This design comes from an exercise in tuning for a short achievable clock period and few clock cycles on the open sky130 flow, not from production work.
Where RTL was checked, it was by simulation tests only, not by an equivalence proof against the original.
Not every run is shown, and edits may drop behaviour that the tests do not exercise.
Only the layout flow was run in runs 2 and 4 to 7; the RTL was not checked for function there.
Power is estimated from default activity; no workload was simulated.

[design/flow/config.mk]
export PLATFORM = sky130hd
export DESIGN_NAME = ARM
export DESIGN_NICKNAME = ARM
export VERILOG_FILES = /design/flow/design.v
export SDC_FILE = /design/flow/constraint.sdc
export NUM_CORES = 4
export LEC_CHECK = 0
export CAP_MARGIN = 20
export CORE_MARGIN = 2
export CORE_UTILIZATION = 40
export SLEW_MARGIN = 20
[design/flow/constraint.sdc]
create_clock -name core_clock -period 9.0 [get_ports {CLK}]
set_input_delay 1.8000 -clock core_clock [delete_from_list [all_inputs] [get_ports {CLK}]]
set_output_delay 1.8000 -clock core_clock [all_outputs]
set_load 0.01 [all_outputs]
[design/flow/design.v]
`timescale 1ns / 1ps
module ARM(
    input CLK,
    input RESET,
    input [31:0] InstrF,
    input [31:0] ReadData,
    output reg MemWriteM,
    output [31:0] PCF,
    output reg [31:0] ALUResultM,
    output [31:0] WriteData
    );
    reg [31:0] InstrD;
	reg[31:0] RD1E;
	wire [31:0] ResultW;
	wire [31:0] PC_Prev;
    wire WE3 ;
    wire [31:0] WD3 ;
    wire [31:0] R15 ;
    wire [31:0] RD1D ;
    wire [31:0] RD2D ;
    wire [1:0] ImmSrc ;
    wire [23:0] InstrImm ;
    wire [31:0] ExtImmD ;
    wire [3:0] Rd ;
    wire [1:0] Op ;
    wire [5:0] Funct ;
    wire MemtoRegD ;
    wire ALUSrcD ;
    wire [1:0] RegSrcD ;
    wire PCSD ;
    wire RegWD ;
    wire NoWriteD ;
    wire MemWD ;
    wire [1:0] FlagWD ;
    wire [3:0] CondD ;
    wire C_Flag ;
    wire [1:0] ShD ;
    reg [1:0] ShE;
    wire [4:0] Shamt5D ;
    wire [31:0] ShIn ;
    wire [31:0] ShOut ;
    wire [3:0] ALUControlD ;
    wire [3:0] ALUFlags ;
    wire WE_PC ;    
    wire [31:0] PC_IN ;
    reg PCSE;
    reg RegWE;
    reg MemWE;
    reg [1:0] FlagWE;
    reg NoWriteE;
    reg [3:0] ALUControlE;
    reg MemtoRegE;
    reg ALUSrcE;
    reg [3:0] CondE;
    reg [31:0] RD2E;
    reg [3:0] WA3E;
    reg [31:0] ExtImmE;
    reg [4:0] Shamt5E;
    wire RegWriteE;
    wire MemWriteE;
    wire FlushE;
    wire [31:0] SrcAE;
    wire [31:0] SrcBE;
    wire [1:0] ForwardAE;
    wire [1:0] ForwardBE;
    wire [31:0] WriteDataE;
    wire [31:0] ALUResultE;    
    wire PCSrcE;
    reg PCSrcM;
    reg RegWriteM;
    reg MemtoRegM;
    reg [3:0] WA3M;
    reg [31:0] WriteDataM;
    wire ForwardM;
    reg PCSrcW;
    reg RegWriteW;
    reg MemtoRegW;
    reg [31:0] ReadDataW;
    reg [31:0] ALUResultW;
    reg [3:0] WA3W;
    wire StallF;
    wire FlushD;
    wire StallD;
    reg [31:0] PCD;
    reg [31:0] PCE;
    wire [31:0] PCPlus4F;
    reg [31:0] PCPlus4D;
    reg [31:0] PCPlus4E;
    wire WE_PrALUResult;
    wire WE_PrPCSrc;
    wire BranchAcceptD = 1'b0;
    wire [3:0] RA1D;
    wire [3:0] RA2D;
    reg [3:0] RA1E;
    reg [3:0] RA2E;
    reg [3:0] RA2M;
    wire FlushD_H;
    wire FlushE_H;
    always @ (posedge CLK) begin
        if (RESET || FlushD) begin
            InstrD <= 1'b0;
            PCD <= 1'b0;
            PCPlus4D <= 1'b0;
        end
        else if (!StallD) begin
            InstrD <= InstrF;
            PCD <= PCF;
            PCPlus4D <= PCPlus4F;
        end
    end 
    always @ (posedge CLK) begin
        if (RESET || FlushE) begin
            PCSE <= 1'b0;
            RegWE <= 1'b0;
            MemWE <= 1'b0;
            FlagWE <= 1'b0;
            NoWriteE <= 1'b0;
            ALUControlE <= 1'b0;
            MemtoRegE <= 1'b0;
            ALUSrcE <= 1'b0;
            CondE <= 1'b0;
            ShE <= 1'b0;
            RD1E <= 1'b0;
            RD2E <= 1'b0;
            WA3E <= 1'b0;
            ExtImmE <= 1'b0;
            RA1E <= 1'b0;
            RA2E <= 1'b0;
            Shamt5E <= 1'b0;
            PCE <= 1'b0;
            PCPlus4E <= 1'b0;
        end
        else begin    
            ShE <= ShD;
            PCSE <= PCSD;
            RegWE <= RegWD;
            MemWE <= MemWD;
            FlagWE <= FlagWD;
            NoWriteE <= NoWriteD;
            ALUControlE <= ALUControlD;
            MemtoRegE <= MemtoRegD;
            ALUSrcE <= ALUSrcD;
            CondE <= CondD;
            RD1E <= RD1D;
            RD2E <= RD2D;
            WA3E <= InstrD[15:12];
            ExtImmE <= ExtImmD;
            RA1E <= RA1D;
            RA2E <= RA2D;
            Shamt5E <= Shamt5D;
            PCE <= PCD;
            PCPlus4E <= PCPlus4D;
        end
    end
    assign SrcAE = 
        ForwardAE == 2'b00 ? RD1E:
        ForwardAE == 2'b01 ? ResultW:
        ForwardAE == 2'b10 ? ALUResultM:
        1'b0;
    assign ShIn = 
        ForwardBE == 2'b00 ? RD2E:
        ForwardBE == 2'b01 ? ResultW:
        ForwardBE == 2'b10 ? ALUResultM:
        1'b0;
    assign WriteDataE = ShIn;    
    assign SrcBE = 
        ALUSrcE == 1'b0 ? ShOut: 
        ExtImmE;
    assign InstrImm = InstrD[23:0];
    assign Shamt5D = InstrD[11:7]; 
    assign ShD = InstrD[6:5];
    always @ (posedge CLK) begin
        if (RESET) begin
            RegWriteM <= 1'b0;
            MemWriteM <= 1'b0;
            MemtoRegM <= 1'b0;
        end
        else begin
            RegWriteM <= RegWriteE;
            MemWriteM <= MemWriteE;
            MemtoRegM <= MemtoRegE;
        end
        ALUResultM <= ALUResultE;
        WriteDataM <= WriteDataE;
        WA3M <= WA3E;
        RA2M <= RA2E;
    end
    always @ (posedge CLK) begin
        if (RESET) begin
            RegWriteW <= 1'b0;
            MemtoRegW <= 1'b0;
        end
        else begin
            RegWriteW <= RegWriteM;
            MemtoRegW <= MemtoRegM;
        end
        ReadDataW <= ReadData;
        ALUResultW <= ALUResultM;
        WA3W <= WA3M;
    end
    assign ResultW = (MemtoRegW == 1'b1) ? ReadDataW : ALUResultW;
    assign WE_PC = !StallF ;  
    RegFile RegFile1( 
                    CLK,
                    WE3,
                    RA1D,
                    RA2D,
                    WA3W,
                    WD3,
                    R15,
                    RD1D,
                    RD2D     
                );
    Extend Extend1(
                    ImmSrc,
                    InstrImm,
                    ExtImmD
                );
    Decoder Decoder1(
                    Rd,
                    Op,
                    Funct,
                    PCSD,
                    RegWD,
                    MemWD,
                    MemtoRegD,
                    ALUSrcD,
                    ImmSrc,
                    RegSrcD,
                    NoWriteD,
                    ALUControlD,
                    FlagWD
                );
    CondLogic CondLogic1(
                    CLK,
                    PCSE,
                    RegWE,
                    NoWriteE,
                    MemWE,
                    FlagWE,
                    CondE,
                    ALUFlags,
                    C_Flag,
                    PCSrcE,
                    RegWriteE,
                    MemWriteE,
                    RESET
                );
    Shifter Shifter1(
                    ShE,
                    Shamt5E,
                    ShIn,
                    ShOut
                );
    ALU ALU1(
                    SrcAE,
                    SrcBE,
                    ALUControlE,
                    C_Flag,
                    ALUResultE,
                    ALUFlags
                );           
    hazard_logic hazard_logic1(
                    RA1E,
                    RA2E,
                    RA1D,
                    RA2D,
                    WA3E,
                    MemtoRegE,
                    RegWriteE,
                    RegWriteM,
                    RegWriteW,
                    WA3M,
                    WA3W,
                    RA2M,
                    MemWriteM,
                    MemtoRegW,
                    PCSrcE,
                    MemtoRegD,
                    FlushD_H,
                    StallF,
                    StallD,
                    FlushE_H,
                    ForwardAE,
                    ForwardBE,
                    ForwardM
    );
    assign PCPlus4F = PCF + 3'b100;
    ProgramCounter ProgramCounter1(
                    CLK,
                    RESET,
                    WE_PC,    
                    PC_IN,
                    PCF  
                );                      
    assign CondD = InstrD[31:28];
    assign Op = InstrD[27:26];
    assign Funct = InstrD[25:20];
    assign Rd = InstrD[15:12];
    assign RA1D = RegSrcD[0] == 1'b0 ? InstrD[19:16] : 4'b1111;
    assign RA2D = RegSrcD[1] == 1'b0 ? InstrD[3:0] : InstrD[15:12];
    assign WD3 = ResultW;
    assign WE3 = RegWriteW;
    assign R15 = (BranchAcceptD) ? PCPlus4D + 3'b100 : PCPlus4F;
    assign WriteData = 
        ForwardM == 1'b0 ? WriteDataM :
        ResultW;   
    assign FlushD = FlushD_H;
    assign FlushE = FlushE_H;
    assign PC_IN = (!PCSrcE == 1'b0) ? ALUResultE : PCPlus4F ;
    assign PC_Prev = PC_IN;
endmodule
`timescale 1ns / 1ps
module RegFile(
    input         CLK,
    input         WE3,
    input  [3:0]  A1,
    input  [3:0]  A2,
    input  [3:0]  A3,
    input  [31:0] WD3,
    input  [31:0] R15,
    output [31:0] RD1,
    output [31:0] RD2
    );
    reg [31:0] RegBank [0:14];
    always @(posedge CLK) begin
        if (WE3 && A3 != 4'b1111)
            RegBank[A3] <= WD3;
    end
    assign RD1 = (A1 == 4'b1111) ? R15 :
                 (WE3 && A1 == A3) ? WD3 : RegBank[A1];
    assign RD2 = (A2 == 4'b1111) ? R15 :
                 (WE3 && A2 == A3) ? WD3 : RegBank[A2];
endmodule
`timescale 1ns / 1ps
module Extend(
    input      [1:0]  ImmSrc,
    input      [23:0] InstrImm,
    output reg [31:0] ExtImm
    );
    always @(*) begin
        case (ImmSrc)
            2'b00:   ExtImm = {24'b0, InstrImm[7:0]};                        
            2'b01:   ExtImm = {20'b0, InstrImm[11:0]};                       
            2'b10:   ExtImm = {{6{InstrImm[23]}}, InstrImm[23:0], 2'b00};    
            default: ExtImm = 32'h00000000;
        endcase
    end
endmodule
`timescale 1ns / 1ps
module Decoder(
    input  [3:0] Rd,
    input  [1:0] Op,
    input  [5:0] Funct,
    output PCS,
    output RegW,
    output MemW,
    output MemtoReg,
    output ALUSrc,
    output [1:0] ImmSrc,
    output [1:0] RegSrc,
    output reg NoWrite,
    output reg [3:0] ALUControl,
    output reg [1:0] FlagW
    );
    wire [1:0] ALUOp;
    wire Branch;
    wire RegW_internal;
    assign Branch = (Op == 2'b10);
    assign MemtoReg = (Op == 2'b01);
    assign MemW = (Op == 2'b01 && Funct[0] == 1'b0);
    assign ALUSrc = (Op == 2'b00 && Funct[5] == 1'b0) ? 1'b0 : 1'b1;
    assign ImmSrc = (Op == 2'b00) ? 2'b00 :
                    (Op == 2'b01) ? 2'b01 : 2'b10;
    assign RegW_internal = ((Op == 2'b01 && Funct[0] == 1'b0) || (Op == 2'b10)) ? 1'b0 : 1'b1;
    assign RegW = RegW_internal;
    assign RegSrc[0] = (Op == 2'b10);
    assign RegSrc[1] = (Op == 2'b01 && Funct[0] == 1'b0);
    assign ALUOp = (Op == 2'b00) ? 2'b01 :
                   (Op == 2'b01 && Funct[3] == 1'b1) ? 2'b10 :
                   (Op == 2'b01 && Funct[3] == 1'b0) ? 2'b11 :
                   2'b00;
    assign PCS = ((Rd == 4'b1111 && RegW_internal) || Branch) ? 1'b1 : 1'b0;
    always @(*) begin
        NoWrite = 1'b0;
        ALUControl = 4'b0100;
        FlagW = 2'b00;
        if (ALUOp[1]) begin
            if (ALUOp[0]) ALUControl = 4'b0010;    
            else          ALUControl = 4'b0100;    
        end
        else if (ALUOp[0]) begin
            case (Funct[4:1])
                4'b0000: begin ALUControl = 4'b0000; FlagW = Funct[0] ? 2'b10 : 2'b00; end  
                4'b0001: begin ALUControl = 4'b0001; FlagW = Funct[0] ? 2'b10 : 2'b00; end  
                4'b0010: begin ALUControl = 4'b0010; FlagW = Funct[0] ? 2'b11 : 2'b00; end  
                4'b0011: begin ALUControl = 4'b0011; FlagW = Funct[0] ? 2'b11 : 2'b00; end  
                4'b0100: begin ALUControl = 4'b0100; FlagW = Funct[0] ? 2'b11 : 2'b00; end  
                4'b0101: begin ALUControl = 4'b0101; FlagW = Funct[0] ? 2'b11 : 2'b00; end  
                4'b0110: begin ALUControl = 4'b0110; FlagW = Funct[0] ? 2'b11 : 2'b00; end  
                4'b0111: begin ALUControl = 4'b0111; FlagW = Funct[0] ? 2'b11 : 2'b00; end  
                4'b1000: begin ALUControl = 4'b0000; FlagW = 2'b10; NoWrite = 1'b1; end     
                4'b1001: begin ALUControl = 4'b0001; FlagW = 2'b10; NoWrite = 1'b1; end     
                4'b1010: begin ALUControl = 4'b0010; FlagW = 2'b11; NoWrite = 1'b1; end     
                4'b1011: begin ALUControl = 4'b0100; FlagW = 2'b11; NoWrite = 1'b1; end     
                4'b1100: begin ALUControl = 4'b1100; FlagW = Funct[0] ? 2'b10 : 2'b00; end  
                4'b1101: begin ALUControl = 4'b1101; FlagW = 2'b10; end                     
                4'b1110: begin ALUControl = 4'b1110; FlagW = Funct[0] ? 2'b10 : 2'b00; end  
                default: begin ALUControl = 4'b1111; FlagW = Funct[0] ? 2'b10 : 2'b00; end  
            endcase
        end
    end
endmodule
`timescale 1ns / 1ps
module CondLogic(
    input        CLK,
    input        PCS,
    input        RegW,
    input        NoWrite,
    input        MemW,
    input  [1:0] FlagW,
    input  [3:0] Cond,
    input  [3:0] ALUFlags,
    output       C_Flag,
    output       PCSrc,
    output       RegWrite,
    output       MemWrite,
    input        RESET
    );
    reg CondEx;
    reg N, Z, C, V;
    wire [1:0] FlagWrite;
    always @(*) begin
        case (Cond)
            4'b0000: CondEx = Z;
            4'b0001: CondEx = ~Z;
            4'b0010: CondEx = C;
            4'b0011: CondEx = ~C;
            4'b0100: CondEx = N;
            4'b0101: CondEx = ~N;
            4'b0110: CondEx = V;
            4'b0111: CondEx = ~V;
            4'b1000: CondEx = ~Z & C;
            4'b1001: CondEx = Z | ~C;
            4'b1010: CondEx = ~(N ^ V);
            4'b1011: CondEx = N ^ V;
            4'b1100: CondEx = ~Z & ~(N ^ V);
            4'b1101: CondEx = Z | (N ^ V);
            4'b1110: CondEx = 1'b1;
            default: CondEx = 1'b0;    
        endcase
    end
    assign FlagWrite = FlagW & {2{CondEx}};
    assign PCSrc = PCS & CondEx;
    assign RegWrite = RegW & CondEx & ~NoWrite;
    assign MemWrite = MemW & CondEx;
    assign C_Flag = C;
    always @(posedge CLK) begin
        if (RESET) begin
            N <= 1'b0;
            Z <= 1'b0;
            C <= 1'b0;
            V <= 1'b0;
        end
        else begin
            if (FlagWrite[1]) begin
                N <= ALUFlags[3];
                Z <= ALUFlags[2];
            end
            if (FlagWrite[0]) begin
                C <= ALUFlags[1];
                V <= ALUFlags[0];
            end
        end
    end
endmodule
`timescale 1ns / 1ps
module Shifter(
    input      [1:0]  Sh,
    input      [4:0]  Shamt5,
    input      [31:0] ShIn,
    output reg [31:0] ShOut
    );
    always @(*) begin
        case (Sh)
            2'b00:   ShOut = ShIn << Shamt5;
            2'b01:   ShOut = ShIn >> Shamt5;
            2'b10:   ShOut = $signed(ShIn) >>> Shamt5;
            default: ShOut = (ShIn >> Shamt5) | (ShIn << (6'd32 - {1'b0, Shamt5}));
        endcase
    end
endmodule
`timescale 1ns / 1ps
module ALU(
    input  [31:0] Src_A,
    input  [31:0] Src_B,
    input  [3:0]  ALUControl,
    input         C_Flag,
    output [31:0] ALUResult,
    output [3:0]  ALUFlags
    );
    reg  [32:0] Src_A_comp;
    reg  [32:0] Src_B_comp;
    reg  [32:0] C_0;
    reg  [31:0] ALUResult_i;
    reg         V;
    wire [32:0] S_wider;
    wire N, Z, C;
    assign S_wider = Src_A_comp + Src_B_comp + C_0;
    always @(*) begin
        C_0 = 33'd0;
        Src_A_comp = {1'b0, Src_A};
        Src_B_comp = {1'b0, Src_B};
        ALUResult_i = Src_B;
        V = 1'b0;
        case (ALUControl)
            4'b0000: ALUResult_i = Src_A & Src_B;
            4'b0001: ALUResult_i = Src_A ^ Src_B;
            4'b0010: begin
                C_0[0] = 1'b1;
                Src_B_comp = {1'b0, ~Src_B};
                ALUResult_i = S_wider[31:0];
                V = (Src_A[31] ^ Src_B[31]) & ~(Src_B[31] ^ S_wider[31]);
            end
            4'b0011: begin
                C_0[0] = 1'b1;
                Src_A_comp = {1'b0, ~Src_A};
                ALUResult_i = S_wider[31:0];
            end
            4'b0100: begin
                ALUResult_i = S_wider[31:0];
                V = ~(Src_A[31] ^ Src_B[31]) & (Src_B[31] ^ S_wider[31]);
            end
            4'b0101: begin
                C_0[0] = 1'b1;
                ALUResult_i = S_wider[31:0];
                V = ~(Src_A[31] ^ Src_B[31]) & (Src_B[31] ^ S_wider[31]);
            end
            4'b0110: begin
                C_0 = C_Flag ? {33{1'b1}} : 33'd0;
                Src_B_comp = {1'b0, ~Src_B};
                ALUResult_i = S_wider[31:0];
                V = ~(Src_A[31] ^ Src_B[31]) & (Src_B[31] ^ S_wider[31]);
            end
            4'b0111: begin
                C_0 = C_Flag ? {33{1'b1}} : 33'd0;
                Src_A_comp = {1'b0, ~Src_A};
                ALUResult_i = S_wider[31:0];
                V = ~(Src_A[31] ^ Src_B[31]) & (Src_B[31] ^ S_wider[31]);
            end
            4'b1100: ALUResult_i = Src_A | Src_B;
            4'b1101: ALUResult_i = Src_B;
            4'b1110: ALUResult_i = Src_A & ~Src_B;
            4'b1111: ALUResult_i = ~Src_B;
            default: ALUResult_i = Src_B;    
        endcase
    end
    assign N = ALUResult_i[31];
    assign Z = (ALUResult_i == 32'h00000000);
    assign C = S_wider[32];
    assign ALUResult = ALUResult_i;
    assign ALUFlags = {N, Z, C, V};
endmodule
`timescale 1ns / 1ps
module hazard_logic(
    input  [3:0] RA1E,
    input  [3:0] RA2E,
    input  [3:0] RA1D,
    input  [3:0] RA2D,
    input  [3:0] WA3E,
    input        MemtoRegE,
    input        RegWriteE,
    input        RegWriteM,
    input        RegWriteW,
    input  [3:0] WA3M,
    input  [3:0] WA3W,
    input  [3:0] RA2M,
    input        MemWriteM,
    input        MemtoRegW,
    input        PCSrcE,
    input        MemtoRegD,
    output       FlushD,
    output       StallF,
    output       StallD,
    output       FlushE,
    output [1:0] ForwardAE,
    output [1:0] ForwardBE,
    output       ForwardM
    );
    wire Match_1E_M = (RA1E == WA3M);
    wire Match_2E_M = (RA2E == WA3M);
    wire Match_1E_W = (RA1E == WA3W);
    wire Match_2E_W = (RA2E == WA3W);
    wire Match_12_D_E;
    wire ldrstall;
    assign ForwardAE = (Match_1E_M && RegWriteM) ? 2'b10 :
                       (Match_1E_W && RegWriteW) ? 2'b01 : 2'b00;
    assign ForwardBE = (Match_2E_M && RegWriteM) ? 2'b10 :
                       (Match_2E_W && RegWriteW) ? 2'b01 : 2'b00;
    assign ForwardM = (RA2M == WA3W) && MemWriteM && MemtoRegW && RegWriteW;
    assign Match_12_D_E = (RA1D == WA3E) || ((RA2D == WA3E) && !MemtoRegD);
    assign ldrstall = Match_12_D_E && MemtoRegE && RegWriteE;
    assign StallF = ldrstall;
    assign StallD = ldrstall;
    assign FlushE = ldrstall || PCSrcE;
    assign FlushD = PCSrcE;
endmodule
`timescale 1ns / 1ps
module ProgramCounter(
    input             CLK,
    input             RESET,
    input             WE_PC,
    input      [31:0] PC_IN,
    output reg [31:0] PC
    );
    always @(posedge CLK) begin
        if (RESET)
            PC <= 32'h00000000;
        else if (WE_PC)
            PC <= PC_IN;
    end
endmodule
[design/flow/run.sh]
#!/bin/bash
# synth_recipe.tcl (not shown) runs the flow's synth.tcl, then flattens the netlist and writes it again
# the make line also repeats each setting of config.mk as NAME=value (left out here)
make -C /OpenROAD-flow-scripts/flow DESIGN_CONFIG=/design/flow/config.mk WORK_HOME=/design/flow/orfs CLKGATE_MAP_FILE= SYNTH_SCRIPT=/design/flow/synth_recipe.tcl finish
==> impl_metrics.yaml, run 1 <==
critical_path:
  arrival_ns: 9.29
  r2r_start: "MemtoRegW$_SDFF_PP0_"
  cpPeakStageDelay_ns: 0.62
  crit_start: "MemtoRegW$_SDFF_PP0_"
  r2r_setup_slack_ns: 0.35
  crit_path_end: "ProgramCounter1.PC[8]$_SDFFE_PP0N_"
  cpMostUsedCell: "a21oi_1"
  reg2regPathDepth: 30
  cpMaxStageDelayCell: "mux4_2"
  start_kind: "flip-flop"
  critPathRequiredTime_ns: 9.63
  cp_max_fo: 12
  crit_path_end_kind: "flip-flop"
sta:
  drv_slew: 0
  setup_viol: 0
  slew_headroom_pct: 17.7
  max_slew.worst_pin.slew_ns: 1.23
  clock.fmax_mhz: 116
  skew_ns: 0.0343
  whs_ns: 0.379
  min_period_ns: 8.65
  hold_viol_final: 0
drt:
  firstDrtPassIters: 12
  viasPerCell: 6.85
  topRoutingLayerUsed: "met5"
  drc: 0
  wl_met2_um: 111000
  wl_per_cell_um: 36.7
  antenna_left: 0
floorplanning:
  ioPinCount: 163
  die_w_um: 357
  die_y_um: 357
  nWellTaps: 1637
  dieArea_um2: 127000
layout:
  drive_above_1_share_pct: 13.3
  top_register: "RegFile1.RegBank"
  area_delta_synth_final_pct: 15.8
  seq_area_um2: 21200
  nets: 5593
  area_dominant_class: "multi-input gates"
  n_all_buffers: 502
  nClkBuffers: 114
  fin_cells: 7152
  multi_input_cells: 3873
  flops_and_latches: 818
  multi_input_area_um2: 26700
  antenna_cells: 16
  clockNetworkAreaShare_pct: 4.88
  largest_reg_flops: 480
  final_cell_mix: "nand2_1, edfxtp_1, nor2_1"
  multi_input_area_share_pct: 46.3
logic_synthesis:
  synth_seq_cells: 818
  synth_compound_area_share_pct: 21.9
  synth.area.top_cells: "edfxtp_1, dfxtp_1, mux2i_1"
  synth_ff_type: "edfxtp_1"
  synth_warnings: 8
  avgSynthCellArea_um2: 9.44
  synth_cell_types: 99
  synth_top_area_share_pct: 29.0
  synth-edff-count: 480
  async_reset_ff_share_pct: 0
  synth_xor_area_share_pct: 2.74
  synth_top_cell_by_area: "edfxtp_1"
  synth_common_cells: "nand2_1, edfxtp_1, nor2_1"
  synthMuxAreaShare_pct: 10.7
  synth_top_family_by_area: "compound AO/OA/AOI/OAI gates"
  synth_area_um2: 49800
global_routing:
  grt_pass1_vias: 45100
  met2_usage_pct: 59.0
  grt_start_max_net_pins: 198
  grt_usage_pct: 40.0
  grt-ovfl-total: 0
  grt_antenna_before_repair: 26
  busiest_layer: "met2"
clock_network:
  cts_resized: 0
  cts_hold_buf: 0
  post-cts-setup-buffer-count: 0
  clk_latency_ns: 0.71
  cts_root_buf: "clkbuf_16"
  clock_sinks: 818
  clockBufferDepth: 3
  cts_tree: "done"
  h-tree-depth: 3
  cts_buffers: 89
  cts.reportedPaths.clkPinSlew_ns: 0.06
power_and_ir_drop:
  p_per_area_nw_per_um2: 208
  p_leak_nw: 21.1
  ir_worst_vdd_mv: 0.161
  clkPwrFrac_pct: 30.1
  pwr-share-comb_pct: 32.1
  p_sw_share_pct: 37.1
  seqPwrFrac_pct: 37.8
placed_design:
  place_area_um2: 54700
  portBuffers: 162
  place.gp.congestion: 1.16
status:
  status: "complete, no violations"
min_path:
  hold_end: "WA3W[0]$_DFF_P_"
  hp-class: "reg2reg"
Testbench counts for the RTL of run 1, summed over its fixed seeds: cycles 105,132.
-- run 1: power by group through the flow --
stage / clock network [mW] / registers [mW] / logic, mW
final: 3.61 / 4.52 / 3.84
after global routing: 3.80 / 4.52 / 3.92
after CTS: 3.63 / 4.50 / 3.63
after detailed placement: 0 / 4.58 / 3.61
after global placement: 0 / 4.58 / 3.61
after floorplan: 0 / 4.48 / 1.85
-- run 1: stage by stage --
| stage | utilization, % | worst slack [ns] | power [mW] |
|---|---|---|---|
| 3_5_place_dp | 44.2 | 0.250 | 8.19 |
| 2_1_floorplan | - | 0.743 | 6.33 |
| 6_report | 46.6 | 0.347 | 12.0 |
| 5_1_grt | 46.6 | 0.0300 | 12.2 |
| 4_1_cts | 46.5 | 0.234 | 11.8 |
| 3_3_place_gp | 44.2 | 0.209 | 8.19 |
-- run 1: critical path, delay by kind of cell (launching register included) --
| family | cells | cell delay (ns) |
|---|---|---|
| mux | 2 | 1.00 |
| buf+inv | 6 | 1.37 |
| simple gates | 6 | 1.36 |
| fa+ha+maj | 2 | 0.86 |
| compound gates | 12 | 3.20 |
| flops | 1 | 0.51 |
| xor+xnor | 2 | 0.22 |
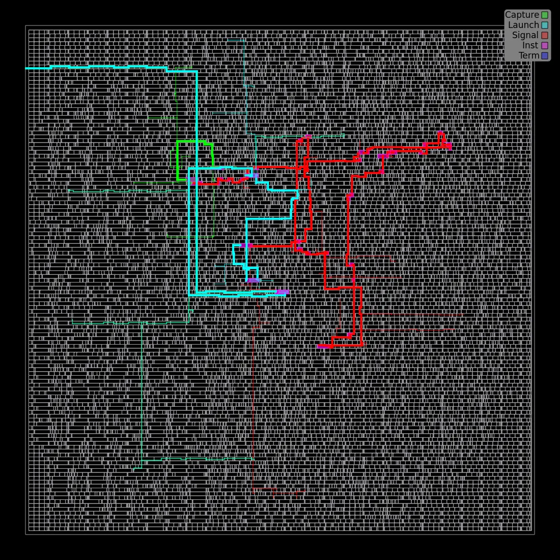
Figure 1: run 1, path with the least slack.
Core Util, Final: 46.6%
setup TNS: 0 ns

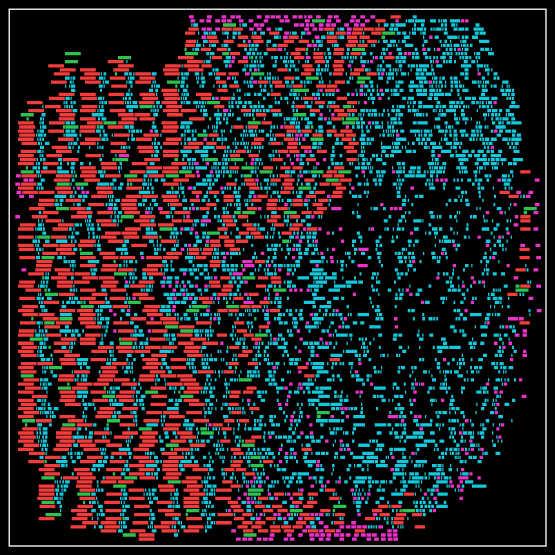
Figure 2: run 1, cells coloured by class.
Scale: 1.5 px per µm.
magenta -> other buffers and delay cells  # cells 502
cyan -> all other logic  # cells 4,018
green -> clock drivers and dummy loads  # cells 161
red -> flops  # cells 818
post-route cell area: 57,700 µm²
Seq/total area: 36.8%
Core Region: 124,000 µm²
# rows: 129

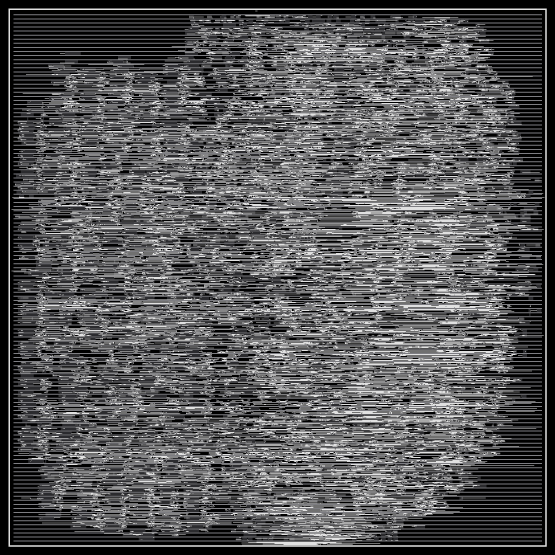
Figure 3: run 1, signal wires on met1.
Scale: 1.5 px per µm. Supply wires on this layer in grey. Cells faint in the background.
longest straight run = 137 µm
wire length on this layer = 96.4 mm
share of all routed wire = 37%
main direction = horizontal
Vias: 49,000
GRT met1 Usage: 50.6%
WL final: 262,000 µm

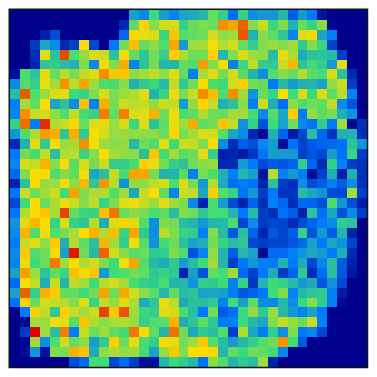
Figure 4: run 1, cell area per tile.
Scale: 1 px per µm. The die is cut into 36 by 36 equal tiles; dark blue is low, red is high, 0 to 100% covered.
nearly empty tiles = 9.6%
mean over tiles = 44%
fullest tile = 100%
tiles over 75% full = 7.8%
Initial Util: 40.3%

Figure 5. Signal wires by layer (run 1).
Scale: 1.5 px per µm.
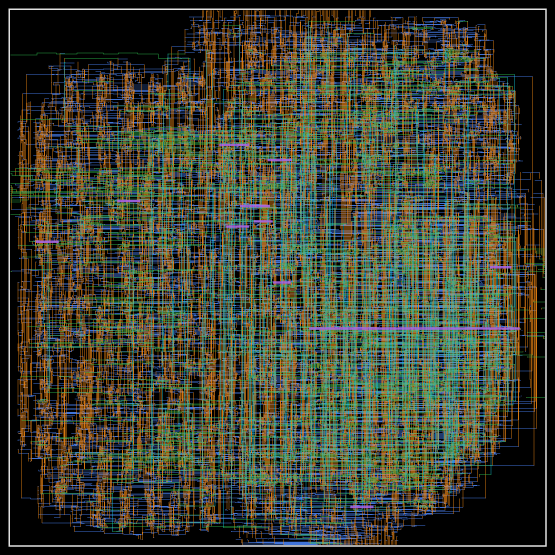

--- run 2 (changed files replaced; the others as in run 1) ---
==> design/flow/design.v <==
`timescale 1ns / 1ps
module ARM(
    input CLK,
    input RESET,
    input [31:0] InstrF,
    input [31:0] ReadData,
    output reg MemWriteM,
    output [31:0] PCF,
    output reg [31:0] ALUResultM,
    output [31:0] WriteData
    );
    localparam NBTB = 8;
    reg  [31:2] pcF;
    reg         validD;
    reg  [31:0] InstrD;
    reg  [31:2] pcD;
    reg         btbHitD;
    reg         validE;
    reg  [3:0]  condE;
    reg         branchE, predE;
    reg         regWE, memWE, memtoRegE;
    reg  [1:0]  flagWE;
    reg  [3:0]  wa3E;
    reg  [31:0] srcAE, srcBE, stDataE;
    reg         fwdAE, fwdBE, fwdSE;
    reg         invAE, invBE, cinE, m1E;
    reg         selSumE, selAndE, selEorE, selOrrE, selBicE, selMovE, selMvnE;
    reg         vSubE, vAddE;
    reg  [31:2] tgtE, fallE;
    reg         regWriteM, memtoRegM;
    reg  [3:0]  wa3M;
    reg  [31:0] WriteDataM;
    reg  [1:0]  flagWM;
    reg         cM, vM;
    reg         flagN, flagZ, flagC, flagV;
    reg  [31:0] rf [0:14];
    reg         btbV   [0:NBTB-1];
    reg  [31:2] btbTag [0:NBTB-1];
    reg  [31:2] btbTgt [0:NBTB-1];
    reg  [2:0]  btbPtr;
    assign PCF = {pcF, 2'b00};
    assign WriteData = WriteDataM;
    wire [31:0] wdM = memtoRegM ? ReadData : ALUResultM;
    wire        zM  = (ALUResultM == 32'd0);
    wire fN = flagWM[1] ? ALUResultM[31] : flagN;
    wire fZ = flagWM[1] ? zM : flagZ;
    wire fC = flagWM[0] ? cM : flagC;
    wire fV = flagWM[0] ? vM : flagV;
    always @(posedge CLK) begin
        if (RESET) begin
            flagN <= 1'b0; flagZ <= 1'b0; flagC <= 1'b0; flagV <= 1'b0;
        end else begin
            flagN <= fN; flagZ <= fZ; flagC <= fC; flagV <= fV;
        end
        if (regWriteM && wa3M != 4'd15)
            rf[wa3M] <= wdM;
    end
    reg condEx;
    always @(*) begin
        case (condE)
            4'b0000: condEx = fZ;
            4'b0001: condEx = ~fZ;
            4'b0010: condEx = fC;
            4'b0011: condEx = ~fC;
            4'b0100: condEx = fN;
            4'b0101: condEx = ~fN;
            4'b0110: condEx = fV;
            4'b0111: condEx = ~fV;
            4'b1000: condEx = ~fZ & fC;
            4'b1001: condEx = fZ | ~fC;
            4'b1010: condEx = ~(fN ^ fV);
            4'b1011: condEx = fN ^ fV;
            4'b1100: condEx = ~fZ & ~(fN ^ fV);
            4'b1101: condEx = fZ | (fN ^ fV);
            4'b1110: condEx = 1'b1;
            default: condEx = 1'b0;
        endcase
    end
    wire fwdA = fwdAE & regWriteM;
    wire fwdB = fwdBE & regWriteM;
    wire [31:0] A = fwdA ? ALUResultM : srcAE;
    wire [31:0] B = fwdB ? ALUResultM : srcBE;
    wire [31:0] a1 = invAE ? ~A : A;
    wire [31:0] b1 = invBE ? ~B : B;
    wire        m1 = m1E & fC;      
    wire [32:0] X = m1 ? {1'b1, ~(a1 ^ b1)} : {1'b0, a1};
    wire [32:0] Y = m1 ? {a1 | b1, 1'b0}    : {1'b0, b1};
    wire [32:0] sum = X + Y + {32'd0, cinE};
    wire [31:0] resE = ({32{selSumE}} & sum[31:0])
                     | ({32{selAndE}} & (A & B))
                     | ({32{selEorE}} & (A ^ B))
                     | ({32{selOrrE}} & (A | B))
                     | ({32{selBicE}} & (A & ~B))
                     | ({32{selMovE}} & B)
                     | ({32{selMvnE}} & ~B);
    wire vE = (vSubE & (A[31] ^ B[31]) & ~(B[31] ^ sum[31]))
            | (vAddE & ~(A[31] ^ B[31]) & (B[31] ^ sum[31]));
    wire fwdS = fwdSE & regWriteM;
    wire [31:0] stE = fwdS ? wdM : stDataE;
    wire takenE = validE & branchE & condEx;
    wire redirE = validE & branchE & (condEx ^ predE);
    wire [31:2] redirPcE = predE ? fallE : tgtE;
    always @(posedge CLK) begin
        if (RESET) begin
            regWriteM <= 1'b0;
            MemWriteM <= 1'b0;
            flagWM    <= 2'b00;
        end else begin
            regWriteM <= validE & regWE & condEx;
            MemWriteM <= validE & memWE & condEx;
            flagWM    <= {2{validE & condEx}} & flagWE;
        end
        memtoRegM  <= memtoRegE;
        wa3M       <= wa3E;
        ALUResultM <= resE;
        WriteDataM <= stE;
        cM         <= sum[32];
        vM         <= vE;
    end
    wire [3:0] condD  = InstrD[31:28];
    wire [1:0] opD    = InstrD[27:26];
    wire       immD   = InstrD[25];
    wire [3:0] aluOpD = InstrD[24:21];
    wire       sD     = InstrD[20];
    wire       loadD  = InstrD[20];
    wire       upD    = InstrD[23];
    wire [3:0] rnD    = InstrD[19:16];
    wire [3:0] rdD    = InstrD[15:12];
    wire [3:0] rmD    = InstrD[3:0];
    wire [4:0] shamtD = InstrD[11:7];
    wire [1:0] shD    = InstrD[6:5];
    wire isDP    = (opD == 2'b00);
    wire isMem   = (opD == 2'b01);
    wire isBr    = (opD == 2'b10);
    wire isStore = isMem & ~loadD;
    wire isLoad  = isMem & loadD;
    wire isMovMvn = isDP & (aluOpD == 4'b1101 || aluOpD == 4'b1111);
    wire useA  = (isDP & ~isMovMvn) | isMem;
    wire useBr = isDP & ~immD;               
    wire [3:0] ra2D = isStore ? rdD : rmD;
    wire useB2 = useBr | isStore;
    wire regWD = isLoad | (isDP & ~(aluOpD[3:2] == 2'b10));   
    wire [31:2] pc8D = pcD + 30'd2;
    wire [31:0] rfA = rf[rnD];
    wire [31:0] rfB = rf[ra2D];
    wire byA = regWriteM & (wa3M == rnD);
    wire byB = regWriteM & (wa3M == ra2D);
    wire [31:0] rd1D = (rnD == 4'd15) ? {pc8D, 2'b00} : (byA ? wdM : rfA);
    wire [31:0] rd2D = byB ? wdM : rfB;
    reg [31:0] shOut;
    always @(*) begin
        case (shD)
            2'b00:   shOut = rd2D << shamtD;
            2'b01:   shOut = rd2D >> shamtD;
            2'b10:   shOut = $signed(rd2D) >>> shamtD;
            default: shOut = (rd2D >> shamtD) | (rd2D << (6'd32 - {1'b0, shamtD}));
        endcase
    end
    wire [31:0] opBD = isDP ? (immD ? {24'd0, InstrD[7:0]} : shOut) : {20'd0, InstrD[11:0]};
    wire eW = validE & regWE;
    wire depA  = eW & useA  & (wa3E == rnD);
    wire depB  = eW & useBr & (wa3E == rmD);
    wire depS  = eW & isStore & (wa3E == rdD);
    wire stallD = validD & ((memtoRegE & (depA | depB)) | (depB & (shamtD != 5'd0)));
    reg invA, invB, cin, m1D, selSum, selAnd, selEor, selOrr, selBic, selMov, selMvn, vSub, vAdd;
    reg [1:0] flagW;
    always @(*) begin
        invA = 0; invB = 0; cin = 0; m1D = 0; vSub = 0; vAdd = 0;
        selSum = 0; selAnd = 0; selEor = 0; selOrr = 0; selBic = 0; selMov = 0; selMvn = 0;
        flagW = 2'b00;
        if (isMem) begin
            selSum = 1;
            if (!upD) begin invB = 1; cin = 1; vSub = 1; end
        end else if (isDP) begin
            case (aluOpD)
                4'b0000: begin selAnd = 1; flagW = {sD, 1'b0}; end
                4'b0001: begin selEor = 1; flagW = {sD, 1'b0}; end
                4'b0010: begin selSum = 1; invB = 1; cin = 1; vSub = 1; flagW = {2{sD}}; end
                4'b0011: begin selSum = 1; invA = 1; cin = 1; flagW = {2{sD}}; end
                4'b0100: begin selSum = 1; vAdd = 1; flagW = {2{sD}}; end
                4'b0101: begin selSum = 1; cin = 1; vAdd = 1; flagW = {2{sD}}; end
                4'b0110: begin selSum = 1; invB = 1; m1D = 1; vAdd = 1; flagW = {2{sD}}; end
                4'b0111: begin selSum = 1; invA = 1; m1D = 1; vAdd = 1; flagW = {2{sD}}; end
                4'b1000: begin selAnd = 1; flagW = 2'b10; end
                4'b1001: begin selEor = 1; flagW = 2'b10; end
                4'b1010: begin selSum = 1; invB = 1; cin = 1; vSub = 1; flagW = 2'b11; end
                4'b1011: begin selSum = 1; vAdd = 1; flagW = 2'b11; end
                4'b1100: begin selOrr = 1; flagW = {sD, 1'b0}; end
                4'b1101: begin selMov = 1; flagW = 2'b10; end
                4'b1110: begin selBic = 1; flagW = {sD, 1'b0}; end
                default: begin selMvn = 1; flagW = {sD, 1'b0}; end
            endcase
        end
    end
    wire [31:2] tgtD  = pc8D + {{6{InstrD[23]}}, InstrD[23:0]};
    wire [31:2] fallD = pcD + 30'd1;
    wire predD  = isBr & ((condD == 4'b1110) | InstrD[23]);
    wire redirD = validD & predD & ~btbHitD;
    always @(posedge CLK) begin
        if (RESET || redirE || stallD || !validD) begin
            validE  <= 1'b0;
            regWE   <= 1'b0;
            memWE   <= 1'b0;
            branchE <= 1'b0;
            flagWE  <= 2'b00;
        end else begin
            validE  <= 1'b1;
            regWE   <= regWD;
            memWE   <= isStore;
            branchE <= isBr;
            flagWE  <= flagW;
        end
        condE     <= condD;
        predE     <= predD;
        memtoRegE <= isLoad;
        wa3E      <= rdD;
        srcAE     <= rd1D;
        srcBE     <= opBD;
        stDataE   <= rd2D;
        fwdAE     <= depA;
        fwdBE     <= depB;
        fwdSE     <= depS;
        invAE <= invA; invBE <= invB; cinE <= cin; m1E <= m1D;
        selSumE <= selSum; selAndE <= selAnd; selEorE <= selEor; selOrrE <= selOrr;
        selBicE <= selBic; selMovE <= selMov; selMvnE <= selMvn;
        vSubE <= vSub; vAddE <= vAdd;
        tgtE  <= tgtD;
        fallE <= fallD;
    end
    reg btbHitF;
    reg [31:2] btbTgtF;
    integer i;
    always @(*) begin
        btbHitF = 1'b0;
        btbTgtF = 30'd0;
        for (i = 0; i < NBTB; i = i + 1)
            if (btbV[i] && btbTag[i] == pcF) begin
                btbHitF = 1'b1;
                btbTgtF = btbTgtF | btbTgt[i];
            end
    end
    always @(posedge CLK) begin
        if (RESET)
            pcF <= 30'd0;
        else if (redirE)
            pcF <= redirPcE;
        else if (stallD)
            pcF <= pcF;
        else if (redirD)
            pcF <= tgtD;
        else if (btbHitF)
            pcF <= btbTgtF;
        else
            pcF <= pcF + 30'd1;
        if (RESET || redirE || redirD)
            validD <= 1'b0;
        else if (!stallD)
            validD <= 1'b1;
        if (!stallD) begin
            InstrD  <= InstrF;
            pcD     <= pcF;
            btbHitD <= btbHitF;
        end
    end
    always @(posedge CLK) begin
        if (RESET) begin
            for (i = 0; i < NBTB; i = i + 1) btbV[i] <= 1'b0;
            btbPtr <= 3'd0;
        end else if (redirD) begin
            btbV[btbPtr]   <= 1'b1;
            btbTag[btbPtr] <= pcD;
            btbTgt[btbPtr] <= tgtD;
            btbPtr <= btbPtr + 3'd1;
        end
    end
endmodule
==> design/flow/config.mk <==
export PLATFORM = sky130hd
export DESIGN_NAME = ARM
export DESIGN_NICKNAME = ARM
export VERILOG_FILES = /design/flow/design.v
export SDC_FILE = /design/flow/constraint.sdc
export NUM_CORES = 4
export LEC_CHECK = 0
export ABC_CLOCK_PERIOD_IN_PS = 3500
export CAP_MARGIN = 20
export CORE_MARGIN = 2
export CORE_UTILIZATION = 40
export SETUP_SLACK_MARGIN = 5
export SLEW_MARGIN = 20
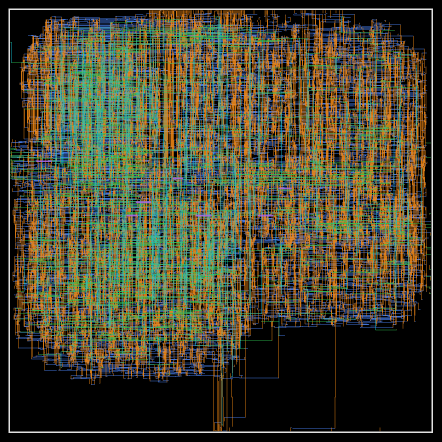
Figure 6: run 2, signal wires by layer.
Scale: 1 px per µm.
blue -> met1  # wire length 108 mm
green -> met3  # wire length 29.7 mm
purple -> met5  # wire length 86.5 µm
orange -> met2  # wire length 131 mm
cyan -> met4  # wire length 21.7 mm
Tot GR Track Use: 31.3%
WL final: 291,000 µm
Vias: 56,000
Routed wire per std cell: 32.9 µm

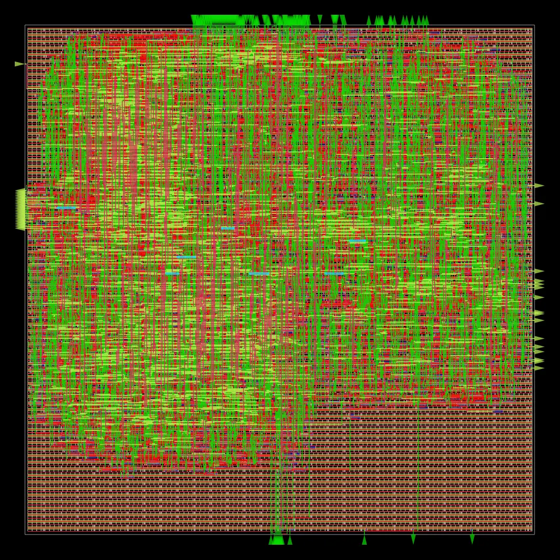
Figure 7: run 2, routing view.
routed wire length on met2: 131,000 µm
metal3 WL: 29,700 µm
M1 wire length: 108,000 µm
top sig layer: met5

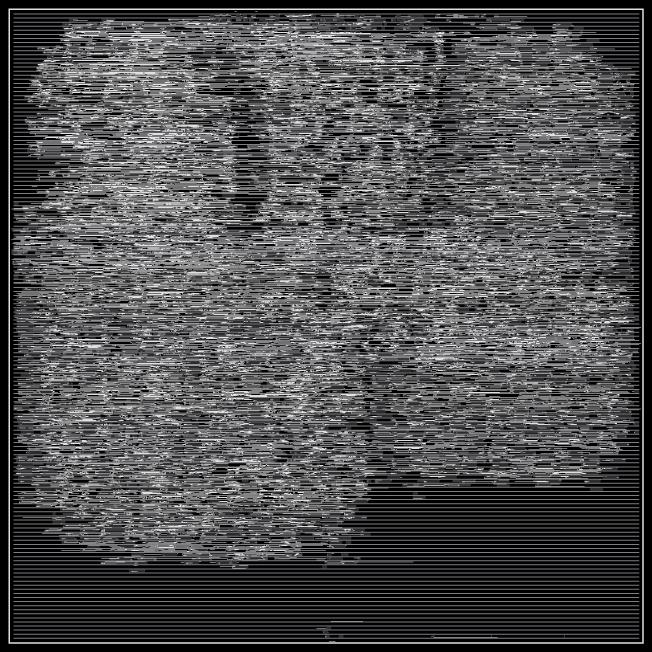
Figure 8: run 2, signal wires on met1.
Scale: 1.5 px per µm. Supply wires on this layer in grey. Cells faint in the background.
main direction = horizontal
wire length on this layer = 108 mm
GRT met1 Usage: 39.4%

==> run 2 against run 1 <==
Effect of this change:
- still clean
- clock power up 65%
- final area grew 55%
- setup slack improved by 4.0 ns
- first-iteration DRC count shrank 12%
- sequential share of layout area is 4.7 points higher
- fmax up 84%
- die area rose by 40%
- combinational power hardly changed
- total power is 42% higher
- sequential cell count is 518 higher
- via count rose by 14%
- register-to-register slack better by 4.0 ns
- critical path type unchanged
- largest cell class is now flip-flops and latches
==> impl_metrics.yaml, run 2 <==
status:
  status: "complete, no violations"
clock_network:
  clock_sinks: 1336
  h-tree-depth: 4
  cts.reportedPaths.clkPinSlew_ns: 0.07
  clk_latency_ns: 0.81
  cts_buffers: 145
  post-cts-setup-buffer-count: 301
  cts_tree: "done"
  cts_root_buf: "clkbuf_16"
  cts_resized: 721
critical_path:
  r2r_setup_slack_ns: 4.30
  arrival_ns: 5.43
  cp_max_fo: 5
  cp_num_buf_inv: 10
  cpPeakStageDelay_ns: 0.52
  cpMostUsedCell: "buf_12"
  critPathRequiredTime_ns: 9.73
  crit_path_end_kind: "flip-flop"
  cpLargestDelayFamily: "buffers and inverters"
  crit_start: "InstrD[20]$_DFFE_PN_"
  cpMaxStageDelayCell: "mux4_2"
  critical_path_depth: 21
sta:
  clock.fmax_mhz: 213
  hold_viol_final: 0
  whs_ns: 0.369
  setup_viol: 0
  min_period_ns: 4.70
  fin_tns_setup_ns: 0
  max_slew.worst_pin.slew_ns: 1.16
  timing.final.ws_setup_ns: 4.30
  slew_headroom_pct: 20.6
layout:
  largest_reg_flops: 480
  nets: 6672
  area_delta_synth_final_pct: 28.2
  layout_commonest_cell: "edfxtp_1"
  final_cell_mix: "edfxtp_1, nand2_1, buf_4"
  final_core_util_pct: 51.5
  final_cell_area_um2: 89400
global_routing:
  met2_usage_pct: 48.4
  grt-ovfl-total: 0
  grt_antenna_before_repair: 14
  grt_start_max_net_pins: 125
  grt_pass1_vias: 53200
placed_design:
  portBuffers: 160
  place.gp.congestion: 1.02
  place_ws_ns: 2.74
logic_synthesis:
  synth_ff_type: "edfxtp_1"
  synth-edff-count: 1023
  synth_top_cell_by_area: "edfxtp_1"
  synth_common_cells: "edfxtp_1, nand2_1, mux2i_1"
  synth_cell_types: 104
  synth_area_um2: 69700
  avgSynthCellArea_um2: 12.0
  synth_seq_cells: 1336
  synth.area.top_cells: "edfxtp_1, dfxtp_1, mux2i_1"
  async_reset_ff_share_pct: 0
  synth_warnings: 1
  synth_top_area_share_pct: 44.0
power_and_ir_drop:
  p_sw_share_pct: 30.2
  p_leak_nw: 33.1
  p_per_area_nw_per_um2: 190
  p_seq_mw: 7.26
  power_clock_mw: 5.96
  powerComb_mw: 3.81
  p_total_mw: 17.0
  ir_worst_vdd_mv: 0.215
  clkPwrFrac_pct: 35.0
  pwr-share-comb_pct: 22.4
  seqPwrFrac_pct: 42.6
floorplanning:
  coreArea_um2: 174000
  ioPinCount: 163
  die_y_um: 422
  rows: 153
  die_w_um: 422
  dieArea_um2: 178000
drt:
  antenna_left: 0
  drc: 0
min_path:
  hp-class: "reg2reg"
## run 2: changes by cell type in the layout (fill, tap and decap cells not counted), moves of 127 or more
cell	previous run	this run
a21oi_1	338	165
buf_6	1	128
edfxtp_1	480	1023
nor2_1	432	233
o21ai_0	321	160
xor2_1	61	201
## run 2: area by class of cell
type / count / area, µm² / share of cell area (%)
Antenna cell: 4 / 10.0 / 0.0112
Clock buffer: 192 / 3910 / 4.37
Clock inverter: 67 / 694 / 0.777
Inverter: 160 / 634 / 0.709
Multi-Input combinational cell: 3944 / 35500 / 39.7
Sequential cell: 1336 / 37100 / 41.4
Tap cell: 2325 / 2910 / 3.25
Timing Repair Buffer: 822 / 8700 / 9.73
## run 2: kinds of logic (layout without fill, tap and decap cells)
family                     Yosys count  in the layout  share of synthesized area [%]
AOI/OAI and AO/OA                 1148           1155                           11.7
xor gates and xnor gates           464            464                           5.83
adders and majority gates          197            197                           3.57
buffers and inverters              563           1241                           3.28
DFF                               1336           1336                           53.0
muxes                              722            722                           13.4
other                                1              6                        0.00538
and+or+nand+nor                   1397           1404                           9.17
Figure 9. Cell area per tile (run 2).
Scale: 1 px per µm. The die is cut into 21 by 21 equal tiles; dark blue is low, red is high, 0 to 100% covered.
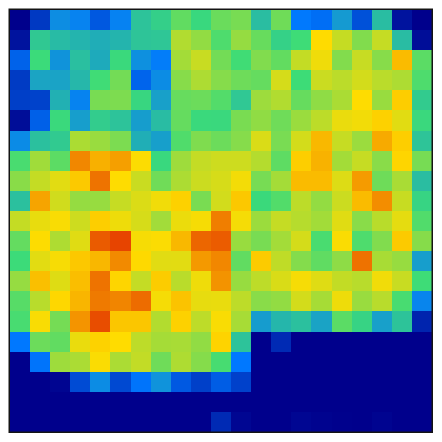

==> run 3: a larger rewrite; changed files in full <==
==> design/flow/design.v <==
`timescale 1ns / 1ps
module ARM(
    input CLK,
    input RESET,
    input [31:0] InstrF,
    input [31:0] ReadData,
    output reg MemWriteM,
    output [31:0] PCF,
    output reg [31:0] ALUResultM,
    output [31:0] WriteData
    );
    localparam NBTB = 8;
    localparam NBW  = 3;
    reg  [31:2] pcF;
    reg         validD;
    reg  [31:0] InstrD;
    reg  [31:2] pcD, pc8D;
    reg         fbD, fbPredD;
    reg  [3:0]  fbCondD;
    reg  [31:2] fbAltD;
    reg  [NBW-1:0] fbIdxD;
    reg  [3:0]  raAD, raBD;
    reg         isDPD, isMemD, isBrD, isStoreD, isLoadD, useAD, useBrD, regWDD, pcAD;
    reg         validE;
    reg  [3:0]  condE;
    reg         branchE, predE;
    reg         regWE, memWE, memtoRegE;
    reg  [1:0]  flagWE;
    reg  [3:0]  wa3E;
    reg  [31:0] srcAE, srcBE, stDataE;
    reg         fwdAE, fwdBE, fwdSE;
    reg         invAE, invBE, cinE, m1E;
    reg         selSumE, selAndE, selEorE, selOrrE, selBicE, selMovE, selMvnE;
    reg         vSubE, vAddE;
    reg  [31:2] tgtE, fallE, pcE;
    reg         fbE, fbPredE;
    reg  [3:0]  fbCondE;
    reg  [31:2] fbAltE;
    reg  [NBW-1:0] fbIdxE;
    reg         regWriteM, memtoRegM;
    reg  [3:0]  wa3M;
    reg  [31:0] WriteDataM;
    reg  [1:0]  flagWM;
    reg         cM, vM;
    reg         fbM, fbPredM;
    reg  [3:0]  fbCondM;
    reg  [31:2] fbAltM;
    reg  [NBW-1:0] fbIdxM;
    reg         flagN, flagZ, flagC, flagV;
    reg  [31:0] rf [0:14];
    reg         btbV   [0:NBTB-1];
    reg  [31:2] btbTag [0:NBTB-1];
    reg  [31:2] btbTgt [0:NBTB-1];
    reg  [3:0]  btbCond[0:NBTB-1];
    reg  [1:0]  btbCtr [0:NBTB-1];
    reg  [NBW-1:0] btbPtr;
    assign PCF = {pcF, 2'b00};
    assign WriteData = WriteDataM;
    function condPass(input [3:0] c, input n, input z, input cf, input v);
        case (c)
            4'b0000: condPass = z;
            4'b0001: condPass = ~z;
            4'b0010: condPass = cf;
            4'b0011: condPass = ~cf;
            4'b0100: condPass = n;
            4'b0101: condPass = ~n;
            4'b0110: condPass = v;
            4'b0111: condPass = ~v;
            4'b1000: condPass = ~z & cf;
            4'b1001: condPass = z | ~cf;
            4'b1010: condPass = ~(n ^ v);
            4'b1011: condPass = n ^ v;
            4'b1100: condPass = ~z & ~(n ^ v);
            4'b1101: condPass = z | (n ^ v);
            4'b1110: condPass = 1'b1;
            default: condPass = 1'b0;
        endcase
    endfunction
    wire [31:0] wdM = memtoRegM ? ReadData : ALUResultM;
    wire        zM  = (ALUResultM == 32'd0);
    wire fN = flagWM[1] ? ALUResultM[31] : flagN;
    wire fZ = flagWM[1] ? zM : flagZ;
    wire fC = flagWM[0] ? cM : flagC;
    wire fV = flagWM[0] ? vM : flagV;
    always @(posedge CLK) begin
        if (RESET) begin
            flagN <= 1'b0; flagZ <= 1'b0; flagC <= 1'b0; flagV <= 1'b0;
        end else begin
            flagN <= fN; flagZ <= fZ; flagC <= fC; flagV <= fV;
        end
        if (regWriteM && wa3M != 4'd15)
            rf[wa3M] <= wdM;
    end
    wire fbPassM = condPass(fbCondM, fN, fZ, fC, fV);
    wire fbMissM = fbM & (fbPassM ^ fbPredM);
    wire condEx = condPass(condE, fN, fZ, fC, fV);
    wire killE  = fbMissM;
    wire fwdA = fwdAE & regWriteM;
    wire fwdB = fwdBE & regWriteM;
    wire [31:0] A = fwdA ? ALUResultM : srcAE;
    wire [31:0] B = fwdB ? ALUResultM : srcBE;
    wire [31:0] a1 = invAE ? ~A : A;
    wire [31:0] b1 = invBE ? ~B : B;
    wire        m1 = m1E & fC;      
    wire [32:0] X = m1 ? {1'b1, ~(a1 ^ b1)} : {1'b0, a1};
    wire [32:0] Y = m1 ? {a1 | b1, 1'b0}    : {1'b0, b1};
    wire [33:0] sum34 = {X, 1'b1} + {Y, cinE};
    wire [32:0] sum = sum34[33:1];
    wire [31:0] resE = ({32{selSumE}} & sum[31:0])
                     | ({32{selAndE}} & (A & B))
                     | ({32{selEorE}} & (A ^ B))
                     | ({32{selOrrE}} & (A | B))
                     | ({32{selBicE}} & (A & ~B))
                     | ({32{selMovE}} & B)
                     | ({32{selMvnE}} & ~B);
    wire vE = (vSubE & (A[31] ^ B[31]) & ~(B[31] ^ sum[31]))
            | (vAddE & ~(A[31] ^ B[31]) & (B[31] ^ sum[31]));
    wire fwdS = fwdSE & regWriteM;
    wire [31:0] stE = fwdS ? wdM : stDataE;
    wire redirE = validE & branchE & (condEx ^ predE) & ~killE;
    wire [31:2] redirPcE = predE ? fallE : tgtE;
    always @(posedge CLK) begin
        if (RESET) begin
            regWriteM <= 1'b0;
            MemWriteM <= 1'b0;
            flagWM    <= 2'b00;
            fbM       <= 1'b0;
        end else begin
            regWriteM <= validE & ~killE & regWE & condEx;
            MemWriteM <= validE & ~killE & memWE & condEx;
            flagWM    <= {2{validE & ~killE & condEx}} & flagWE;
            fbM       <= validE & ~killE & fbE;
        end
        fbPredM    <= fbPredE;
        fbCondM    <= fbCondE;
        fbAltM     <= fbAltE;
        fbIdxM     <= fbIdxE;
        memtoRegM  <= memtoRegE;
        wa3M       <= wa3E;
        ALUResultM <= resE;
        WriteDataM <= stE;
        cM         <= sum[32];
        vM         <= vE;
    end
    wire [3:0] condD  = InstrD[31:28];
    wire       immD   = InstrD[25];
    wire [3:0] aluOpD = InstrD[24:21];
    wire       sD     = InstrD[20];
    wire       upD    = InstrD[23];
    wire [3:0] rdD    = InstrD[15:12];
    wire [4:0] shamtD = InstrD[11:7];
    wire [1:0] shD    = InstrD[6:5];
    wire [31:0] rfA = rf[raAD];
    wire [31:0] rfB = rf[raBD];
    wire byA = regWriteM & (wa3M == raAD);
    wire byB = regWriteM & (wa3M == raBD);
    wire [31:0] rd1D = pcAD ? {pc8D, 2'b00} : (byA ? wdM : rfA);
    wire [31:0] rd2D = byB ? wdM : rfB;
    reg [31:0] shOut;
    always @(*) begin
        case (shD)
            2'b00:   shOut = rd2D << shamtD;
            2'b01:   shOut = rd2D >> shamtD;
            2'b10:   shOut = $signed(rd2D) >>> shamtD;
            default: shOut = (rd2D >> shamtD) | (rd2D << (6'd32 - {1'b0, shamtD}));
        endcase
    end
    wire [31:0] opBD = isDPD ? (immD ? {24'd0, InstrD[7:0]} : shOut) : {20'd0, InstrD[11:0]};
    wire eW = validE & regWE;
    wire depA  = eW & useAD    & (wa3E == raAD);
    wire depB  = eW & useBrD   & (wa3E == raBD);
    wire depS  = eW & isStoreD & (wa3E == raBD);
    wire stallD = validD & ((memtoRegE & (depA | depB)) | (depB & (shamtD != 5'd0)));
    reg invA, invB, cin, m1D, selSum, selAnd, selEor, selOrr, selBic, selMov, selMvn, vSub, vAdd;
    reg [1:0] flagW;
    always @(*) begin
        invA = 0; invB = 0; cin = 0; m1D = 0; vSub = 0; vAdd = 0;
        selSum = 0; selAnd = 0; selEor = 0; selOrr = 0; selBic = 0; selMov = 0; selMvn = 0;
        flagW = 2'b00;
        if (isMemD) begin
            selSum = 1;
            if (!upD) begin invB = 1; cin = 1; vSub = 1; end
        end else if (isDPD) begin
            case (aluOpD)
                4'b0000: begin selAnd = 1; flagW = {sD, 1'b0}; end
                4'b0001: begin selEor = 1; flagW = {sD, 1'b0}; end
                4'b0010: begin selSum = 1; invB = 1; cin = 1; vSub = 1; flagW = {2{sD}}; end
                4'b0011: begin selSum = 1; invA = 1; cin = 1; flagW = {2{sD}}; end
                4'b0100: begin selSum = 1; vAdd = 1; flagW = {2{sD}}; end
                4'b0101: begin selSum = 1; cin = 1; vAdd = 1; flagW = {2{sD}}; end
                4'b0110: begin selSum = 1; invB = 1; m1D = 1; vAdd = 1; flagW = {2{sD}}; end
                4'b0111: begin selSum = 1; invA = 1; m1D = 1; vAdd = 1; flagW = {2{sD}}; end
                4'b1000: begin selAnd = 1; flagW = 2'b10; end
                4'b1001: begin selEor = 1; flagW = 2'b10; end
                4'b1010: begin selSum = 1; invB = 1; cin = 1; vSub = 1; flagW = 2'b11; end
                4'b1011: begin selSum = 1; vAdd = 1; flagW = 2'b11; end
                4'b1100: begin selOrr = 1; flagW = {sD, 1'b0}; end
                4'b1101: begin selMov = 1; flagW = 2'b10; end
                4'b1110: begin selBic = 1; flagW = {sD, 1'b0}; end
                default: begin selMvn = 1; flagW = {sD, 1'b0}; end
            endcase
        end
    end
    wire [31:2] tgtD  = pc8D + {{6{InstrD[23]}}, InstrD[23:0]};
    wire [31:2] fallD = pcD + 30'd1;
    wire predD  = isBrD & ((condD == 4'b1110) | InstrD[23]);
    wire redirD = validD & predD;
    wire learnD = validD & isBrD & validE & ~branchE & ~fbE & (fallE == pcD);
    always @(posedge CLK) begin
        if (RESET || killE || redirE || stallD || !validD) begin
            validE  <= 1'b0;
            regWE   <= 1'b0;
            memWE   <= 1'b0;
            branchE <= 1'b0;
            flagWE  <= 2'b00;
            fbE     <= 1'b0;
        end else begin
            validE  <= 1'b1;
            regWE   <= regWDD;
            memWE   <= isStoreD;
            branchE <= isBrD;
            flagWE  <= flagW;
            fbE     <= fbD;
        end
        fbPredE   <= fbPredD;
        fbCondE   <= fbCondD;
        fbAltE    <= fbAltD;
        fbIdxE    <= fbIdxD;
        condE     <= condD;
        predE     <= predD;
        memtoRegE <= isLoadD;
        wa3E      <= rdD;
        srcAE     <= rd1D;
        srcBE     <= opBD;
        stDataE   <= rd2D;
        fwdAE     <= depA;
        fwdBE     <= depB;
        fwdSE     <= depS;
        invAE <= invA; invBE <= invB; cinE <= cin; m1E <= m1D;
        selSumE <= selSum; selAndE <= selAnd; selEorE <= selEor; selOrrE <= selOrr;
        selBicE <= selBic; selMovE <= selMov; selMvnE <= selMvn;
        vSubE <= vSub; vAddE <= vAdd;
        tgtE  <= tgtD;
        fallE <= fallD;
        pcE   <= pcD;
    end
    reg btbHitF;
    reg [1:0] btbCtrF;
    reg [31:2] btbTgtF;
    reg [3:0] btbCondF;
    reg [NBW-1:0] btbIdxF;
    integer i;
    always @(*) begin
        btbHitF = 1'b0;
        btbCtrF = 2'd0;
        btbTgtF = 30'd0;
        btbCondF = 4'd0;
        btbIdxF = {NBW{1'b0}};
        for (i = 0; i < NBTB; i = i + 1)
            if (btbV[i] && btbTag[i] == pcF) begin
                btbHitF  = 1'b1;
                btbCtrF  = btbCtrF | btbCtr[i];
                btbTgtF  = btbTgtF | btbTgt[i];
                btbCondF = btbCondF | btbCond[i];
                btbIdxF  = btbIdxF | i[NBW-1:0];
            end
    end
    wire btbPredF = btbCtrF[1];
    wire [31:2] pcF1 = pcF + 30'd1;
    wire [31:2] pcF2 = pcF + 30'd2;
    wire [1:0] opF     = InstrF[27:26];
    wire       isDPF   = (opF == 2'b00);
    wire       isMemF  = (opF == 2'b01);
    wire       isStoreF = isMemF & ~InstrF[20];
    wire       isMovMvnF = isDPF & (InstrF[24:21] == 4'b1101 || InstrF[24:21] == 4'b1111);
    always @(posedge CLK) begin
        if (RESET)
            pcF <= 30'd0;
        else if (fbMissM)
            pcF <= fbAltM;
        else if (redirE)
            pcF <= redirPcE;
        else if (stallD)
            pcF <= pcF;
        else if (redirD)
            pcF <= tgtD;
        else if (btbHitF)
            pcF <= btbPredF ? btbTgtF : pcF2;
        else
            pcF <= pcF1;
        if (RESET || fbMissM || redirE || redirD)
            validD <= 1'b0;
        else if (!stallD)
            validD <= 1'b1;
        if (!stallD) begin
            InstrD  <= InstrF;
            pcD     <= pcF;
            pc8D    <= pcF2;
            fbD     <= btbHitF;
            fbPredD <= btbPredF;
            fbCondD <= btbCondF;
            fbAltD  <= btbPredF ? pcF2 : btbTgtF;
            fbIdxD  <= btbIdxF;
            raAD     <= InstrF[19:16];
            raBD     <= isStoreF ? InstrF[15:12] : InstrF[3:0];
            pcAD     <= (InstrF[19:16] == 4'd15);
            isDPD    <= isDPF;
            isMemD   <= isMemF;
            isBrD    <= (opF == 2'b10);
            isStoreD <= isStoreF;
            isLoadD  <= isMemF & InstrF[20];
            useAD    <= (isDPF & ~isMovMvnF) | isMemF;
            useBrD   <= isDPF & ~InstrF[25];
            regWDD   <= (isMemF & InstrF[20]) | (isDPF & ~(InstrF[24:23] == 2'b10));
        end
    end
    always @(posedge CLK) begin
        if (RESET) begin
            for (i = 0; i < NBTB; i = i + 1) btbV[i] <= 1'b0;
            btbPtr <= {NBW{1'b0}};
        end else begin
            if (fbM) begin
                if (fbPassM && btbCtr[fbIdxM] != 2'b11)
                    btbCtr[fbIdxM] <= btbCtr[fbIdxM] + 2'd1;
                else if (!fbPassM && btbCtr[fbIdxM] != 2'b00)
                    btbCtr[fbIdxM] <= btbCtr[fbIdxM] - 2'd1;
            end
            if (learnD) begin
                btbV[btbPtr]    <= 1'b1;
                btbTag[btbPtr]  <= pcE;
                btbTgt[btbPtr]  <= tgtD;
                btbCond[btbPtr] <= condD;
                btbCtr[btbPtr]  <= predD ? 2'b11 : 2'b01;
                btbPtr <= btbPtr + 1'b1;
            end
        end
    end
endmodule
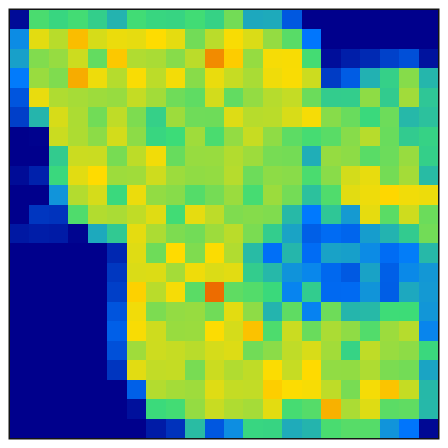
Figure 10: run 3, cell area per tile.
The die is cut into 22 by 22 equal tiles; dark blue is low, red is high, 0 to 100% covered.
tiles over 75% full = 3.1%
mean over tiles = 45%
fullest tile = 88%
nearly empty tiles = 16%
Core Util, Final: 48.0%
Initial Util: 40.4%
Core Region: 191,000 µm²

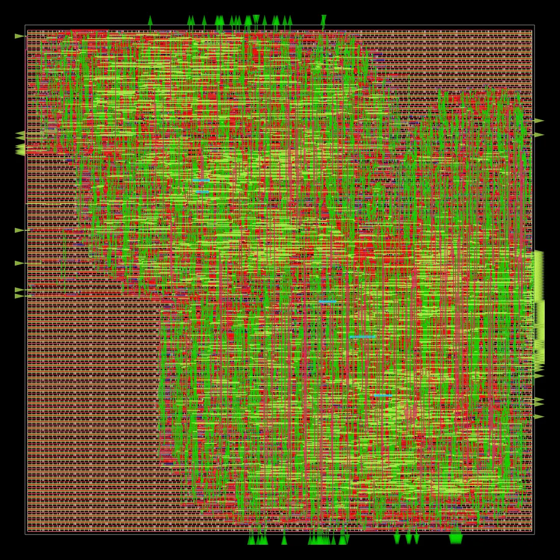
Figure 11: run 3, routing view.
Vias: 55,700
Routed wire per std cell: 32.8 µm
Tot GR Track Use: 28.9%
routed wire length on met2: 129,000 µm

==> run 3 against run 2 <==
Effect of this change:
- setup slack better by 0.34 ns
- routed wire length up 0.44%
- non-clock buffer count down 302
- combinational power down 19%
- critical path depth down 3
- clock power up 18%
- worst hold slack worse by 0.046 ns
- total power up 8.9%
- critical endpoint is now ALUResultM[30]$_DFF_P_
==> impl_metrics.yaml, run 3 <==
sta:
  setup_viol: 0
  max_slew.worst_pin.slew_ns: 1.18
  skew_ns: 0.0574
  hold_viol_final: 0
  fin_tns_setup_ns: 0
  timing.final.ws_setup_ns: 4.65
  clock.fmax_mhz: 230
  drv_slew: 0
  whs_ns: 0.323
  min_period_ns: 4.35
  slew_headroom_pct: 20.8
critical_path:
  cpMaxStageDelayCell: "or4b_4"
  critPathRequiredTime_ns: 9.63
  crit_path_end_kind: "flip-flop"
  crit_path_end: "ALUResultM[30]$_DFF_P_"
  cpPeakStageDelay_ns: 0.52
  r2r_setup_slack_ns: 4.65
  arrival_ns: 4.99
  reg2regPathDepth: 18
  start_kind: "flip-flop"
  critical_path_depth: 18
  crit_start: "regWriteM$_SDFF_PP0_"
  cpLargestDelayFamily: "simple AND/OR/NAND/NOR gates"
  cpMostUsedCell: "ha_1"
  cp_max_fo: 8
placed_design:
  place.gp.congestion: 1.02
  place_area_um2: 81400
  portBuffers: 160
  place_ws_ns: 3.32
global_routing:
  grt_start_max_net_pins: 101
  met2_usage_pct: 43.6
  grt-ovfl-total: 0
  grt_util_met1_pct: 39.3
  busiest_layer: "met2"
  grt_antenna_before_repair: 29
clock_network:
  clockBufferDepth: 3
  cts.reportedPaths.clkPinSlew_ns: 0.06
  clk_latency_ns: 0.86
  cts_hold_buf: 0
  cts_resized: 361
  cts_root_buf: "clkbuf_16"
  clock_sinks: 1574
  cts_buffers: 166
  h-tree-depth: 4
floorplanning:
  ioPinCount: 163
  dieArea_um2: 196000
  nWellTaps: 2511
  rows: 160
  die_y_um: 443
layout:
  final_cell_mix: "edfxtp_1, dfxtp_1, nand2_1"
  seq_area_um2: 43000
  largest_reg_flops: 480
  n_all_buffers: 520
  layout_commonest_cell: "edfxtp_1"
  fin_cells: 8920
  drive_above_1_share_pct: 21.3
  bufAreaShareNonClock_pct: 5.46
  inv_count: 181
  sh_seq_area_pct: 47.0
  top_register: "rf"
  nClkBuffers: 231
  area_dominant_class: "flip-flops and latches"
  final_cell_area_um2: 91600
  multi_input_area_um2: 34000
  nets: 6521
  multi_input_area_share_pct: 37.2
  clockNetworkAreaShare_pct: 6.14
  antenna_cells: 9
logic_synthesis:
  synth_common_cells: "edfxtp_1, dfxtp_1, mux2i_1"
  synth_seq_cells: 1574
  synth_compound_area_share_pct: 9.02
  synth_ff_type: "edfxtp_1"
  synth_top_family_by_area: "multiplexers"
  yosys.area_share.simple_pct: 8.20
  synth_top_cell_by_area: "edfxtp_1"
  synth_xor_area_share_pct: 5.42
  synthAdderAreaFrac_pct: 3.22
  async_reset_ff_share_pct: 0
  synth_area_um2: 76900
  synth_cell_types: 103
  synth_warnings: 1
  avgSynthCellArea_um2: 13.0
min_path:
  hold_end: "fbAltE[26]$_DFF_P_"
  hp-class: "reg2reg"
power_and_ir_drop:
  p_total_mw: 18.5
  ir_worst_vdd_mv: 0.144
  p_sw_share_pct: 28.4
  seqPwrFrac_pct: 45.2
  clkPwrFrac_pct: 38.1
  p_leak_nw: 33.7
  p_per_area_nw_per_um2: 202
drt:
  firstDrtPassIters: 6
  viasPerCell: 6.24
  antenna_left: 0
  drc: 0
status:
  status: "complete, no violations"
Testbench counts for the RTL of run 3, summed over its fixed seeds: cycles 79,922.
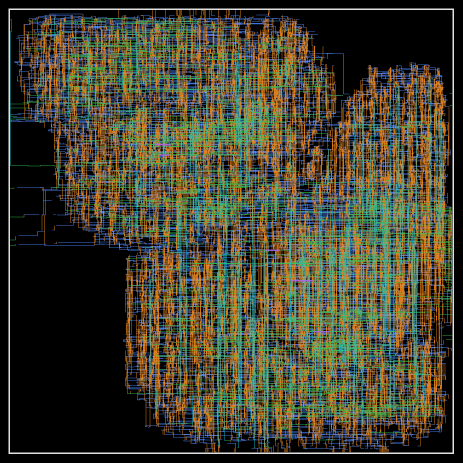
Figure 12: run 3, signal wires by layer.
Scale: 1 px per µm.
WL final: 292,000 µm

[run 3: cell types whose count changed in the layout (fill, tap and decap cells not counted), sizes merged, moves of 34 or more]
cell | before | now
clkbuf | 200 | 234
mux2i | 471 | 418
edfxtp | 1023 | 1141
nand3 | 184 | 121
nand2b | 34 | 103
dfxtp | 313 | 433
mux4 | 161 | 266
a221oi | 67 | 31
a211oi | 102 | 44
buf | 650 | 356
o211ai | 36 | 73
nand2 | 565 | 411
[run 3: power by group through the flow]
| stage | clock, mW | combinational (mW) | sequential (mW) |
|---|---|---|---|
| 3_5_place_dp | 0 | 2.66 | 8.50 |
| 4_1_cts | 7.12 | 2.91 | 8.36 |
| 5_1_grt | 7.41 | 3.22 | 8.38 |
| 6_report | 7.06 | 3.10 | 8.38 |
| 3_3_place_gp | 0 | 2.65 | 8.49 |
| 2_1_floorplan | 0 | 1.57 | 8.40 |
[run 3: per-layer routing]
layer / routed length [µm] / vias to the layer above
li1: - / 23300
met5: 69 / -
met2: 129000 / 3362
met4: 16900 / 10
met3: 31300 / 644
met1: 115000 / 28400
Figure 13. Path with the least slack (run 3).
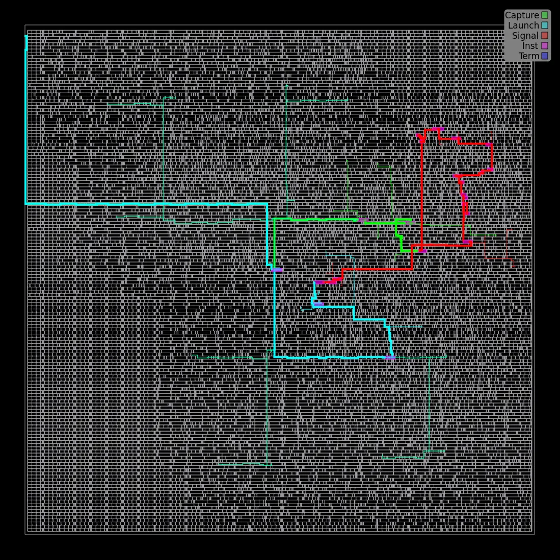

==> run 4: changes to the inputs <==
--- a/design/flow/design.v
+++ b/design/flow/design.v
@@ -15,5 +15,6 @@
     reg         validD;
     reg  [31:0] InstrD;
-    reg  [31:2] pcD, pc8D;
+    reg  [31:2] pcD, pc4D, pc8D, tgtD;
+    reg         seqD;
     reg         fbD, fbPredD;
     reg  [3:0]  fbCondD;
@@ -96,15 +97,32 @@
     wire condEx = condPass(condE, fN, fZ, fC, fV);
     wire killE  = fbMissM;
-    wire fwdA = fwdAE & regWriteM;
-    wire fwdB = fwdBE & regWriteM;
-    wire [31:0] A = fwdA ? ALUResultM : srcAE;
-    wire [31:0] B = fwdB ? ALUResultM : srcBE;
+    wire [31:0] A = fwdAE ? ALUResultM : srcAE;
+    wire [31:0] B = fwdBE ? ALUResultM : srcBE;
     wire [31:0] a1 = invAE ? ~A : A;
     wire [31:0] b1 = invBE ? ~B : B;
-    wire        m1 = m1E & fC;      
-    wire [32:0] X = m1 ? {1'b1, ~(a1 ^ b1)} : {1'b0, a1};
-    wire [32:0] Y = m1 ? {a1 | b1, 1'b0}    : {1'b0, b1};
-    wire [33:0] sum34 = {X, 1'b1} + {Y, cinE};
-    wire [32:0] sum = sum34[33:1];
+    wire        m1 = m1E & fC;
+    wire [32:0] xm = {1'b1, ~(a1 ^ b1)};
+    wire [32:0] ym = {a1 | b1, 1'b0};
+    wire [32:0] pg = m1 ? (xm ^ ym) : {1'b0, a1 ^ b1};
+    wire [32:0] gg = m1 ? (xm & ym) : {1'b0, a1 & b1};
+    wire [33:0] kp [0:6];
+    wire [33:0] kg [0:6];
+    assign kp[0] = {pg, 1'b0};
+    assign kg[0] = {gg, cinE & ~m1};
+    genvar gl, gb;
+    generate
+        for (gl = 0; gl < 6; gl = gl + 1) begin : ks
+            for (gb = 0; gb < 34; gb = gb + 1) begin : bit_
+                if (gb >= (1 << gl)) begin : op
+                    assign kg[gl+1][gb] = kg[gl][gb] | (kp[gl][gb] & kg[gl][gb - (1 << gl)]);
+                    assign kp[gl+1][gb] = kp[gl][gb] & kp[gl][gb - (1 << gl)];
+                end else begin : pass
+                    assign kg[gl+1][gb] = kg[gl][gb];
+                    assign kp[gl+1][gb] = kp[gl][gb];
+                end
+            end
+        end
+    endgenerate
+    wire [32:0] sum = pg ^ kg[6][32:0];
     wire [31:0] resE = ({32{selSumE}} & sum[31:0])
                      | ({32{selAndE}} & (A & B))
@@ -116,6 +134,5 @@
     wire vE = (vSubE & (A[31] ^ B[31]) & ~(B[31] ^ sum[31]))
             | (vAddE & ~(A[31] ^ B[31]) & (B[31] ^ sum[31]));
-    wire fwdS = fwdSE & regWriteM;
-    wire [31:0] stE = fwdS ? wdM : stDataE;
+    wire [31:0] stE = fwdSE ? wdM : stDataE;
     wire redirE = validE & branchE & (condEx ^ predE) & ~killE;
     wire [31:2] redirPcE = predE ? fallE : tgtE;
@@ -155,21 +172,26 @@
     wire byA = regWriteM & (wa3M == raAD);
     wire byB = regWriteM & (wa3M == raBD);
+    wire byBL = byB & memtoRegM;
     wire [31:0] rd1D = pcAD ? {pc8D, 2'b00} : (byA ? wdM : rfA);
     wire [31:0] rd2D = byB ? wdM : rfB;
+    wire [31:0] rd2S = (byB & ~memtoRegM) ? ALUResultM : rfB;
     reg [31:0] shOut;
     always @(*) begin
         case (shD)
-            2'b00:   shOut = rd2D << shamtD;
-            2'b01:   shOut = rd2D >> shamtD;
-            2'b10:   shOut = $signed(rd2D) >>> shamtD;
-            default: shOut = (rd2D >> shamtD) | (rd2D << (6'd32 - {1'b0, shamtD}));
+            2'b00:   shOut = rd2S << shamtD;
+            2'b01:   shOut = rd2S >> shamtD;
+            2'b10:   shOut = $signed(rd2S) >>> shamtD;
+            default: shOut = (rd2S >> shamtD) | (rd2S << (6'd32 - {1'b0, shamtD}));
         endcase
     end
-    wire [31:0] opBD = isDPD ? (immD ? {24'd0, InstrD[7:0]} : shOut) : {20'd0, InstrD[11:0]};
+    wire [31:0] opBD = isDPD ? (immD ? {24'd0, InstrD[7:0]} : (byBL ? ReadData : shOut))
+                             : {20'd0, InstrD[11:0]};
     wire eW = validE & regWE;
     wire depA  = eW & useAD    & (wa3E == raAD);
     wire depB  = eW & useBrD   & (wa3E == raBD);
     wire depS  = eW & isStoreD & (wa3E == raBD);
-    wire stallD = validD & ((memtoRegE & (depA | depB)) | (depB & (shamtD != 5'd0)));
+    wire stallD = validD & ((memtoRegE & (depA | depB)) |
+                            ((depB | (useBrD & byBL)) & (shamtD != 5'd0)));
+    wire eWill = validE & ~killE & regWE & condEx;
     reg invA, invB, cin, m1D, selSum, selAnd, selEor, selOrr, selBic, selMov, selMvn, vSub, vAdd;
     reg [1:0] flagW;
@@ -202,9 +224,8 @@
         end
     end
-    wire [31:2] tgtD  = pc8D + {{6{InstrD[23]}}, InstrD[23:0]};
-    wire [31:2] fallD = pcD + 30'd1;
+    wire [31:2] fallD = pc4D;
     wire predD  = isBrD & ((condD == 4'b1110) | InstrD[23]);
     wire redirD = validD & predD;
-    wire learnD = validD & isBrD & validE & ~branchE & ~fbE & (fallE == pcD);
+    wire learnD = validD & isBrD & validE & ~branchE & ~fbE & seqD;
     always @(posedge CLK) begin
         if (RESET || killE || redirE || stallD || !validD) begin
@@ -234,7 +255,7 @@
         srcBE     <= opBD;
         stDataE   <= rd2D;
-        fwdAE     <= depA;
-        fwdBE     <= depB;
-        fwdSE     <= depS;
+        fwdAE     <= depA & eWill;
+        fwdBE     <= depB & eWill;
+        fwdSE     <= depS & eWill;
         invAE <= invA; invBE <= invB; cinE <= cin; m1E <= m1D;
         selSumE <= selSum; selAndE <= selAnd; selEorE <= selEor; selOrrE <= selOrr;
@@ -296,5 +317,8 @@
             InstrD  <= InstrF;
             pcD     <= pcF;
+            pc4D    <= pcF1;
             pc8D    <= pcF2;
+            tgtD    <= pcF2 + {{6{InstrF[23]}}, InstrF[23:0]};
+            seqD    <= (pcF == pc4D);
             fbD     <= btbHitF;
             fbPredD <= btbPredF;
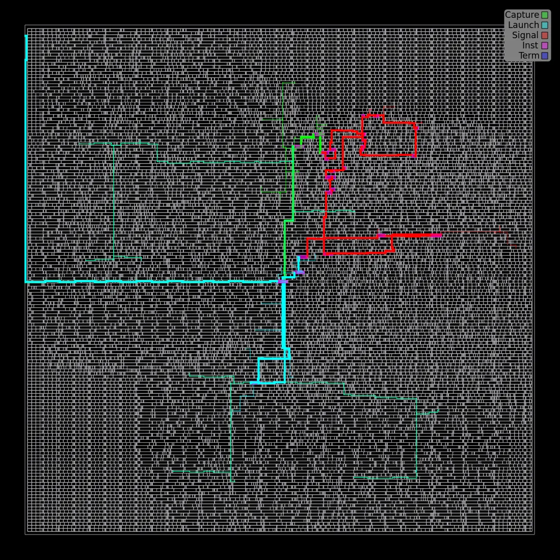
Figure 14: run 4, path with the least slack.
Finished Layout Cells: 9,476
worst setup margin: 4.70 ns
Core Util, Final: 48.7%
minimum clock period: 4.30 ns

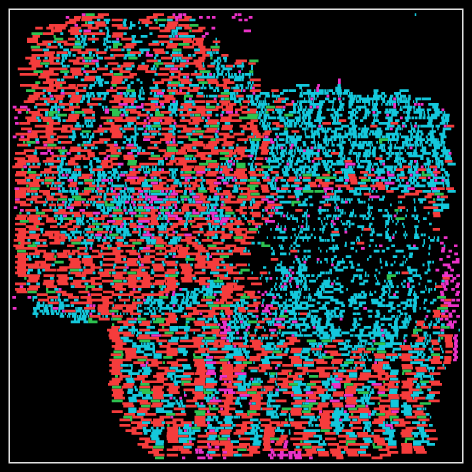
Figure 15: run 4, cells coloured by class.
Scale: 1 px per µm.
green -> clock drivers and dummy loads  # cells 328
cyan -> all other logic  # cells 4,275
magenta -> other buffers and delay cells  # cells 572
red -> flops  # cells 1,635
post-route cell area: 97,200 µm²
# rows: 164
Seq/total area: 46.2%
Core Region: 200,000 µm²

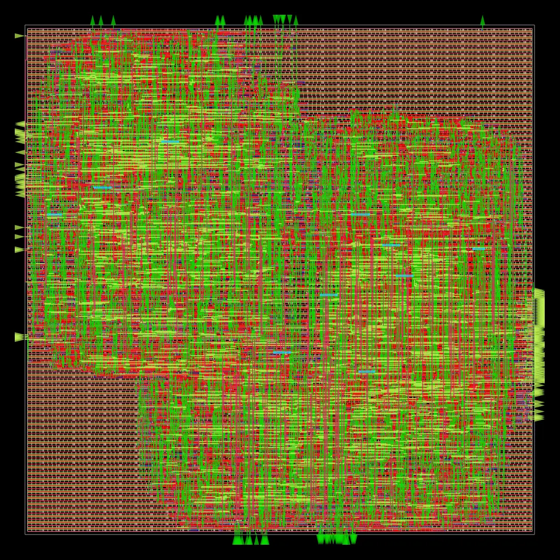
Figure 16: run 4, routing view.
Routed wire per std cell: 32.5 µm
M1 wire length: 124,000 µm
Tot GR Track Use: 29.1%
routed wire length on met2: 136,000 µm
Vias: 58,400

==> run 4 against run 3 <==
Effect of this change:
- largest power group unchanged
- non-clock buffer count up 52
- sequential cell count up 61
- first-iteration DRC count up 5.4%
- die area up 4.3%
- critical path depth up 1
- synthesized cell count up 6.6%
- routed wire length up 5.5%
- sequential power up 6.6%
- largest cell class unchanged
- final area up 6.2%
- cell count up 6.2%
==> impl_metrics.yaml, run 4 <==
placed_design:
  hpwlAfterDp_um: 200000
  place_ws_ns: 3.49
  portBuffers: 160
  place.gp.congestion: 1.00
power_and_ir_drop:
  p_per_area_nw_per_um2: 204
  pwr-share-comb_pct: 16.8
  seqPwrFrac_pct: 45.0
  power.group.top: "registers"
  power_clock_mw: 7.57
  p_seq_mw: 8.93
  clkPwrFrac_pct: 38.2
  powerComb_mw: 3.34
  ir_worst_vdd_mv: 0.200
  p_leak_nw: 34.8
  p_sw_share_pct: 28.8
logic_synthesis:
  synth-edff-count: 1202
  synth_seq_cells: 1635
  synth_most_common_cell: "edfxtp_1"
  synth_top_area_share_pct: 45.0
  yosysSeqAreaShare_pct: 55.8
  async_reset_ff_share_pct: 0
  synth.area.top_cells: "edfxtp_1, dfxtp_1, mux4_2"
  synth_warnings: 1
  synth_common_cells: "edfxtp_1, dfxtp_1, mux2i_1"
  synth_ff_type: "edfxtp_1"
  synth_area_um2: 80300
  synth_top_cell_by_area: "edfxtp_1"
  avgSynthCellArea_um2: 12.7
  synth_cell_types: 99
clock_network:
  cts.reportedPaths.clkPinSlew_ns: 0.06
  cts_hold_buf: 0
  cts_buffers: 174
  clk_latency_ns: 0.87
  clockBufferDepth: 3
  cts_tree: "done"
  clock_sinks: 1635
  post-cts-setup-buffer-count: 109
  cts_root_buf: "clkbuf_16"
  h-tree-depth: 4
  cts_resized: 443
critical_path:
  start_kind: "flip-flop"
  critical_path_depth: 19
  arrival_ns: 5.03
  cpPeakStageDelay_ns: 0.45
  cpMaxStageDelayCell: "a2111o_1"
  cp_max_fo: 4
  reg2regPathDepth: 19
  r2r_start: "fwdAE$_DFF_P_"
  crit_start: "fwdAE$_DFF_P_"
  cpLargestDelayFamily: "compound AO/OA/AOI/OAI gates"
  r2r_setup_slack_ns: 4.70
  critPathRequiredTime_ns: 9.73
  crit_path_end: "vM$_DFF_P_"
  crit_path_end_kind: "flip-flop"
  cp_num_buf_inv: 4
layout:
  seq_area_um2: 44900
  multi_input_area_um2: 35700
  top_register: "rf"
  nets: 6951
  largestRegisters: "rf x480, btbTag x240, btbTgt x240"
  drive_above_1_share_pct: 22.2
  area_delta_synth_final_pct: 21.1
  layout_commonest_cell: "edfxtp_1"
  largest_reg_flops: 480
  final_cell_mix: "edfxtp_1, nand2_1, dfxtp_1"
global_routing:
  grt_util_met1_pct: 40.2
  met2_usage_pct: 43.8
  grt_start_max_net_pins: 102
  grt_antenna_before_repair: 21
  grt-ovfl-total: 0
  grt_pass1_vias: 55100
  busiest_layer: "met2"
min_path:
  hold_end: "fbAltM[22]$_DFF_P_"
  hp-class: "reg2reg"
floorplanning:
  ioPinCount: 163
  die_w_um: 452
  start_util_pct: 40.2
  dieArea_um2: 204000
  die_y_um: 452
sta:
  whs_ns: 0.317
  skew_ns: 0.0817
  slew_headroom_pct: 15.8
  drv_slew: 0
  hold_viol_final: 0
  setup_viol: 0
  clock.fmax_mhz: 232
  fin_tns_setup_ns: 0
  finalCritPeriodShare_pct: 47.8
  max_slew.worst_pin.slew_ns: 1.25
drt:
  firstDrtPassIters: 7
  drt_wl_total_um: 308000
  dr_wl_met3_um: 31800
  viasPerCell: 6.16
  drc: 0
  topRoutingLayerUsed: "met5"
  antenna_left: 0
status:
  status: "complete, no violations"
run:
  cap_violations: 0
==> run 4: changes by cell type after synthesis, sizes merged, moves of 64 or more <==
cell	before	now
inv	172	263
clkbuf	173	243
xor2	246	78
xnor2	230	403
mux2	123	59
nand4	88	158
==> run 4: area by class of cell <==
| cell class | instances | share of cell area, % |
|---|---|---|
| Timing Repair inverter | 4 | 0.0360 |
| Tap cell | 2656 | 3.42 |
| Clock buffer | 227 | 4.93 |
| Antenna cell | 10 | 0.0257 |
| Sequential cell | 1635 | 46.2 |
| Inverter | 266 | 1.08 |
| Timing Repair Buffer | 572 | 6.27 |
| Multi-Input combinational cell | 4005 | 36.7 |
| Clock inverter | 101 | 1.34 |
==> run 4: kinds of logic (layout without fill, tap and decap cells) <==
family,after synthesis,after routing,synth area share [%]
mux,753,753,13.7
buf+inv,681,1170,3.51
xor+xnor,481,481,5.25
simple gates,1389,1390,8.71
flops,1635,1635,55.8
compound gates,1151,1151,9.55
fa+ha+maj,228,228,3.56
other cells,1,12,0.00467
==> run 4: through the flow <==
stage               total power [mW]  area (µm²)
finish                          19.8       97200
detailed placement              11.8       85200
floorplan                       10.5       80500
global placement                11.8       85100
global route                    20.4       97200
CTS                             19.6       94700
==> run 5: changes to the inputs <==
--- a/design/flow/config.mk
+++ b/design/flow/config.mk
@@ -6,5 +6,5 @@
 export NUM_CORES = 4
 export LEC_CHECK = 0
-export ABC_CLOCK_PERIOD_IN_PS = 3500
+export ABC_CLOCK_PERIOD_IN_PS = 2500
 export CAP_MARGIN = 20
 export CORE_MARGIN = 2
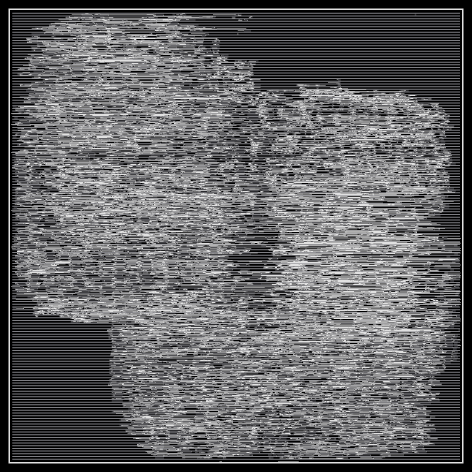
Figure 17: run 5, signal wires on met1.
Scale: 1 px per µm. Supply wires on this layer in grey. Cells faint in the background.
share of all routed wire = 40%
main direction = horizontal
longest straight run = 111 µm
nets with wire on the layer = 6,563
wire length on this layer = 124 mm
WL final: 308,000 µm
GRT met1 Usage: 40.2%

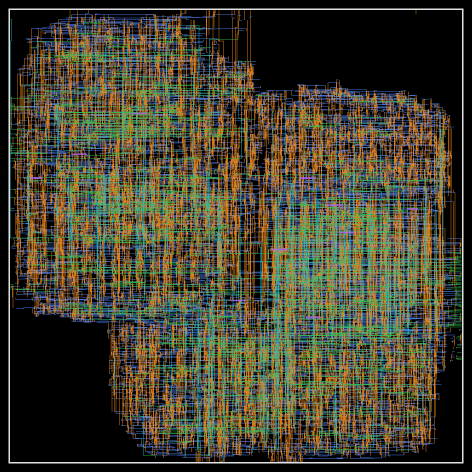
Figure 18: run 5, signal wires by layer.
Scale: 1 px per µm.
orange -> met2  # wire length 136 mm
green -> met3  # wire length 31.8 mm
cyan -> met4  # wire length 16,600 µm
blue -> met1  # wire length 124 mm
purple -> met5  # wire length 131 µm

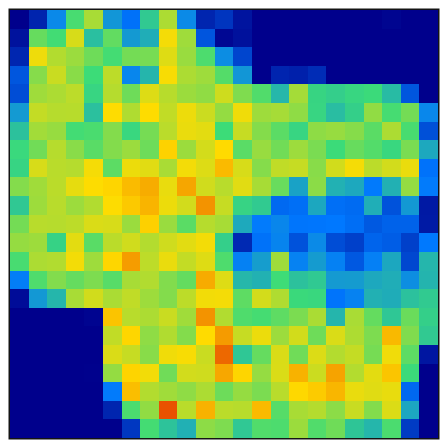
Figure 19: run 5, cell area per tile.
The die is cut into 23 by 23 equal tiles; dark blue is low, red is high, 0 to 100% covered.
Initial Util: 40.2%

==> run 5 against run 4 <==
Effect of this change:
- register-to-register slack about the same
- core utilization unchanged
- clock power about the same
- largest cell class unchanged
- final area unchanged
- still clean
- global-route usage unchanged
==> impl_metrics.yaml, run 5 <==
status:
  status: "complete, no violations"
layout:
  largest_reg_flops: 480
  inv_count: 270
  nets: 6951
  area_delta_synth_final_pct: 21.1
  multi_input_area_um2: 35700
  clockNetworkAreaShare_pct: 6.27
  top_register: "rf"
  bufAreaShareNonClock_pct: 6.27
  flops_and_latches: 1635
  final_cell_area_um2: 97200
  n_all_buffers: 572
placed_design:
  place.gp.congestion: 1.00
  portBuffers: 160
critical_path:
  reg2regPathDepth: 19
  cp_num_buf_inv: 4
  cp_max_fo: 4
  cpPeakStageDelay_ns: 0.45
  crit_path_end_kind: "flip-flop"
  cpLargestDelayFamily: "compound AO/OA/AOI/OAI gates"
  critPathRequiredTime_ns: 9.73
logic_synthesis:
  synth_area_um2: 80300
  yosys.area_share.simple_pct: 8.71
  synth_seq_cells: 1635
  synth_warnings: 1
  synthAdderAreaFrac_pct: 3.56
  synth_common_cells: "edfxtp_1, dfxtp_1, mux2i_1"
  avgSynthCellArea_um2: 12.7
  synth.area.top_cells: "edfxtp_1, dfxtp_1, mux4_2"
  synth_most_common_cell: "edfxtp_1"
  synth_top_area_share_pct: 45.0
  synth_xor_area_share_pct: 5.25
  synth_compound_area_share_pct: 9.55
  synth-edff-count: 1202
  async_reset_ff_share_pct: 0
clock_network:
  cts_buffers: 174
  cts_root_buf: "clkbuf_16"
  post-cts-setup-buffer-count: 109
  cts_hold_buf: 0
power_and_ir_drop:
  pwr-share-comb_pct: 16.8
  p_seq_mw: 8.93
  powerComb_mw: 3.34
  p_total_mw: 19.8
  p_leak_nw: 34.8
  p_per_area_nw_per_um2: 204
  ir_worst_vdd_mv: 0.200
run:
  cap_violations: 0
sta:
  hold_viol_final: 0
  finalCritPeriodShare_pct: 47.8
  timing.final.ws_setup_ns: 4.70
  whs_ns: 0.317
  slew_headroom_pct: 15.8
  min_period_ns: 4.30
  setup_viol: 0
  drv_slew: 0
  skew_ns: 0.0817
floorplanning:
  ioPinCount: 163
  coreArea_um2: 200000
  rows: 164
  nWellTaps: 2656
global_routing:
  grt_pass1_vias: 55100
  grt_start_max_net_pins: 102
drt:
  antenna_left: 0
  drc: 0
run 5: cell counts in the layout (fill, tap and decap cells not counted):
Identical to the previous run, type by type.
run 5: per-layer routing:
layer	track usage [%]	part of all wire (%)	vias to the layer above
met5	0	0.042	-
met4	13.6	5.4	20
met3	6.03	10	613
met2	43.8	44	3357
met1	40.2	40	29700
li1	-	-	24700
run 5: worst max path at each step:
stage / start / endpoint / cells after the start
2_1_floorplan: InstrF[0] / tgtD[28]$_DFFE_PN_ / 13
6_report: fwdAE$_DFF_P_ / vM$_DFF_P_ / 19
3_5_place_dp: InstrD[7]$_DFFE_PN_ / pcF[2]$_SDFFE_PP0P_ / 16
4_1_cts: fwdBE$_DFF_P_ / vM$_DFF_P_ / 18
5_1_grt: fwdAE$_DFF_P_ / vM$_DFF_P_ / 18
3_3_place_gp: InstrD[7]$_DFFE_PN_ / pcF[2]$_SDFFE_PP0P_ / 16
run 5: kinds of logic (layout without fill, tap and decap cells):
family,count (synthesis),in the layout
adders and majority gates,228,228
other,1,12
xor gates and xnor gates,481,481
AOI/OAI and AO/OA,1151,1151
buffers and inverters,681,1170
DFF,1635,1635
and+or+nand+nor,1389,1390
muxes,753,753
==> run 6: a larger rewrite; changed files in full <==
==> design/flow/design.v <==
`timescale 1ns / 1ps
module ARM(
    input CLK,
    input RESET,
    input [31:0] InstrF,
    input [31:0] ReadData,
    output reg MemWriteM,
    output [31:0] PCF,
    output reg [31:0] ALUResultM,
    output [31:0] WriteData
    );
    localparam NBTB = 8;
    localparam NBW  = 3;
    integer i, j;
    reg  [31:2] pcF;
    reg  [NBTB-1:0] hitF;       
    reg         validD;
    reg  [31:0] InstrD;
    reg  [31:2] pcD, pc4D, pc8D, tgtD;
    reg         seqD;           
    reg         fbD, fbPredD;
    reg  [3:0]  fbCondD;
    reg  [31:2] fbAltD;
    reg  [NBW-1:0] fbIdxD;
    reg  [3:0]  raAD, raBD;
    reg         isDPD, isMemD, isBrD, isStoreD, isLoadD, useAD, useBrD, regWDD, pcAD;
    reg  [31:0] rfAD, rfBD;
    reg         validE;
    reg  [3:0]  condE;
    reg         branchE, predE;
    reg         regWE, memWE, memtoRegE;
    reg  [1:0]  flagWE;
    reg  [3:0]  wa3E;
    reg  [32:0] xE, yE;
    reg         cinE;
    reg  [31:0] logE;
    reg         selSumE, vSubE, vAddE, vA31E, vB31E;
    reg  [31:0] stDataE;
    reg         fwdSE;
    reg  [31:2] tgtE, fallE, pcE;
    reg         fbE, fbPredE;
    reg  [3:0]  fbCondE;
    reg  [31:2] fbAltE;
    reg  [NBW-1:0] fbIdxE;
    reg         regWriteM, memtoRegM;
    reg  [3:0]  wa3M;
    reg  [31:0] WriteDataM;
    reg  [1:0]  flagWM;
    reg         cM, vM;
    reg         fbM, fbPredM;
    reg  [3:0]  fbCondM;
    reg  [31:2] fbAltM;
    reg  [NBW-1:0] fbIdxM;
    reg         flagN, flagZ, flagC, flagV;
    reg  [31:0] rf [0:14];
    reg  [NBTB-1:0] btbV;
    reg  [31:2] btbTag [0:NBTB-1];
    reg  [31:2] btbTgt [0:NBTB-1];
    reg  [3:0]  btbCond[0:NBTB-1];
    reg  [1:0]  btbCtr [0:NBTB-1];
    reg  [NBTB-1:0] btbTm [0:NBTB-1];    
    reg  [NBW-1:0] btbPtr;
    assign PCF = {pcF, 2'b00};
    assign WriteData = WriteDataM;
    function condPass(input [3:0] c, input n, input z, input cf, input v);
        case (c)
            4'b0000: condPass = z;
            4'b0001: condPass = ~z;
            4'b0010: condPass = cf;
            4'b0011: condPass = ~cf;
            4'b0100: condPass = n;
            4'b0101: condPass = ~n;
            4'b0110: condPass = v;
            4'b0111: condPass = ~v;
            4'b1000: condPass = ~z & cf;
            4'b1001: condPass = z | ~cf;
            4'b1010: condPass = ~(n ^ v);
            4'b1011: condPass = n ^ v;
            4'b1100: condPass = ~z & ~(n ^ v);
            4'b1101: condPass = z | (n ^ v);
            4'b1110: condPass = 1'b1;
            default: condPass = 1'b0;
        endcase
    endfunction
    function [NBTB-1:0] btbMatch(input [31:2] a);
        integer k;
        for (k = 0; k < NBTB; k = k + 1)
            btbMatch[k] = btbV[k] & (btbTag[k] == a);
    endfunction
    wire [31:0] wdM = memtoRegM ? ReadData : ALUResultM;
    wire        zM  = (ALUResultM == 32'd0);
    wire fN = flagWM[1] ? ALUResultM[31] : flagN;
    wire fZ = flagWM[1] ? zM : flagZ;
    wire fC = flagWM[0] ? cM : flagC;
    wire fV = flagWM[0] ? vM : flagV;
    always @(posedge CLK) begin
        if (RESET) begin
            flagN <= 1'b0; flagZ <= 1'b0; flagC <= 1'b0; flagV <= 1'b0;
        end else begin
            flagN <= fN; flagZ <= fZ; flagC <= fC; flagV <= fV;
        end
        if (regWriteM && wa3M != 4'd15)
            rf[wa3M] <= wdM;
    end
    wire fbPassM = condPass(fbCondM, fN, fZ, fC, fV);
    wire fbMissM = fbM & (fbPassM ^ fbPredM);
    wire condEx = condPass(condE, fN, fZ, fC, fV);
    wire killE  = fbMissM;
    wire [32:0] pg = xE ^ yE;
    wire [33:0] kp [0:6];
    wire [33:0] kg [0:6];
    assign kp[0] = {pg, 1'b0};
    assign kg[0] = {xE & yE, cinE};
    genvar gl, gb;
    generate
        for (gl = 0; gl < 6; gl = gl + 1) begin : ks
            for (gb = 0; gb < 34; gb = gb + 1) begin : bit_
                if (gb >= (1 << gl)) begin : op
                    assign kg[gl+1][gb] = kg[gl][gb] | (kp[gl][gb] & kg[gl][gb - (1 << gl)]);
                    assign kp[gl+1][gb] = kp[gl][gb] & kp[gl][gb - (1 << gl)];
                end else begin : pass
                    assign kg[gl+1][gb] = kg[gl][gb];
                    assign kp[gl+1][gb] = kp[gl][gb];
                end
            end
        end
    endgenerate
    wire [32:0] sum = pg ^ kg[6][32:0];
    wire [31:0] resE = selSumE ? sum[31:0] : logE;
    wire vE = (vSubE & (vA31E ^ vB31E) & ~(vB31E ^ sum[31]))
            | (vAddE & ~(vA31E ^ vB31E) & (vB31E ^ sum[31]));
    wire [31:0] stE = fwdSE ? wdM : stDataE;
    wire redirE = validE & branchE & (condEx ^ predE) & ~killE;
    wire [31:2] redirPcE = predE ? fallE : tgtE;
    wire eWill = validE & regWE & condEx;
    always @(posedge CLK) begin
        if (RESET) begin
            regWriteM <= 1'b0;
            MemWriteM <= 1'b0;
            flagWM    <= 2'b00;
            fbM       <= 1'b0;
        end else begin
            regWriteM <= validE & ~killE & regWE & condEx;
            MemWriteM <= validE & ~killE & memWE & condEx;
            flagWM    <= {2{validE & ~killE & condEx}} & flagWE;
            fbM       <= validE & ~killE & fbE;
        end
        fbPredM    <= fbPredE;
        fbCondM    <= fbCondE;
        fbAltM     <= fbAltE;
        fbIdxM     <= fbIdxE;
        memtoRegM  <= memtoRegE;
        wa3M       <= wa3E;
        ALUResultM <= resE;
        WriteDataM <= stE;
        cM         <= sum[32];
        vM         <= vE;
    end
    wire [3:0] condD  = InstrD[31:28];
    wire       immD   = InstrD[25];
    wire [3:0] aluOpD = InstrD[24:21];
    wire       sD     = InstrD[20];
    wire       upD    = InstrD[23];
    wire [3:0] rdD    = InstrD[15:12];
    wire [4:0] shamtD = InstrD[11:7];
    wire [1:0] shD    = InstrD[6:5];
    wire byA  = regWriteM & (wa3M == raAD);
    wire byB  = regWriteM & (wa3M == raBD);
    wire byBL = byB & memtoRegM;
    wire [31:0] valA = pcAD ? {pc8D, 2'b00} : (byA ? wdM : rfAD);
    wire [31:0] valB = byB ? wdM : rfBD;
    wire [31:0] valBS = (byB & ~memtoRegM) ? ALUResultM : rfBD;
    reg [31:0] shOut;
    always @(*) begin
        case (shD)
            2'b00:   shOut = valBS << shamtD;
            2'b01:   shOut = valBS >> shamtD;
            2'b10:   shOut = $signed(valBS) >>> shamtD;
            default: shOut = (valBS >> shamtD) | (valBS << (6'd32 - {1'b0, shamtD}));
        endcase
    end
    wire [31:0] opB = isDPD ? (immD ? {24'd0, InstrD[7:0]} : (byBL ? ReadData : shOut))
                            : {20'd0, InstrD[11:0]};
    reg invA, invB, cin, m1D, selSum, vSub, vAdd;
    reg [31:0] logic_;
    reg [1:0] flagW;
    always @(*) begin
        invA = 0; invB = 0; cin = 0; m1D = 0; vSub = 0; vAdd = 0; selSum = 0;
        logic_ = opB;
        flagW = 2'b00;
        if (isMemD) begin
            selSum = 1;
            if (!upD) begin invB = 1; cin = 1; vSub = 1; end
        end else if (isDPD) begin
            case (aluOpD)
                4'b0000: begin logic_ = valA & opB; flagW = {sD, 1'b0}; end
                4'b0001: begin logic_ = valA ^ opB; flagW = {sD, 1'b0}; end
                4'b0010: begin selSum = 1; invB = 1; cin = 1; vSub = 1; flagW = {2{sD}}; end
                4'b0011: begin selSum = 1; invA = 1; cin = 1; flagW = {2{sD}}; end
                4'b0100: begin selSum = 1; vAdd = 1; flagW = {2{sD}}; end
                4'b0101: begin selSum = 1; cin = 1; vAdd = 1; flagW = {2{sD}}; end
                4'b0110: begin selSum = 1; invB = 1; m1D = 1; vAdd = 1; flagW = {2{sD}}; end
                4'b0111: begin selSum = 1; invA = 1; m1D = 1; vAdd = 1; flagW = {2{sD}}; end
                4'b1000: begin logic_ = valA & opB; flagW = 2'b10; end
                4'b1001: begin logic_ = valA ^ opB; flagW = 2'b10; end
                4'b1010: begin selSum = 1; invB = 1; cin = 1; vSub = 1; flagW = 2'b11; end
                4'b1011: begin selSum = 1; vAdd = 1; flagW = 2'b11; end
                4'b1100: begin logic_ = valA | opB; flagW = {sD, 1'b0}; end
                4'b1101: begin logic_ = opB; flagW = 2'b10; end
                4'b1110: begin logic_ = valA & ~opB; flagW = {sD, 1'b0}; end
                default: begin logic_ = ~opB; flagW = {sD, 1'b0}; end
            endcase
        end
    end
    wire [31:0] a1 = invA ? ~valA : valA;
    wire [31:0] b1 = invB ? ~opB : opB;
    wire        m1 = m1D & fC;
    wire [32:0] xD = m1 ? {1'b1, ~(a1 ^ b1)} : {1'b0, a1};
    wire [32:0] yD = m1 ? {a1 | b1, 1'b0}    : {1'b0, b1};
    wire depA = useAD  & (wa3E == raAD);
    wire depB = useBrD & (wa3E == raBD);
    wire stallD = validD & ((eWill & (depA | depB)) |
                            (useBrD & byBL & (shamtD != 5'd0)) |
                            (m1D & validE & flagWE[0]));
    wire predD  = isBrD & ((condD == 4'b1110) | InstrD[23]);
    wire redirD = validD & predD;
    wire learnD = validD & isBrD & validE & ~branchE & ~fbE & seqD;
    always @(posedge CLK) begin
        if (RESET || killE || redirE || stallD || !validD) begin
            validE  <= 1'b0;
            regWE   <= 1'b0;
            memWE   <= 1'b0;
            branchE <= 1'b0;
            flagWE  <= 2'b00;
            fbE     <= 1'b0;
        end else begin
            validE  <= 1'b1;
            regWE   <= regWDD;
            memWE   <= isStoreD;
            branchE <= isBrD;
            flagWE  <= flagW;
            fbE     <= fbD;
        end
        fbPredE   <= fbPredD;
        fbCondE   <= fbCondD;
        fbAltE    <= fbAltD;
        fbIdxE    <= fbIdxD;
        condE     <= condD;
        predE     <= predD;
        memtoRegE <= isLoadD;
        wa3E      <= rdD;
        xE        <= xD;
        yE        <= yD;
        cinE      <= cin;
        logE      <= logic_;
        selSumE   <= selSum;
        vSubE     <= vSub;
        vAddE     <= vAdd;
        vA31E     <= valA[31];
        vB31E     <= opB[31];
        stDataE   <= valB;
        fwdSE     <= eWill & isStoreD & (wa3E == raBD);
        tgtE      <= tgtD;
        fallE     <= pc4D;
        pcE       <= pcD;
    end
    reg [1:0] btbCtrF;
    reg [31:2] btbTgtF;
    reg [3:0] btbCondF;
    reg [NBW-1:0] btbIdxF;
    reg [NBTB-1:0] tmHitF;     
    always @(*) begin
        btbCtrF = 2'd0;
        btbTgtF = 30'd0;
        btbCondF = 4'd0;
        btbIdxF = {NBW{1'b0}};
        tmHitF = {NBTB{1'b0}};
        for (i = 0; i < NBTB; i = i + 1)
            if (hitF[i]) begin
                btbCtrF  = btbCtrF | btbCtr[i];
                btbTgtF  = btbTgtF | btbTgt[i];
                btbCondF = btbCondF | btbCond[i];
                btbIdxF  = btbIdxF | i[NBW-1:0];
                tmHitF   = tmHitF | btbTm[i];
            end
    end
    wire btbHitF  = |hitF;
    wire btbPredF = btbCtrF[1];
    wire [31:2] pcF1 = pcF + 30'd1;
    wire [31:2] pcF2 = pcF + 30'd2;
    reg [31:2] pcN;
    reg [NBTB-1:0] hitN;
    always @(*) begin
        if (fbMissM) begin
            pcN = fbAltM;    hitN = btbMatch(fbAltM);
        end else if (redirE) begin
            pcN = redirPcE;  hitN = predE ? btbMatch(fallE) : btbMatch(tgtE);
        end else if (stallD) begin
            pcN = pcF;       hitN = hitF;
        end else if (redirD) begin
            pcN = tgtD;      hitN = btbMatch(tgtD);
        end else if (btbHitF) begin
            pcN = btbPredF ? btbTgtF : pcF2;
            hitN = btbPredF ? (tmHitF & btbV) : btbMatch(pcF2);
        end else begin
            pcN = pcF1;      hitN = btbMatch(pcF1);
        end
    end
    wire [1:0] opF       = InstrF[27:26];
    wire       isDPF     = (opF == 2'b00);
    wire       isMemF    = (opF == 2'b01);
    wire       isStoreF  = isMemF & ~InstrF[20];
    wire       isMovMvnF = isDPF & (InstrF[24:21] == 4'b1101 || InstrF[24:21] == 4'b1111);
    wire [3:0] raAF = InstrF[19:16];
    wire [3:0] raBF = isStoreF ? InstrF[15:12] : InstrF[3:0];
    wire [31:0] rfAF = (regWriteM && wa3M == raAF) ? wdM : rf[raAF];
    wire [31:0] rfBF = (regWriteM && wa3M == raBF) ? wdM : rf[raBF];
    always @(posedge CLK) begin
        if (RESET) begin
            pcF  <= 30'd0;
            hitF <= {NBTB{1'b0}};
        end else begin
            pcF  <= pcN;
            hitF <= hitN & ~({NBTB{learnD}} & (1 << btbPtr));
        end
        if (RESET || fbMissM || redirE || redirD)
            validD <= 1'b0;
        else if (!stallD)
            validD <= 1'b1;
        if (!stallD) begin
            InstrD   <= InstrF;
            pcD      <= pcF;
            pc4D     <= pcF1;
            pc8D     <= pcF2;
            tgtD     <= pcF2 + {{6{InstrF[23]}}, InstrF[23:0]};
            seqD     <= (pcF == pc4D);
            fbD      <= btbHitF;
            fbPredD  <= btbPredF;
            fbCondD  <= btbCondF;
            fbAltD   <= btbPredF ? pcF2 : btbTgtF;
            fbIdxD   <= btbIdxF;
            raAD     <= raAF;
            raBD     <= raBF;
            pcAD     <= (raAF == 4'd15);
            isDPD    <= isDPF;
            isMemD   <= isMemF;
            isBrD    <= (opF == 2'b10);
            isStoreD <= isStoreF;
            isLoadD  <= isMemF & InstrF[20];
            useAD    <= (isDPF & ~isMovMvnF) | isMemF;
            useBrD   <= isDPF & ~InstrF[25];
            regWDD   <= (isMemF & InstrF[20]) | (isDPF & ~(InstrF[24:23] == 2'b10));
            rfAD     <= rfAF;
            rfBD     <= rfBF;
        end else begin
            if (byA) rfAD <= wdM;
            if (byB) rfBD <= wdM;
        end
    end
    always @(posedge CLK) begin
        if (RESET) begin
            btbV   <= {NBTB{1'b0}};
            btbPtr <= {NBW{1'b0}};
        end else begin
            if (fbM) begin
                if (fbPassM && btbCtr[fbIdxM] != 2'b11)
                    btbCtr[fbIdxM] <= btbCtr[fbIdxM] + 2'd1;
                else if (!fbPassM && btbCtr[fbIdxM] != 2'b00)
                    btbCtr[fbIdxM] <= btbCtr[fbIdxM] - 2'd1;
            end
            if (learnD) begin
                btbV[btbPtr]    <= 1'b1;
                btbTag[btbPtr]  <= pcE;
                btbTgt[btbPtr]  <= tgtD;
                btbCond[btbPtr] <= condD;
                btbCtr[btbPtr]  <= predD ? 2'b11 : 2'b01;
                for (i = 0; i < NBTB; i = i + 1) begin
                    if (i == btbPtr) begin
                        btbTm[i][i] <= (tgtD == pcE);
                    end else begin
                        btbTm[btbPtr][i] <= (tgtD == btbTag[i]);
                        btbTm[i][btbPtr] <= (btbTgt[i] == pcE);
                    end
                end
                btbPtr <= btbPtr + 1'b1;
            end
        end
    end
endmodule
==> design/flow/config.mk <==
export PLATFORM = sky130hd
export DESIGN_NAME = ARM
export DESIGN_NICKNAME = ARM
export VERILOG_FILES = /design/flow/design.v
export SDC_FILE = /design/flow/constraint.sdc
export NUM_CORES = 4
export LEC_CHECK = 0
export ABC_CLOCK_PERIOD_IN_PS = 3500
export CAP_MARGIN = 20
export CORE_MARGIN = 2
export CORE_UTILIZATION = 40
export SETUP_SLACK_MARGIN = 5
export SLEW_MARGIN = 20
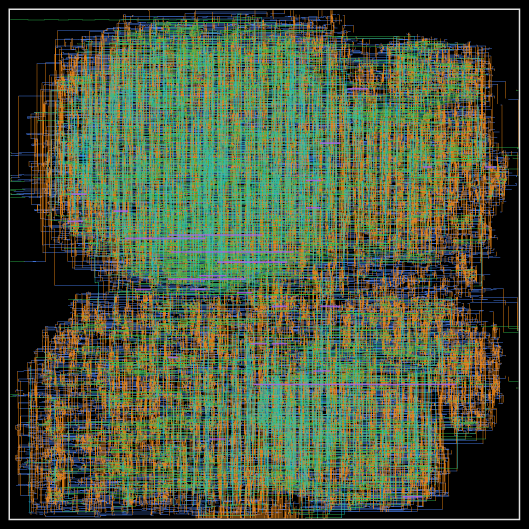
Figure 20: run 6, signal wires by layer.
Scale: 1 px per µm.
Vias: 92,300
Routed wire per std cell: 41.7 µm
Tot GR Track Use: 41.9%
WL final: 565,000 µm

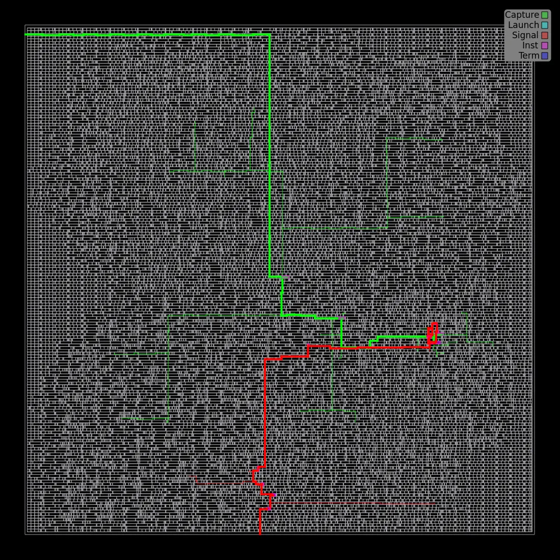
Figure 21: run 6, path with the least slack.
Finished Layout Cells: 13,500
minimum clock period: 4.86 ns
worst setup margin: 4.14 ns
Core Util, Final: 49.4%

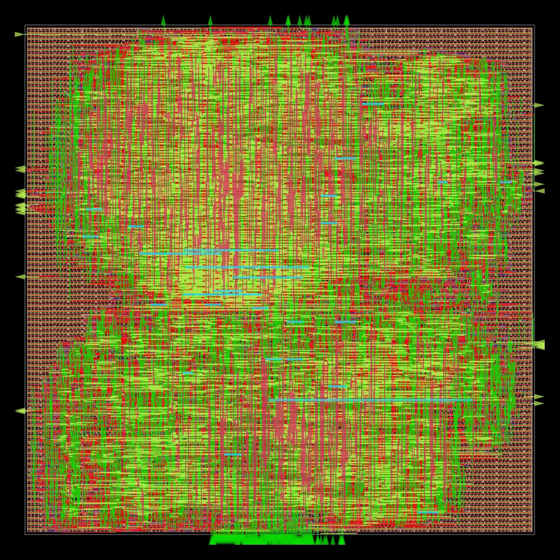
Figure 22: run 6, routing view.
routed wire length on met2: 219,000 µm
M1 wire length: 208,000 µm
metal3 WL: 93,300 µm

==> run 6 against run 5 <==
Effect of this change:
- still clean
- sequential cell count increased by 153
- non-clock buffer count increased by 471
- area after synthesis increased by 27%
- count of clock-buffer cells in the layout up 30
- sequential share of layout area shrank 7.4 points
- final area up 29%
- cell count increased by 43%
- sequential power grew 8.6%
- die area increased by 27%
- register-to-register slack worse by 0.50 ns
- combinational power rose by 66%
- critical path depth down 6
- largest power group unchanged
- highest routed layer unchanged
==> impl_metrics.yaml, run 6 <==
layout:
  flops_and_latches: 1788
  nets: 10200
  largest_reg_flops: 480
  layout_commonest_cell: "edfxtp_1"
  nClkBuffers: 257
  n_all_buffers: 1043
  multi_input_area_um2: 54200
  sh_seq_area_pct: 38.8
  final_cell_area_um2: 125000
  multi_input_area_share_pct: 43.2
  top_register: "rf"
  final_cell_mix: "edfxtp_1, xnor2_1, nand2_1"
  antenna_cells: 37
  seq_area_um2: 48600
  largestRegisters: "rf x480, btbTag x240, btbTgt x240"
  multi_input_cells: 6746
sta:
  setup_viol: 0
  fin_tns_setup_ns: 0
  skew_ns: 0.105
  whs_ns: 0.265
  hold_viol_final: 0
  clock.fmax_mhz: 206
clock_network:
  clockBufferDepth: 3
  cts_resized: 842
  h-tree-depth: 4
  cts.reportedPaths.clkPinSlew_ns: 0.06
  cts_buffers: 195
  cts_tree: "done"
  cts_hold_buf: 0
  clk_latency_ns: 0.94
  clock_sinks: 1788
global_routing:
  grt_pass1_vias: 84200
  met2_usage_pct: 55.8
  grt_antenna_before_repair: 59
  busiest_layer: "met2"
  met3_usage_pct: 19.7
  grt_start_max_net_pins: 103
  grt_util_met1_pct: 54.4
power_and_ir_drop:
  pwr-share-comb_pct: 23.3
  p_sw_share_pct: 32.9
  p_seq_mw: 9.70
  power_clock_mw: 8.54
  p_total_mw: 23.8
  ir_worst_vdd_mv: 0.232
  p_leak_nw: 44.4
  seqPwrFrac_pct: 40.8
logic_synthesis:
  synth.area.top_cells: "edfxtp_1, dfxtp_1, xnor2_1"
  synth_common_cells: "edfxtp_1, xnor2_1, nand2_1"
  synth_most_common_cell: "edfxtp_1"
  synth_top_cell_by_area: "edfxtp_1"
  synthAdderAreaFrac_pct: 1.72
  synth_warnings: 1
  synth_area_um2: 102000
  synth-edff-count: 1266
  synth_top_area_share_pct: 37.3
  synth_ff_type: "edfxtp_1"
  synth_xor_area_share_pct: 15.0
  synth_cell_types: 116
  synth_top_family_by_area: "XOR/XNOR gates"
  yosysSeqAreaShare_pct: 47.5
  synthMuxAreaShare_pct: 7.72
  async_reset_ff_share_pct: 0
status:
  status: "complete, no violations"
critical_path:
  crit_path_end_kind: "flip-flop"
  reg2regPathDepth: 19
  crit_start: "ReadData[17]"
  arrival_ns: 5.60
  r2r_start: "raBD[1]$_DFFE_PN_"
  r2r_setup_slack_ns: 4.20
  crit_path_end: "logE[17]$_DFF_P_"
  cpMaxStageDelayCell: "o21ai_0"
  start_kind: "input pin"
floorplanning:
  die_w_um: 509
  dieArea_um2: 259000
  rows: 185
  start_util_pct: 40.2
placed_design:
  place.gp.congestion: 1.11
  place_area_um2: 108000
  hpwlAfterDp_um: 363000
  portBuffers: 160
min_path:
  hp-class: "reg2reg"
drt:
  topRoutingLayerUsed: "met5"
  firstDrtPassIters: 8
  drc: 0
run 6: cell types whose count changed in the layout (fill, tap and decap cells not counted), moves of 140 or more:
cell,before,now
xor2_1,67,626
a22oi_1,71,223
xnor2_1,361,988
buf_4,300,648
nand3_1,91,231
nand2_1,372,883
nor2_1,284,437
run 6: worst max-delay path, delay by kind of cell:
kind	cells	cell delay, ns
adder cells (fa/ha/maj)	1	0.33
AO/OA/AOI/OAI	5	1.78
buffers and inverters	4	1.35
AND/OR/NAND/NOR	2	0.13
multiplexers	1	0.18
run 6: worst min-delay path by stage:
stage	from	endpoint	slack, ns	depth (start not counted)
final	fbAltE[25]$_DFF_P_	fbAltM[25]$_DFF_P_	0.26	0
after global routing	fbAltE[25]$_DFF_P_	fbAltM[25]$_DFF_P_	0.26	0
after CTS	fbAltE[25]$_DFF_P_	fbAltM[25]$_DFF_P_	0.27	0
after detailed placement	fbAltE[16]$_DFF_P_	fbAltM[16]$_DFF_P_	0.31	0
after global placement	fbAltE[11]$_DFF_P_	fbAltM[11]$_DFF_P_	0.31	0
after floorplan	fbAltE[10]$_DFF_P_	fbAltM[10]$_DFF_P_	0.31	0
Figure 23. Cell area per tile (run 6).
The die is cut into 25 by 25 equal tiles; dark blue is low, red is high, 0 to 100% covered.
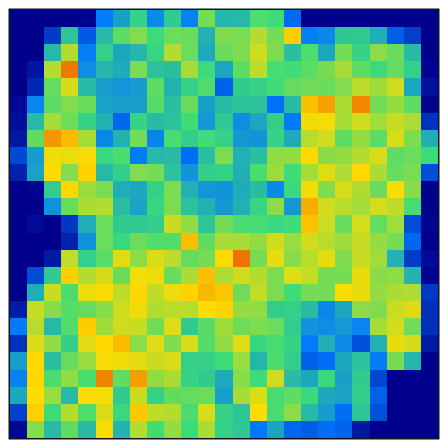

==> run 7: changes to the inputs <==
--- a/design/flow/design.v
+++ b/design/flow/design.v
@@ -23,4 +23,6 @@
     reg  [31:2] fbAltD;
     reg  [NBW-1:0] fbIdxD;
+    reg         fbBackD, fbLpD;
+    reg  [4:0]  fbSnapD;
     reg  [3:0]  raAD, raBD;
     reg         isDPD, isMemD, isBrD, isStoreD, isLoadD, useAD, useBrD, regWDD, pcAD;
@@ -34,5 +36,5 @@
     reg  [32:0] xE, yE;
     reg         cinE;
-    reg  [31:0] logE;
+    reg         selAndE, selEorE, selOrrE, selBicE, selMovE, selMvnE;
     reg         selSumE, vSubE, vAddE, vA31E, vB31E;
     reg  [31:0] stDataE;
@@ -43,4 +45,6 @@
     reg  [31:2] fbAltE;
     reg  [NBW-1:0] fbIdxE;
+    reg         fbBackE, fbLpE;
+    reg  [4:0]  fbSnapE;
     reg         regWriteM, memtoRegM;
     reg  [3:0]  wa3M;
@@ -52,4 +56,6 @@
     reg  [31:2] fbAltM;
     reg  [NBW-1:0] fbIdxM;
+    reg         fbBackM, fbLpM;
+    reg  [4:0]  fbSnapM;
     reg         flagN, flagZ, flagC, flagV;
     reg  [31:0] rf [0:14];
@@ -61,4 +67,7 @@
     reg  [NBTB-1:0] btbTm [0:NBTB-1];    
     reg  [NBW-1:0] btbPtr;
+    reg  [NBTB-1:0] btbBack, lpValid;
+    reg  [4:0]  lpCnt  [0:NBTB-1];
+    reg  [4:0]  lpTrip [0:NBTB-1];
     assign PCF = {pcF, 2'b00};
     assign WriteData = WriteDataM;
@@ -127,5 +136,11 @@
     endgenerate
     wire [32:0] sum = pg ^ kg[6][32:0];
-    wire [31:0] resE = selSumE ? sum[31:0] : logE;
+    wire [31:0] resE = ({32{selSumE}} & sum[31:0])
+                     | ({32{selAndE}} & (xE[31:0] & yE[31:0]))
+                     | ({32{selEorE}} & pg[31:0])
+                     | ({32{selOrrE}} & (xE[31:0] | yE[31:0]))
+                     | ({32{selBicE}} & (xE[31:0] & ~yE[31:0]))
+                     | ({32{selMovE}} & yE[31:0])
+                     | ({32{selMvnE}} & ~yE[31:0]);
     wire vE = (vSubE & (vA31E ^ vB31E) & ~(vB31E ^ sum[31]))
             | (vAddE & ~(vA31E ^ vB31E) & (vB31E ^ sum[31]));
@@ -150,4 +165,7 @@
         fbAltM     <= fbAltE;
         fbIdxM     <= fbIdxE;
+        fbBackM    <= fbBackE;
+        fbSnapM    <= fbSnapE;
+        fbLpM      <= fbLpE;
         memtoRegM  <= memtoRegE;
         wa3M       <= wa3E;
@@ -183,9 +201,9 @@
                             : {20'd0, InstrD[11:0]};
     reg invA, invB, cin, m1D, selSum, vSub, vAdd;
-    reg [31:0] logic_;
+    reg selAnd, selEor, selOrr, selBic, selMov, selMvn;
     reg [1:0] flagW;
     always @(*) begin
         invA = 0; invB = 0; cin = 0; m1D = 0; vSub = 0; vAdd = 0; selSum = 0;
-        logic_ = opB;
+        selAnd = 0; selEor = 0; selOrr = 0; selBic = 0; selMov = 0; selMvn = 0;
         flagW = 2'b00;
         if (isMemD) begin
@@ -194,6 +212,6 @@
         end else if (isDPD) begin
             case (aluOpD)
-                4'b0000: begin logic_ = valA & opB; flagW = {sD, 1'b0}; end
-                4'b0001: begin logic_ = valA ^ opB; flagW = {sD, 1'b0}; end
+                4'b0000: begin selAnd = 1; flagW = {sD, 1'b0}; end
+                4'b0001: begin selEor = 1; flagW = {sD, 1'b0}; end
                 4'b0010: begin selSum = 1; invB = 1; cin = 1; vSub = 1; flagW = {2{sD}}; end
                 4'b0011: begin selSum = 1; invA = 1; cin = 1; flagW = {2{sD}}; end
@@ -202,12 +220,12 @@
                 4'b0110: begin selSum = 1; invB = 1; m1D = 1; vAdd = 1; flagW = {2{sD}}; end
                 4'b0111: begin selSum = 1; invA = 1; m1D = 1; vAdd = 1; flagW = {2{sD}}; end
-                4'b1000: begin logic_ = valA & opB; flagW = 2'b10; end
-                4'b1001: begin logic_ = valA ^ opB; flagW = 2'b10; end
+                4'b1000: begin selAnd = 1; flagW = 2'b10; end
+                4'b1001: begin selEor = 1; flagW = 2'b10; end
                 4'b1010: begin selSum = 1; invB = 1; cin = 1; vSub = 1; flagW = 2'b11; end
                 4'b1011: begin selSum = 1; vAdd = 1; flagW = 2'b11; end
-                4'b1100: begin logic_ = valA | opB; flagW = {sD, 1'b0}; end
-                4'b1101: begin logic_ = opB; flagW = 2'b10; end
-                4'b1110: begin logic_ = valA & ~opB; flagW = {sD, 1'b0}; end
-                default: begin logic_ = ~opB; flagW = {sD, 1'b0}; end
+                4'b1100: begin selOrr = 1; flagW = {sD, 1'b0}; end
+                4'b1101: begin selMov = 1; flagW = 2'b10; end
+                4'b1110: begin selBic = 1; flagW = {sD, 1'b0}; end
+                default: begin selMvn = 1; flagW = {sD, 1'b0}; end
             endcase
         end
@@ -246,4 +264,7 @@
         fbAltE    <= fbAltD;
         fbIdxE    <= fbIdxD;
+        fbBackE   <= fbBackD;
+        fbSnapE   <= fbSnapD;
+        fbLpE     <= fbLpD;
         condE     <= condD;
         predE     <= predD;
@@ -253,6 +274,11 @@
         yE        <= yD;
         cinE      <= cin;
-        logE      <= logic_;
         selSumE   <= selSum;
+        selAndE   <= selAnd;
+        selEorE   <= selEor;
+        selOrrE   <= selOrr;
+        selBicE   <= selBic;
+        selMovE   <= selMov;
+        selMvnE   <= selMvn;
         vSubE     <= vSub;
         vAddE     <= vAdd;
@@ -270,5 +296,10 @@
     reg [NBW-1:0] btbIdxF;
     reg [NBTB-1:0] tmHitF;     
+    reg btbBackF, lpExitF;
+    reg [4:0] lpCntF;
     always @(*) begin
+        btbBackF = 1'b0;
+        lpExitF = 1'b0;
+        lpCntF = 5'd0;
         btbCtrF = 2'd0;
         btbTgtF = 30'd0;
@@ -283,8 +314,12 @@
                 btbIdxF  = btbIdxF | i[NBW-1:0];
                 tmHitF   = tmHitF | btbTm[i];
+                btbBackF = btbBackF | btbBack[i];
+                lpExitF  = lpExitF | (lpValid[i] & (lpCnt[i] == lpTrip[i]));
+                lpCntF   = lpCntF | lpCnt[i];
             end
     end
     wire btbHitF  = |hitF;
-    wire btbPredF = btbCtrF[1];
+    wire lpUseF   = btbBackF & lpExitF;
+    wire btbPredF = btbCtrF[1] & ~lpUseF;
     wire [31:2] pcF1 = pcF + 30'd1;
     wire [31:2] pcF2 = pcF + 30'd2;
@@ -340,4 +375,7 @@
             fbAltD   <= btbPredF ? pcF2 : btbTgtF;
             fbIdxD   <= btbIdxF;
+            fbBackD  <= btbBackF;
+            fbSnapD  <= lpCntF;
+            fbLpD    <= lpUseF;
             raAD     <= raAF;
             raBD     <= raBF;
@@ -369,5 +407,24 @@
                     btbCtr[fbIdxM] <= btbCtr[fbIdxM] - 2'd1;
             end
+            if (btbHitF && btbBackF && !stallD && !redirD && !redirE && !fbMissM)
+                lpCnt[btbIdxF] <= btbPredF ? (lpCntF + {4'd0, lpCntF != 5'd31}) : 5'd0;
+            if (validD && fbD && fbBackD && (redirE || fbMissM))
+                lpCnt[fbIdxD] <= fbSnapD;
+            if (validE && fbE && fbBackE && fbMissM)
+                lpCnt[fbIdxE] <= fbSnapE;
+            if (fbM && fbBackM) begin
+                if (!fbPassM) begin
+                    lpTrip[fbIdxM]  <= fbSnapM;
+                    lpValid[fbIdxM] <= (fbSnapM != 5'd31);
+                end else if (fbLpM) begin
+                    lpValid[fbIdxM] <= 1'b0;
+                end
+                if (fbMissM)
+                    lpCnt[fbIdxM] <= fbPassM ? fbSnapM + 5'd1 : 5'd0;
+            end
             if (learnD) begin
+                btbBack[btbPtr] <= InstrD[23];
+                lpValid[btbPtr] <= 1'b0;
+                lpCnt[btbPtr]   <= 5'd0;
                 btbV[btbPtr]    <= 1'b1;
                 btbTag[btbPtr]  <= pcE;
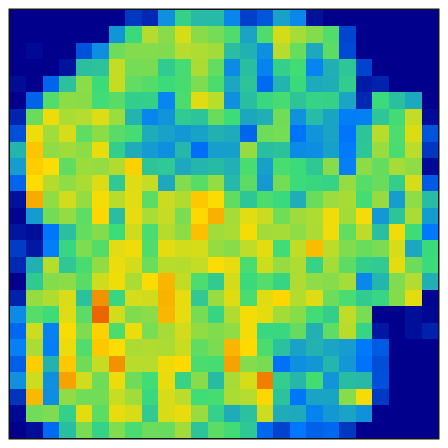
Figure 24: run 7, cell area per tile.
The die is cut into 26 by 26 equal tiles; dark blue is low, red is high, 0 to 100% covered.
mean over tiles = 45%
fullest tile = 89%
nearly empty tiles = 12%
Initial Util: 40.2%
Core Util, Final: 47.8%
Core Region: 265,000 µm²

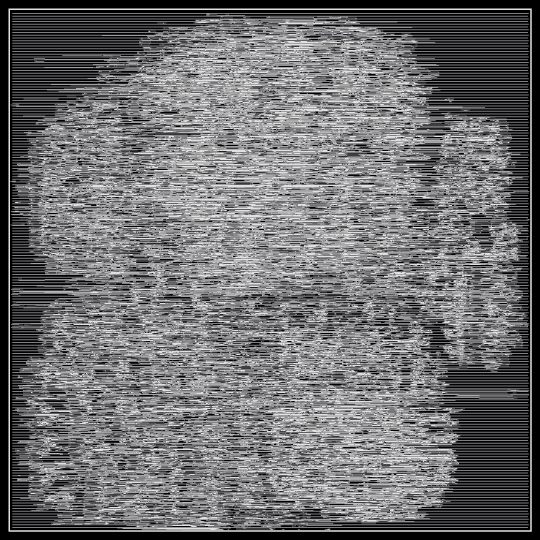
Figure 25: run 7, signal wires on met1.
Scale: 1 px per µm. Supply wires on this layer in grey. Cells faint in the background.
main direction = horizontal
share of all routed wire = 36%
longest straight run = 139 µm
wire length on this layer = 203 mm
nets with wire on the layer = 9,844
Vias: 93,800
GRT met1 Usage: 50.4%

==> run 7 against run 6 <==
Effect of this change:
- clock skew increased by 0.0080 ns
- total power is 0.85% higher
- die area increased by 4.5%
- worst hold slack got worse by 0.0033 ns
- highest routed layer unchanged
- critical path depth grew 1
- critical path type is now reg2reg
- largest cell class unchanged
- still clean on timing, DRC and antenna
- largest power group unchanged
- clock power rose by 3.5%
- register-to-register slack better by 0.54 ns
- via count rose by 1.7%
- sequential share of layout area rose by 1.9 points
==> impl_metrics.yaml, run 7 <==
min_path:
  min-delay-start: "fbAltE[29]$_DFF_P_"
  min_path_cells: 0
  hold_end: "fbAltM[29]$_DFF_P_"
  hp-class: "reg2reg"
logic_synthesis:
  synth_top_area_share_pct: 38.6
  synth_xor_area_share_pct: 14.5
  synthMuxAreaShare_pct: 7.88
  synth_warnings: 1
  yosysSeqAreaShare_pct: 48.1
  synth_most_common_cell: "edfxtp_1"
  yosys.area_share.simple_pct: 12.1
  synth_ff_type: "edfxtp_1"
  synth_common_cells: "edfxtp_1, nand2_1, xnor2_1"
  synth_compound_area_share_pct: 11.1
  synth-edff-count: 1369
  synth.area.top_cells: "edfxtp_1, dfxtp_1, xnor2_1"
  synth_top_cell_by_area: "edfxtp_1"
  syn_inst: 9965
  synth_cell_types: 110
  synthAdderAreaFrac_pct: 2.11
  synth_area_um2: 107000
  async_reset_ff_share_pct: 0
  synth_seq_cells: 1879
  avgSynthCellArea_um2: 10.7
  synth_top_family_by_area: "XOR/XNOR gates"
global_routing:
  grt_usage_pct: 39.2
  met3_usage_pct: 16.7
  grt_pass1_vias: 86100
  busiest_layer: "met2"
  met2_usage_pct: 53.3
  grt-ovfl-total: 0
  grt_antenna_before_repair: 64
drt:
  viasPerCell: 6.75
  drc: 0
  drt_wl_total_um: 556000
  antenna_left: 0
  wl_per_cell_um: 40.0
  firstDrtPassIters: 10
critical_path:
  cpLargestDelayFamily: "multiplexers"
  crit_path_end_kind: "flip-flop"
  reg2regPathDepth: 14
  cp_max_fo: 6
  cp_num_buf_inv: 2
  cpMaxStageDelayCell: "xor2_1"
  r2r_start: "raBD[2]$_DFFE_PN_"
  critical_path_depth: 14
  cpMostUsedCell: "mux2i_1"
  crit_start: "raBD[2]$_DFFE_PN_"
  cpPeakStageDelay_ns: 0.52
  critPathRequiredTime_ns: 9.78
  crit_path_end: "xE[21]$_DFF_P_"
  arrival_ns: 5.04
  r2r_setup_slack_ns: 4.74
  start_kind: "flip-flop"
layout:
  largest_reg_flops: 480
  layout_commonest_cell: "edfxtp_1"
  largestRegisters: "rf x480, btbTag x240, btbTgt x240"
  drive_above_1_share_pct: 18.0
  nets: 10400
  area_delta_synth_final_pct: 18.8
  final_cell_mix: "edfxtp_1, nand2_1, xnor2_1"
  top_register: "rf"
  final_cell_area_um2: 127000
floorplanning:
  rows: 189
  die_y_um: 520
  ioPinCount: 163
  dieArea_um2: 271000
  die_w_um: 520
sta:
  max_slew.worst_pin.slew_ns: 1.31
  slew_headroom_pct: 11.8
  drv_slew: 0
  hold_viol_final: 0
  skew_ns: 0.113
  finalCritPeriodShare_pct: 47.3
  clock.fmax_mhz: 235
  whs_ns: 0.262
  fin_tns_setup_ns: 0
  setup_viol: 0
power_and_ir_drop:
  ir_worst_vdd_mv: 0.258
  p_leak_nw: 44.9
  p_per_area_nw_per_um2: 189
  p_total_mw: 24.0
placed_design:
  portBuffers: 160
  place_ws_ns: 2.67
  place.gp.congestion: 1.15
  hpwlAfterDp_um: 372000
  place_area_um2: 113000
clock_network:
  cts_tree: "done"
  clk_latency_ns: 0.95
  cts_buffers: 203
  cts_hold_buf: 0
  cts.reportedPaths.clkPinSlew_ns: 0.06
  clock_sinks: 1879
  h-tree-depth: 4
  clockBufferDepth: 3
  cts_root_buf: "clkbuf_16"
run:
  cap_violations: 0
status:
  status: "complete, no violations"
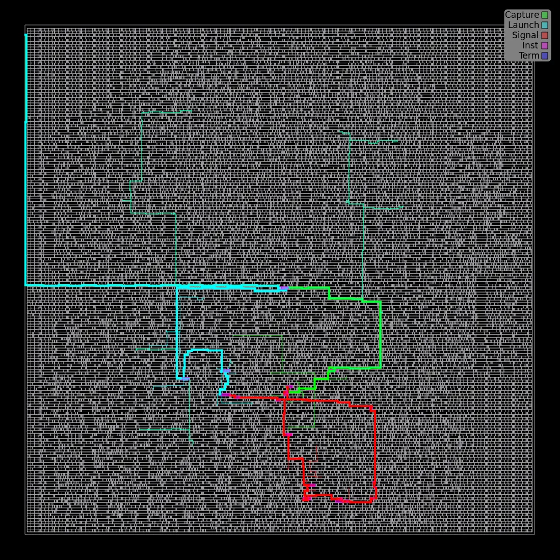
Figure 26: run 7, path with the least slack.
Finished Layout Cells: 13,900
worst setup margin: 4.74 ns
minimum clock period: 4.26 ns

[run 7: changes by cell type after synthesis, sizes merged, moves of 36 or more]
cell | previous run | this run
xor2 | 650 | 772
nand2 | 909 | 1013
ha | 137 | 177
o211ai | 106 | 70
a21oi | 416 | 352
nand4 | 298 | 338
inv | 189 | 234
xnor2 | 1036 | 967
edfxtp | 1266 | 1369
mux2i | 249 | 292
[run 7: timing repair]
item,4_1_cts,5_1_grt
cloned,15,15
setup endpoints to repair,993,524
pin swaps,62,88
setup buffers,152,146
gates resized for setup,481,291
[run 7: power breakdown]
group | leakage [nW] | internal [mW] | switching, mW
clock network | 3.39 | 4.98 | 3.86
logic | 24.3 | 1.65 | 3.36
registers | 17.2 | 9.72 | 0.391
total | 44.9 | 16.4 | 7.61
[run 7: cell type report]
cell class,count,area [µm²]
repair inverters,7,58.8
fillers,23800,138000
flip-flops and latches,1879,51500
diodes,30,75.1
clock buffers,271,5690
repair buffers,873,8280
clock inverters,114,1390
multi-input cells,6967,54200
well taps,3533,4420
inverters,239,1070
[run 7: per-layer routing]
layer / vias to the layer above / share of wire [%]
li1: 36800 / -
met1: 46300 / 36
met2: 8514 / 39
met3: 2187 / 16
met4: 32 / 8.3
met5: - / 0.13

==> port drivers added, routing unchanged <==
In the flow no input, the clock included, has a driving cell. The finished layouts below were timed again as built, in two steps.
Step 1 assumes that a clkbuf_16 drives the clock port and a buf_2 every other input.
Step 2 adds t to the input delays and takes it off the output delays; t is the mean of the earliest and latest rising clock arrival at the registers after step 1. Input paths then give back, and output paths get back, about the clock's delay inside the block.
a / b / c = ideal / step 1 / step 2; a / b = the first two.
run	shift t [ns]	setup WS [ns]	worst slew at a driven data input, ns
run 1	0.778	0.347 / 0.347 / 0.347	0.15
run 2	0.877	4.303 / 4.303 / 3.849	0.07
run 3	0.913	4.648 / 4.648 / 4.084	0.06
run 4	0.918	4.698 / 4.698 / 4.080	0.14
run 5	0.918	4.698 / 4.698 / 4.080	0.14
run 6	0.997	4.143 / 4.201 / 3.205	0.21
run 7	0.992	4.743 / 4.743 / 3.851	0.25
After both steps setup and hold are still met in every run listed. For run 6, which loses most, drivers alone change the setup slack by +0.058 ns; drivers and shift together by -0.938 ns.
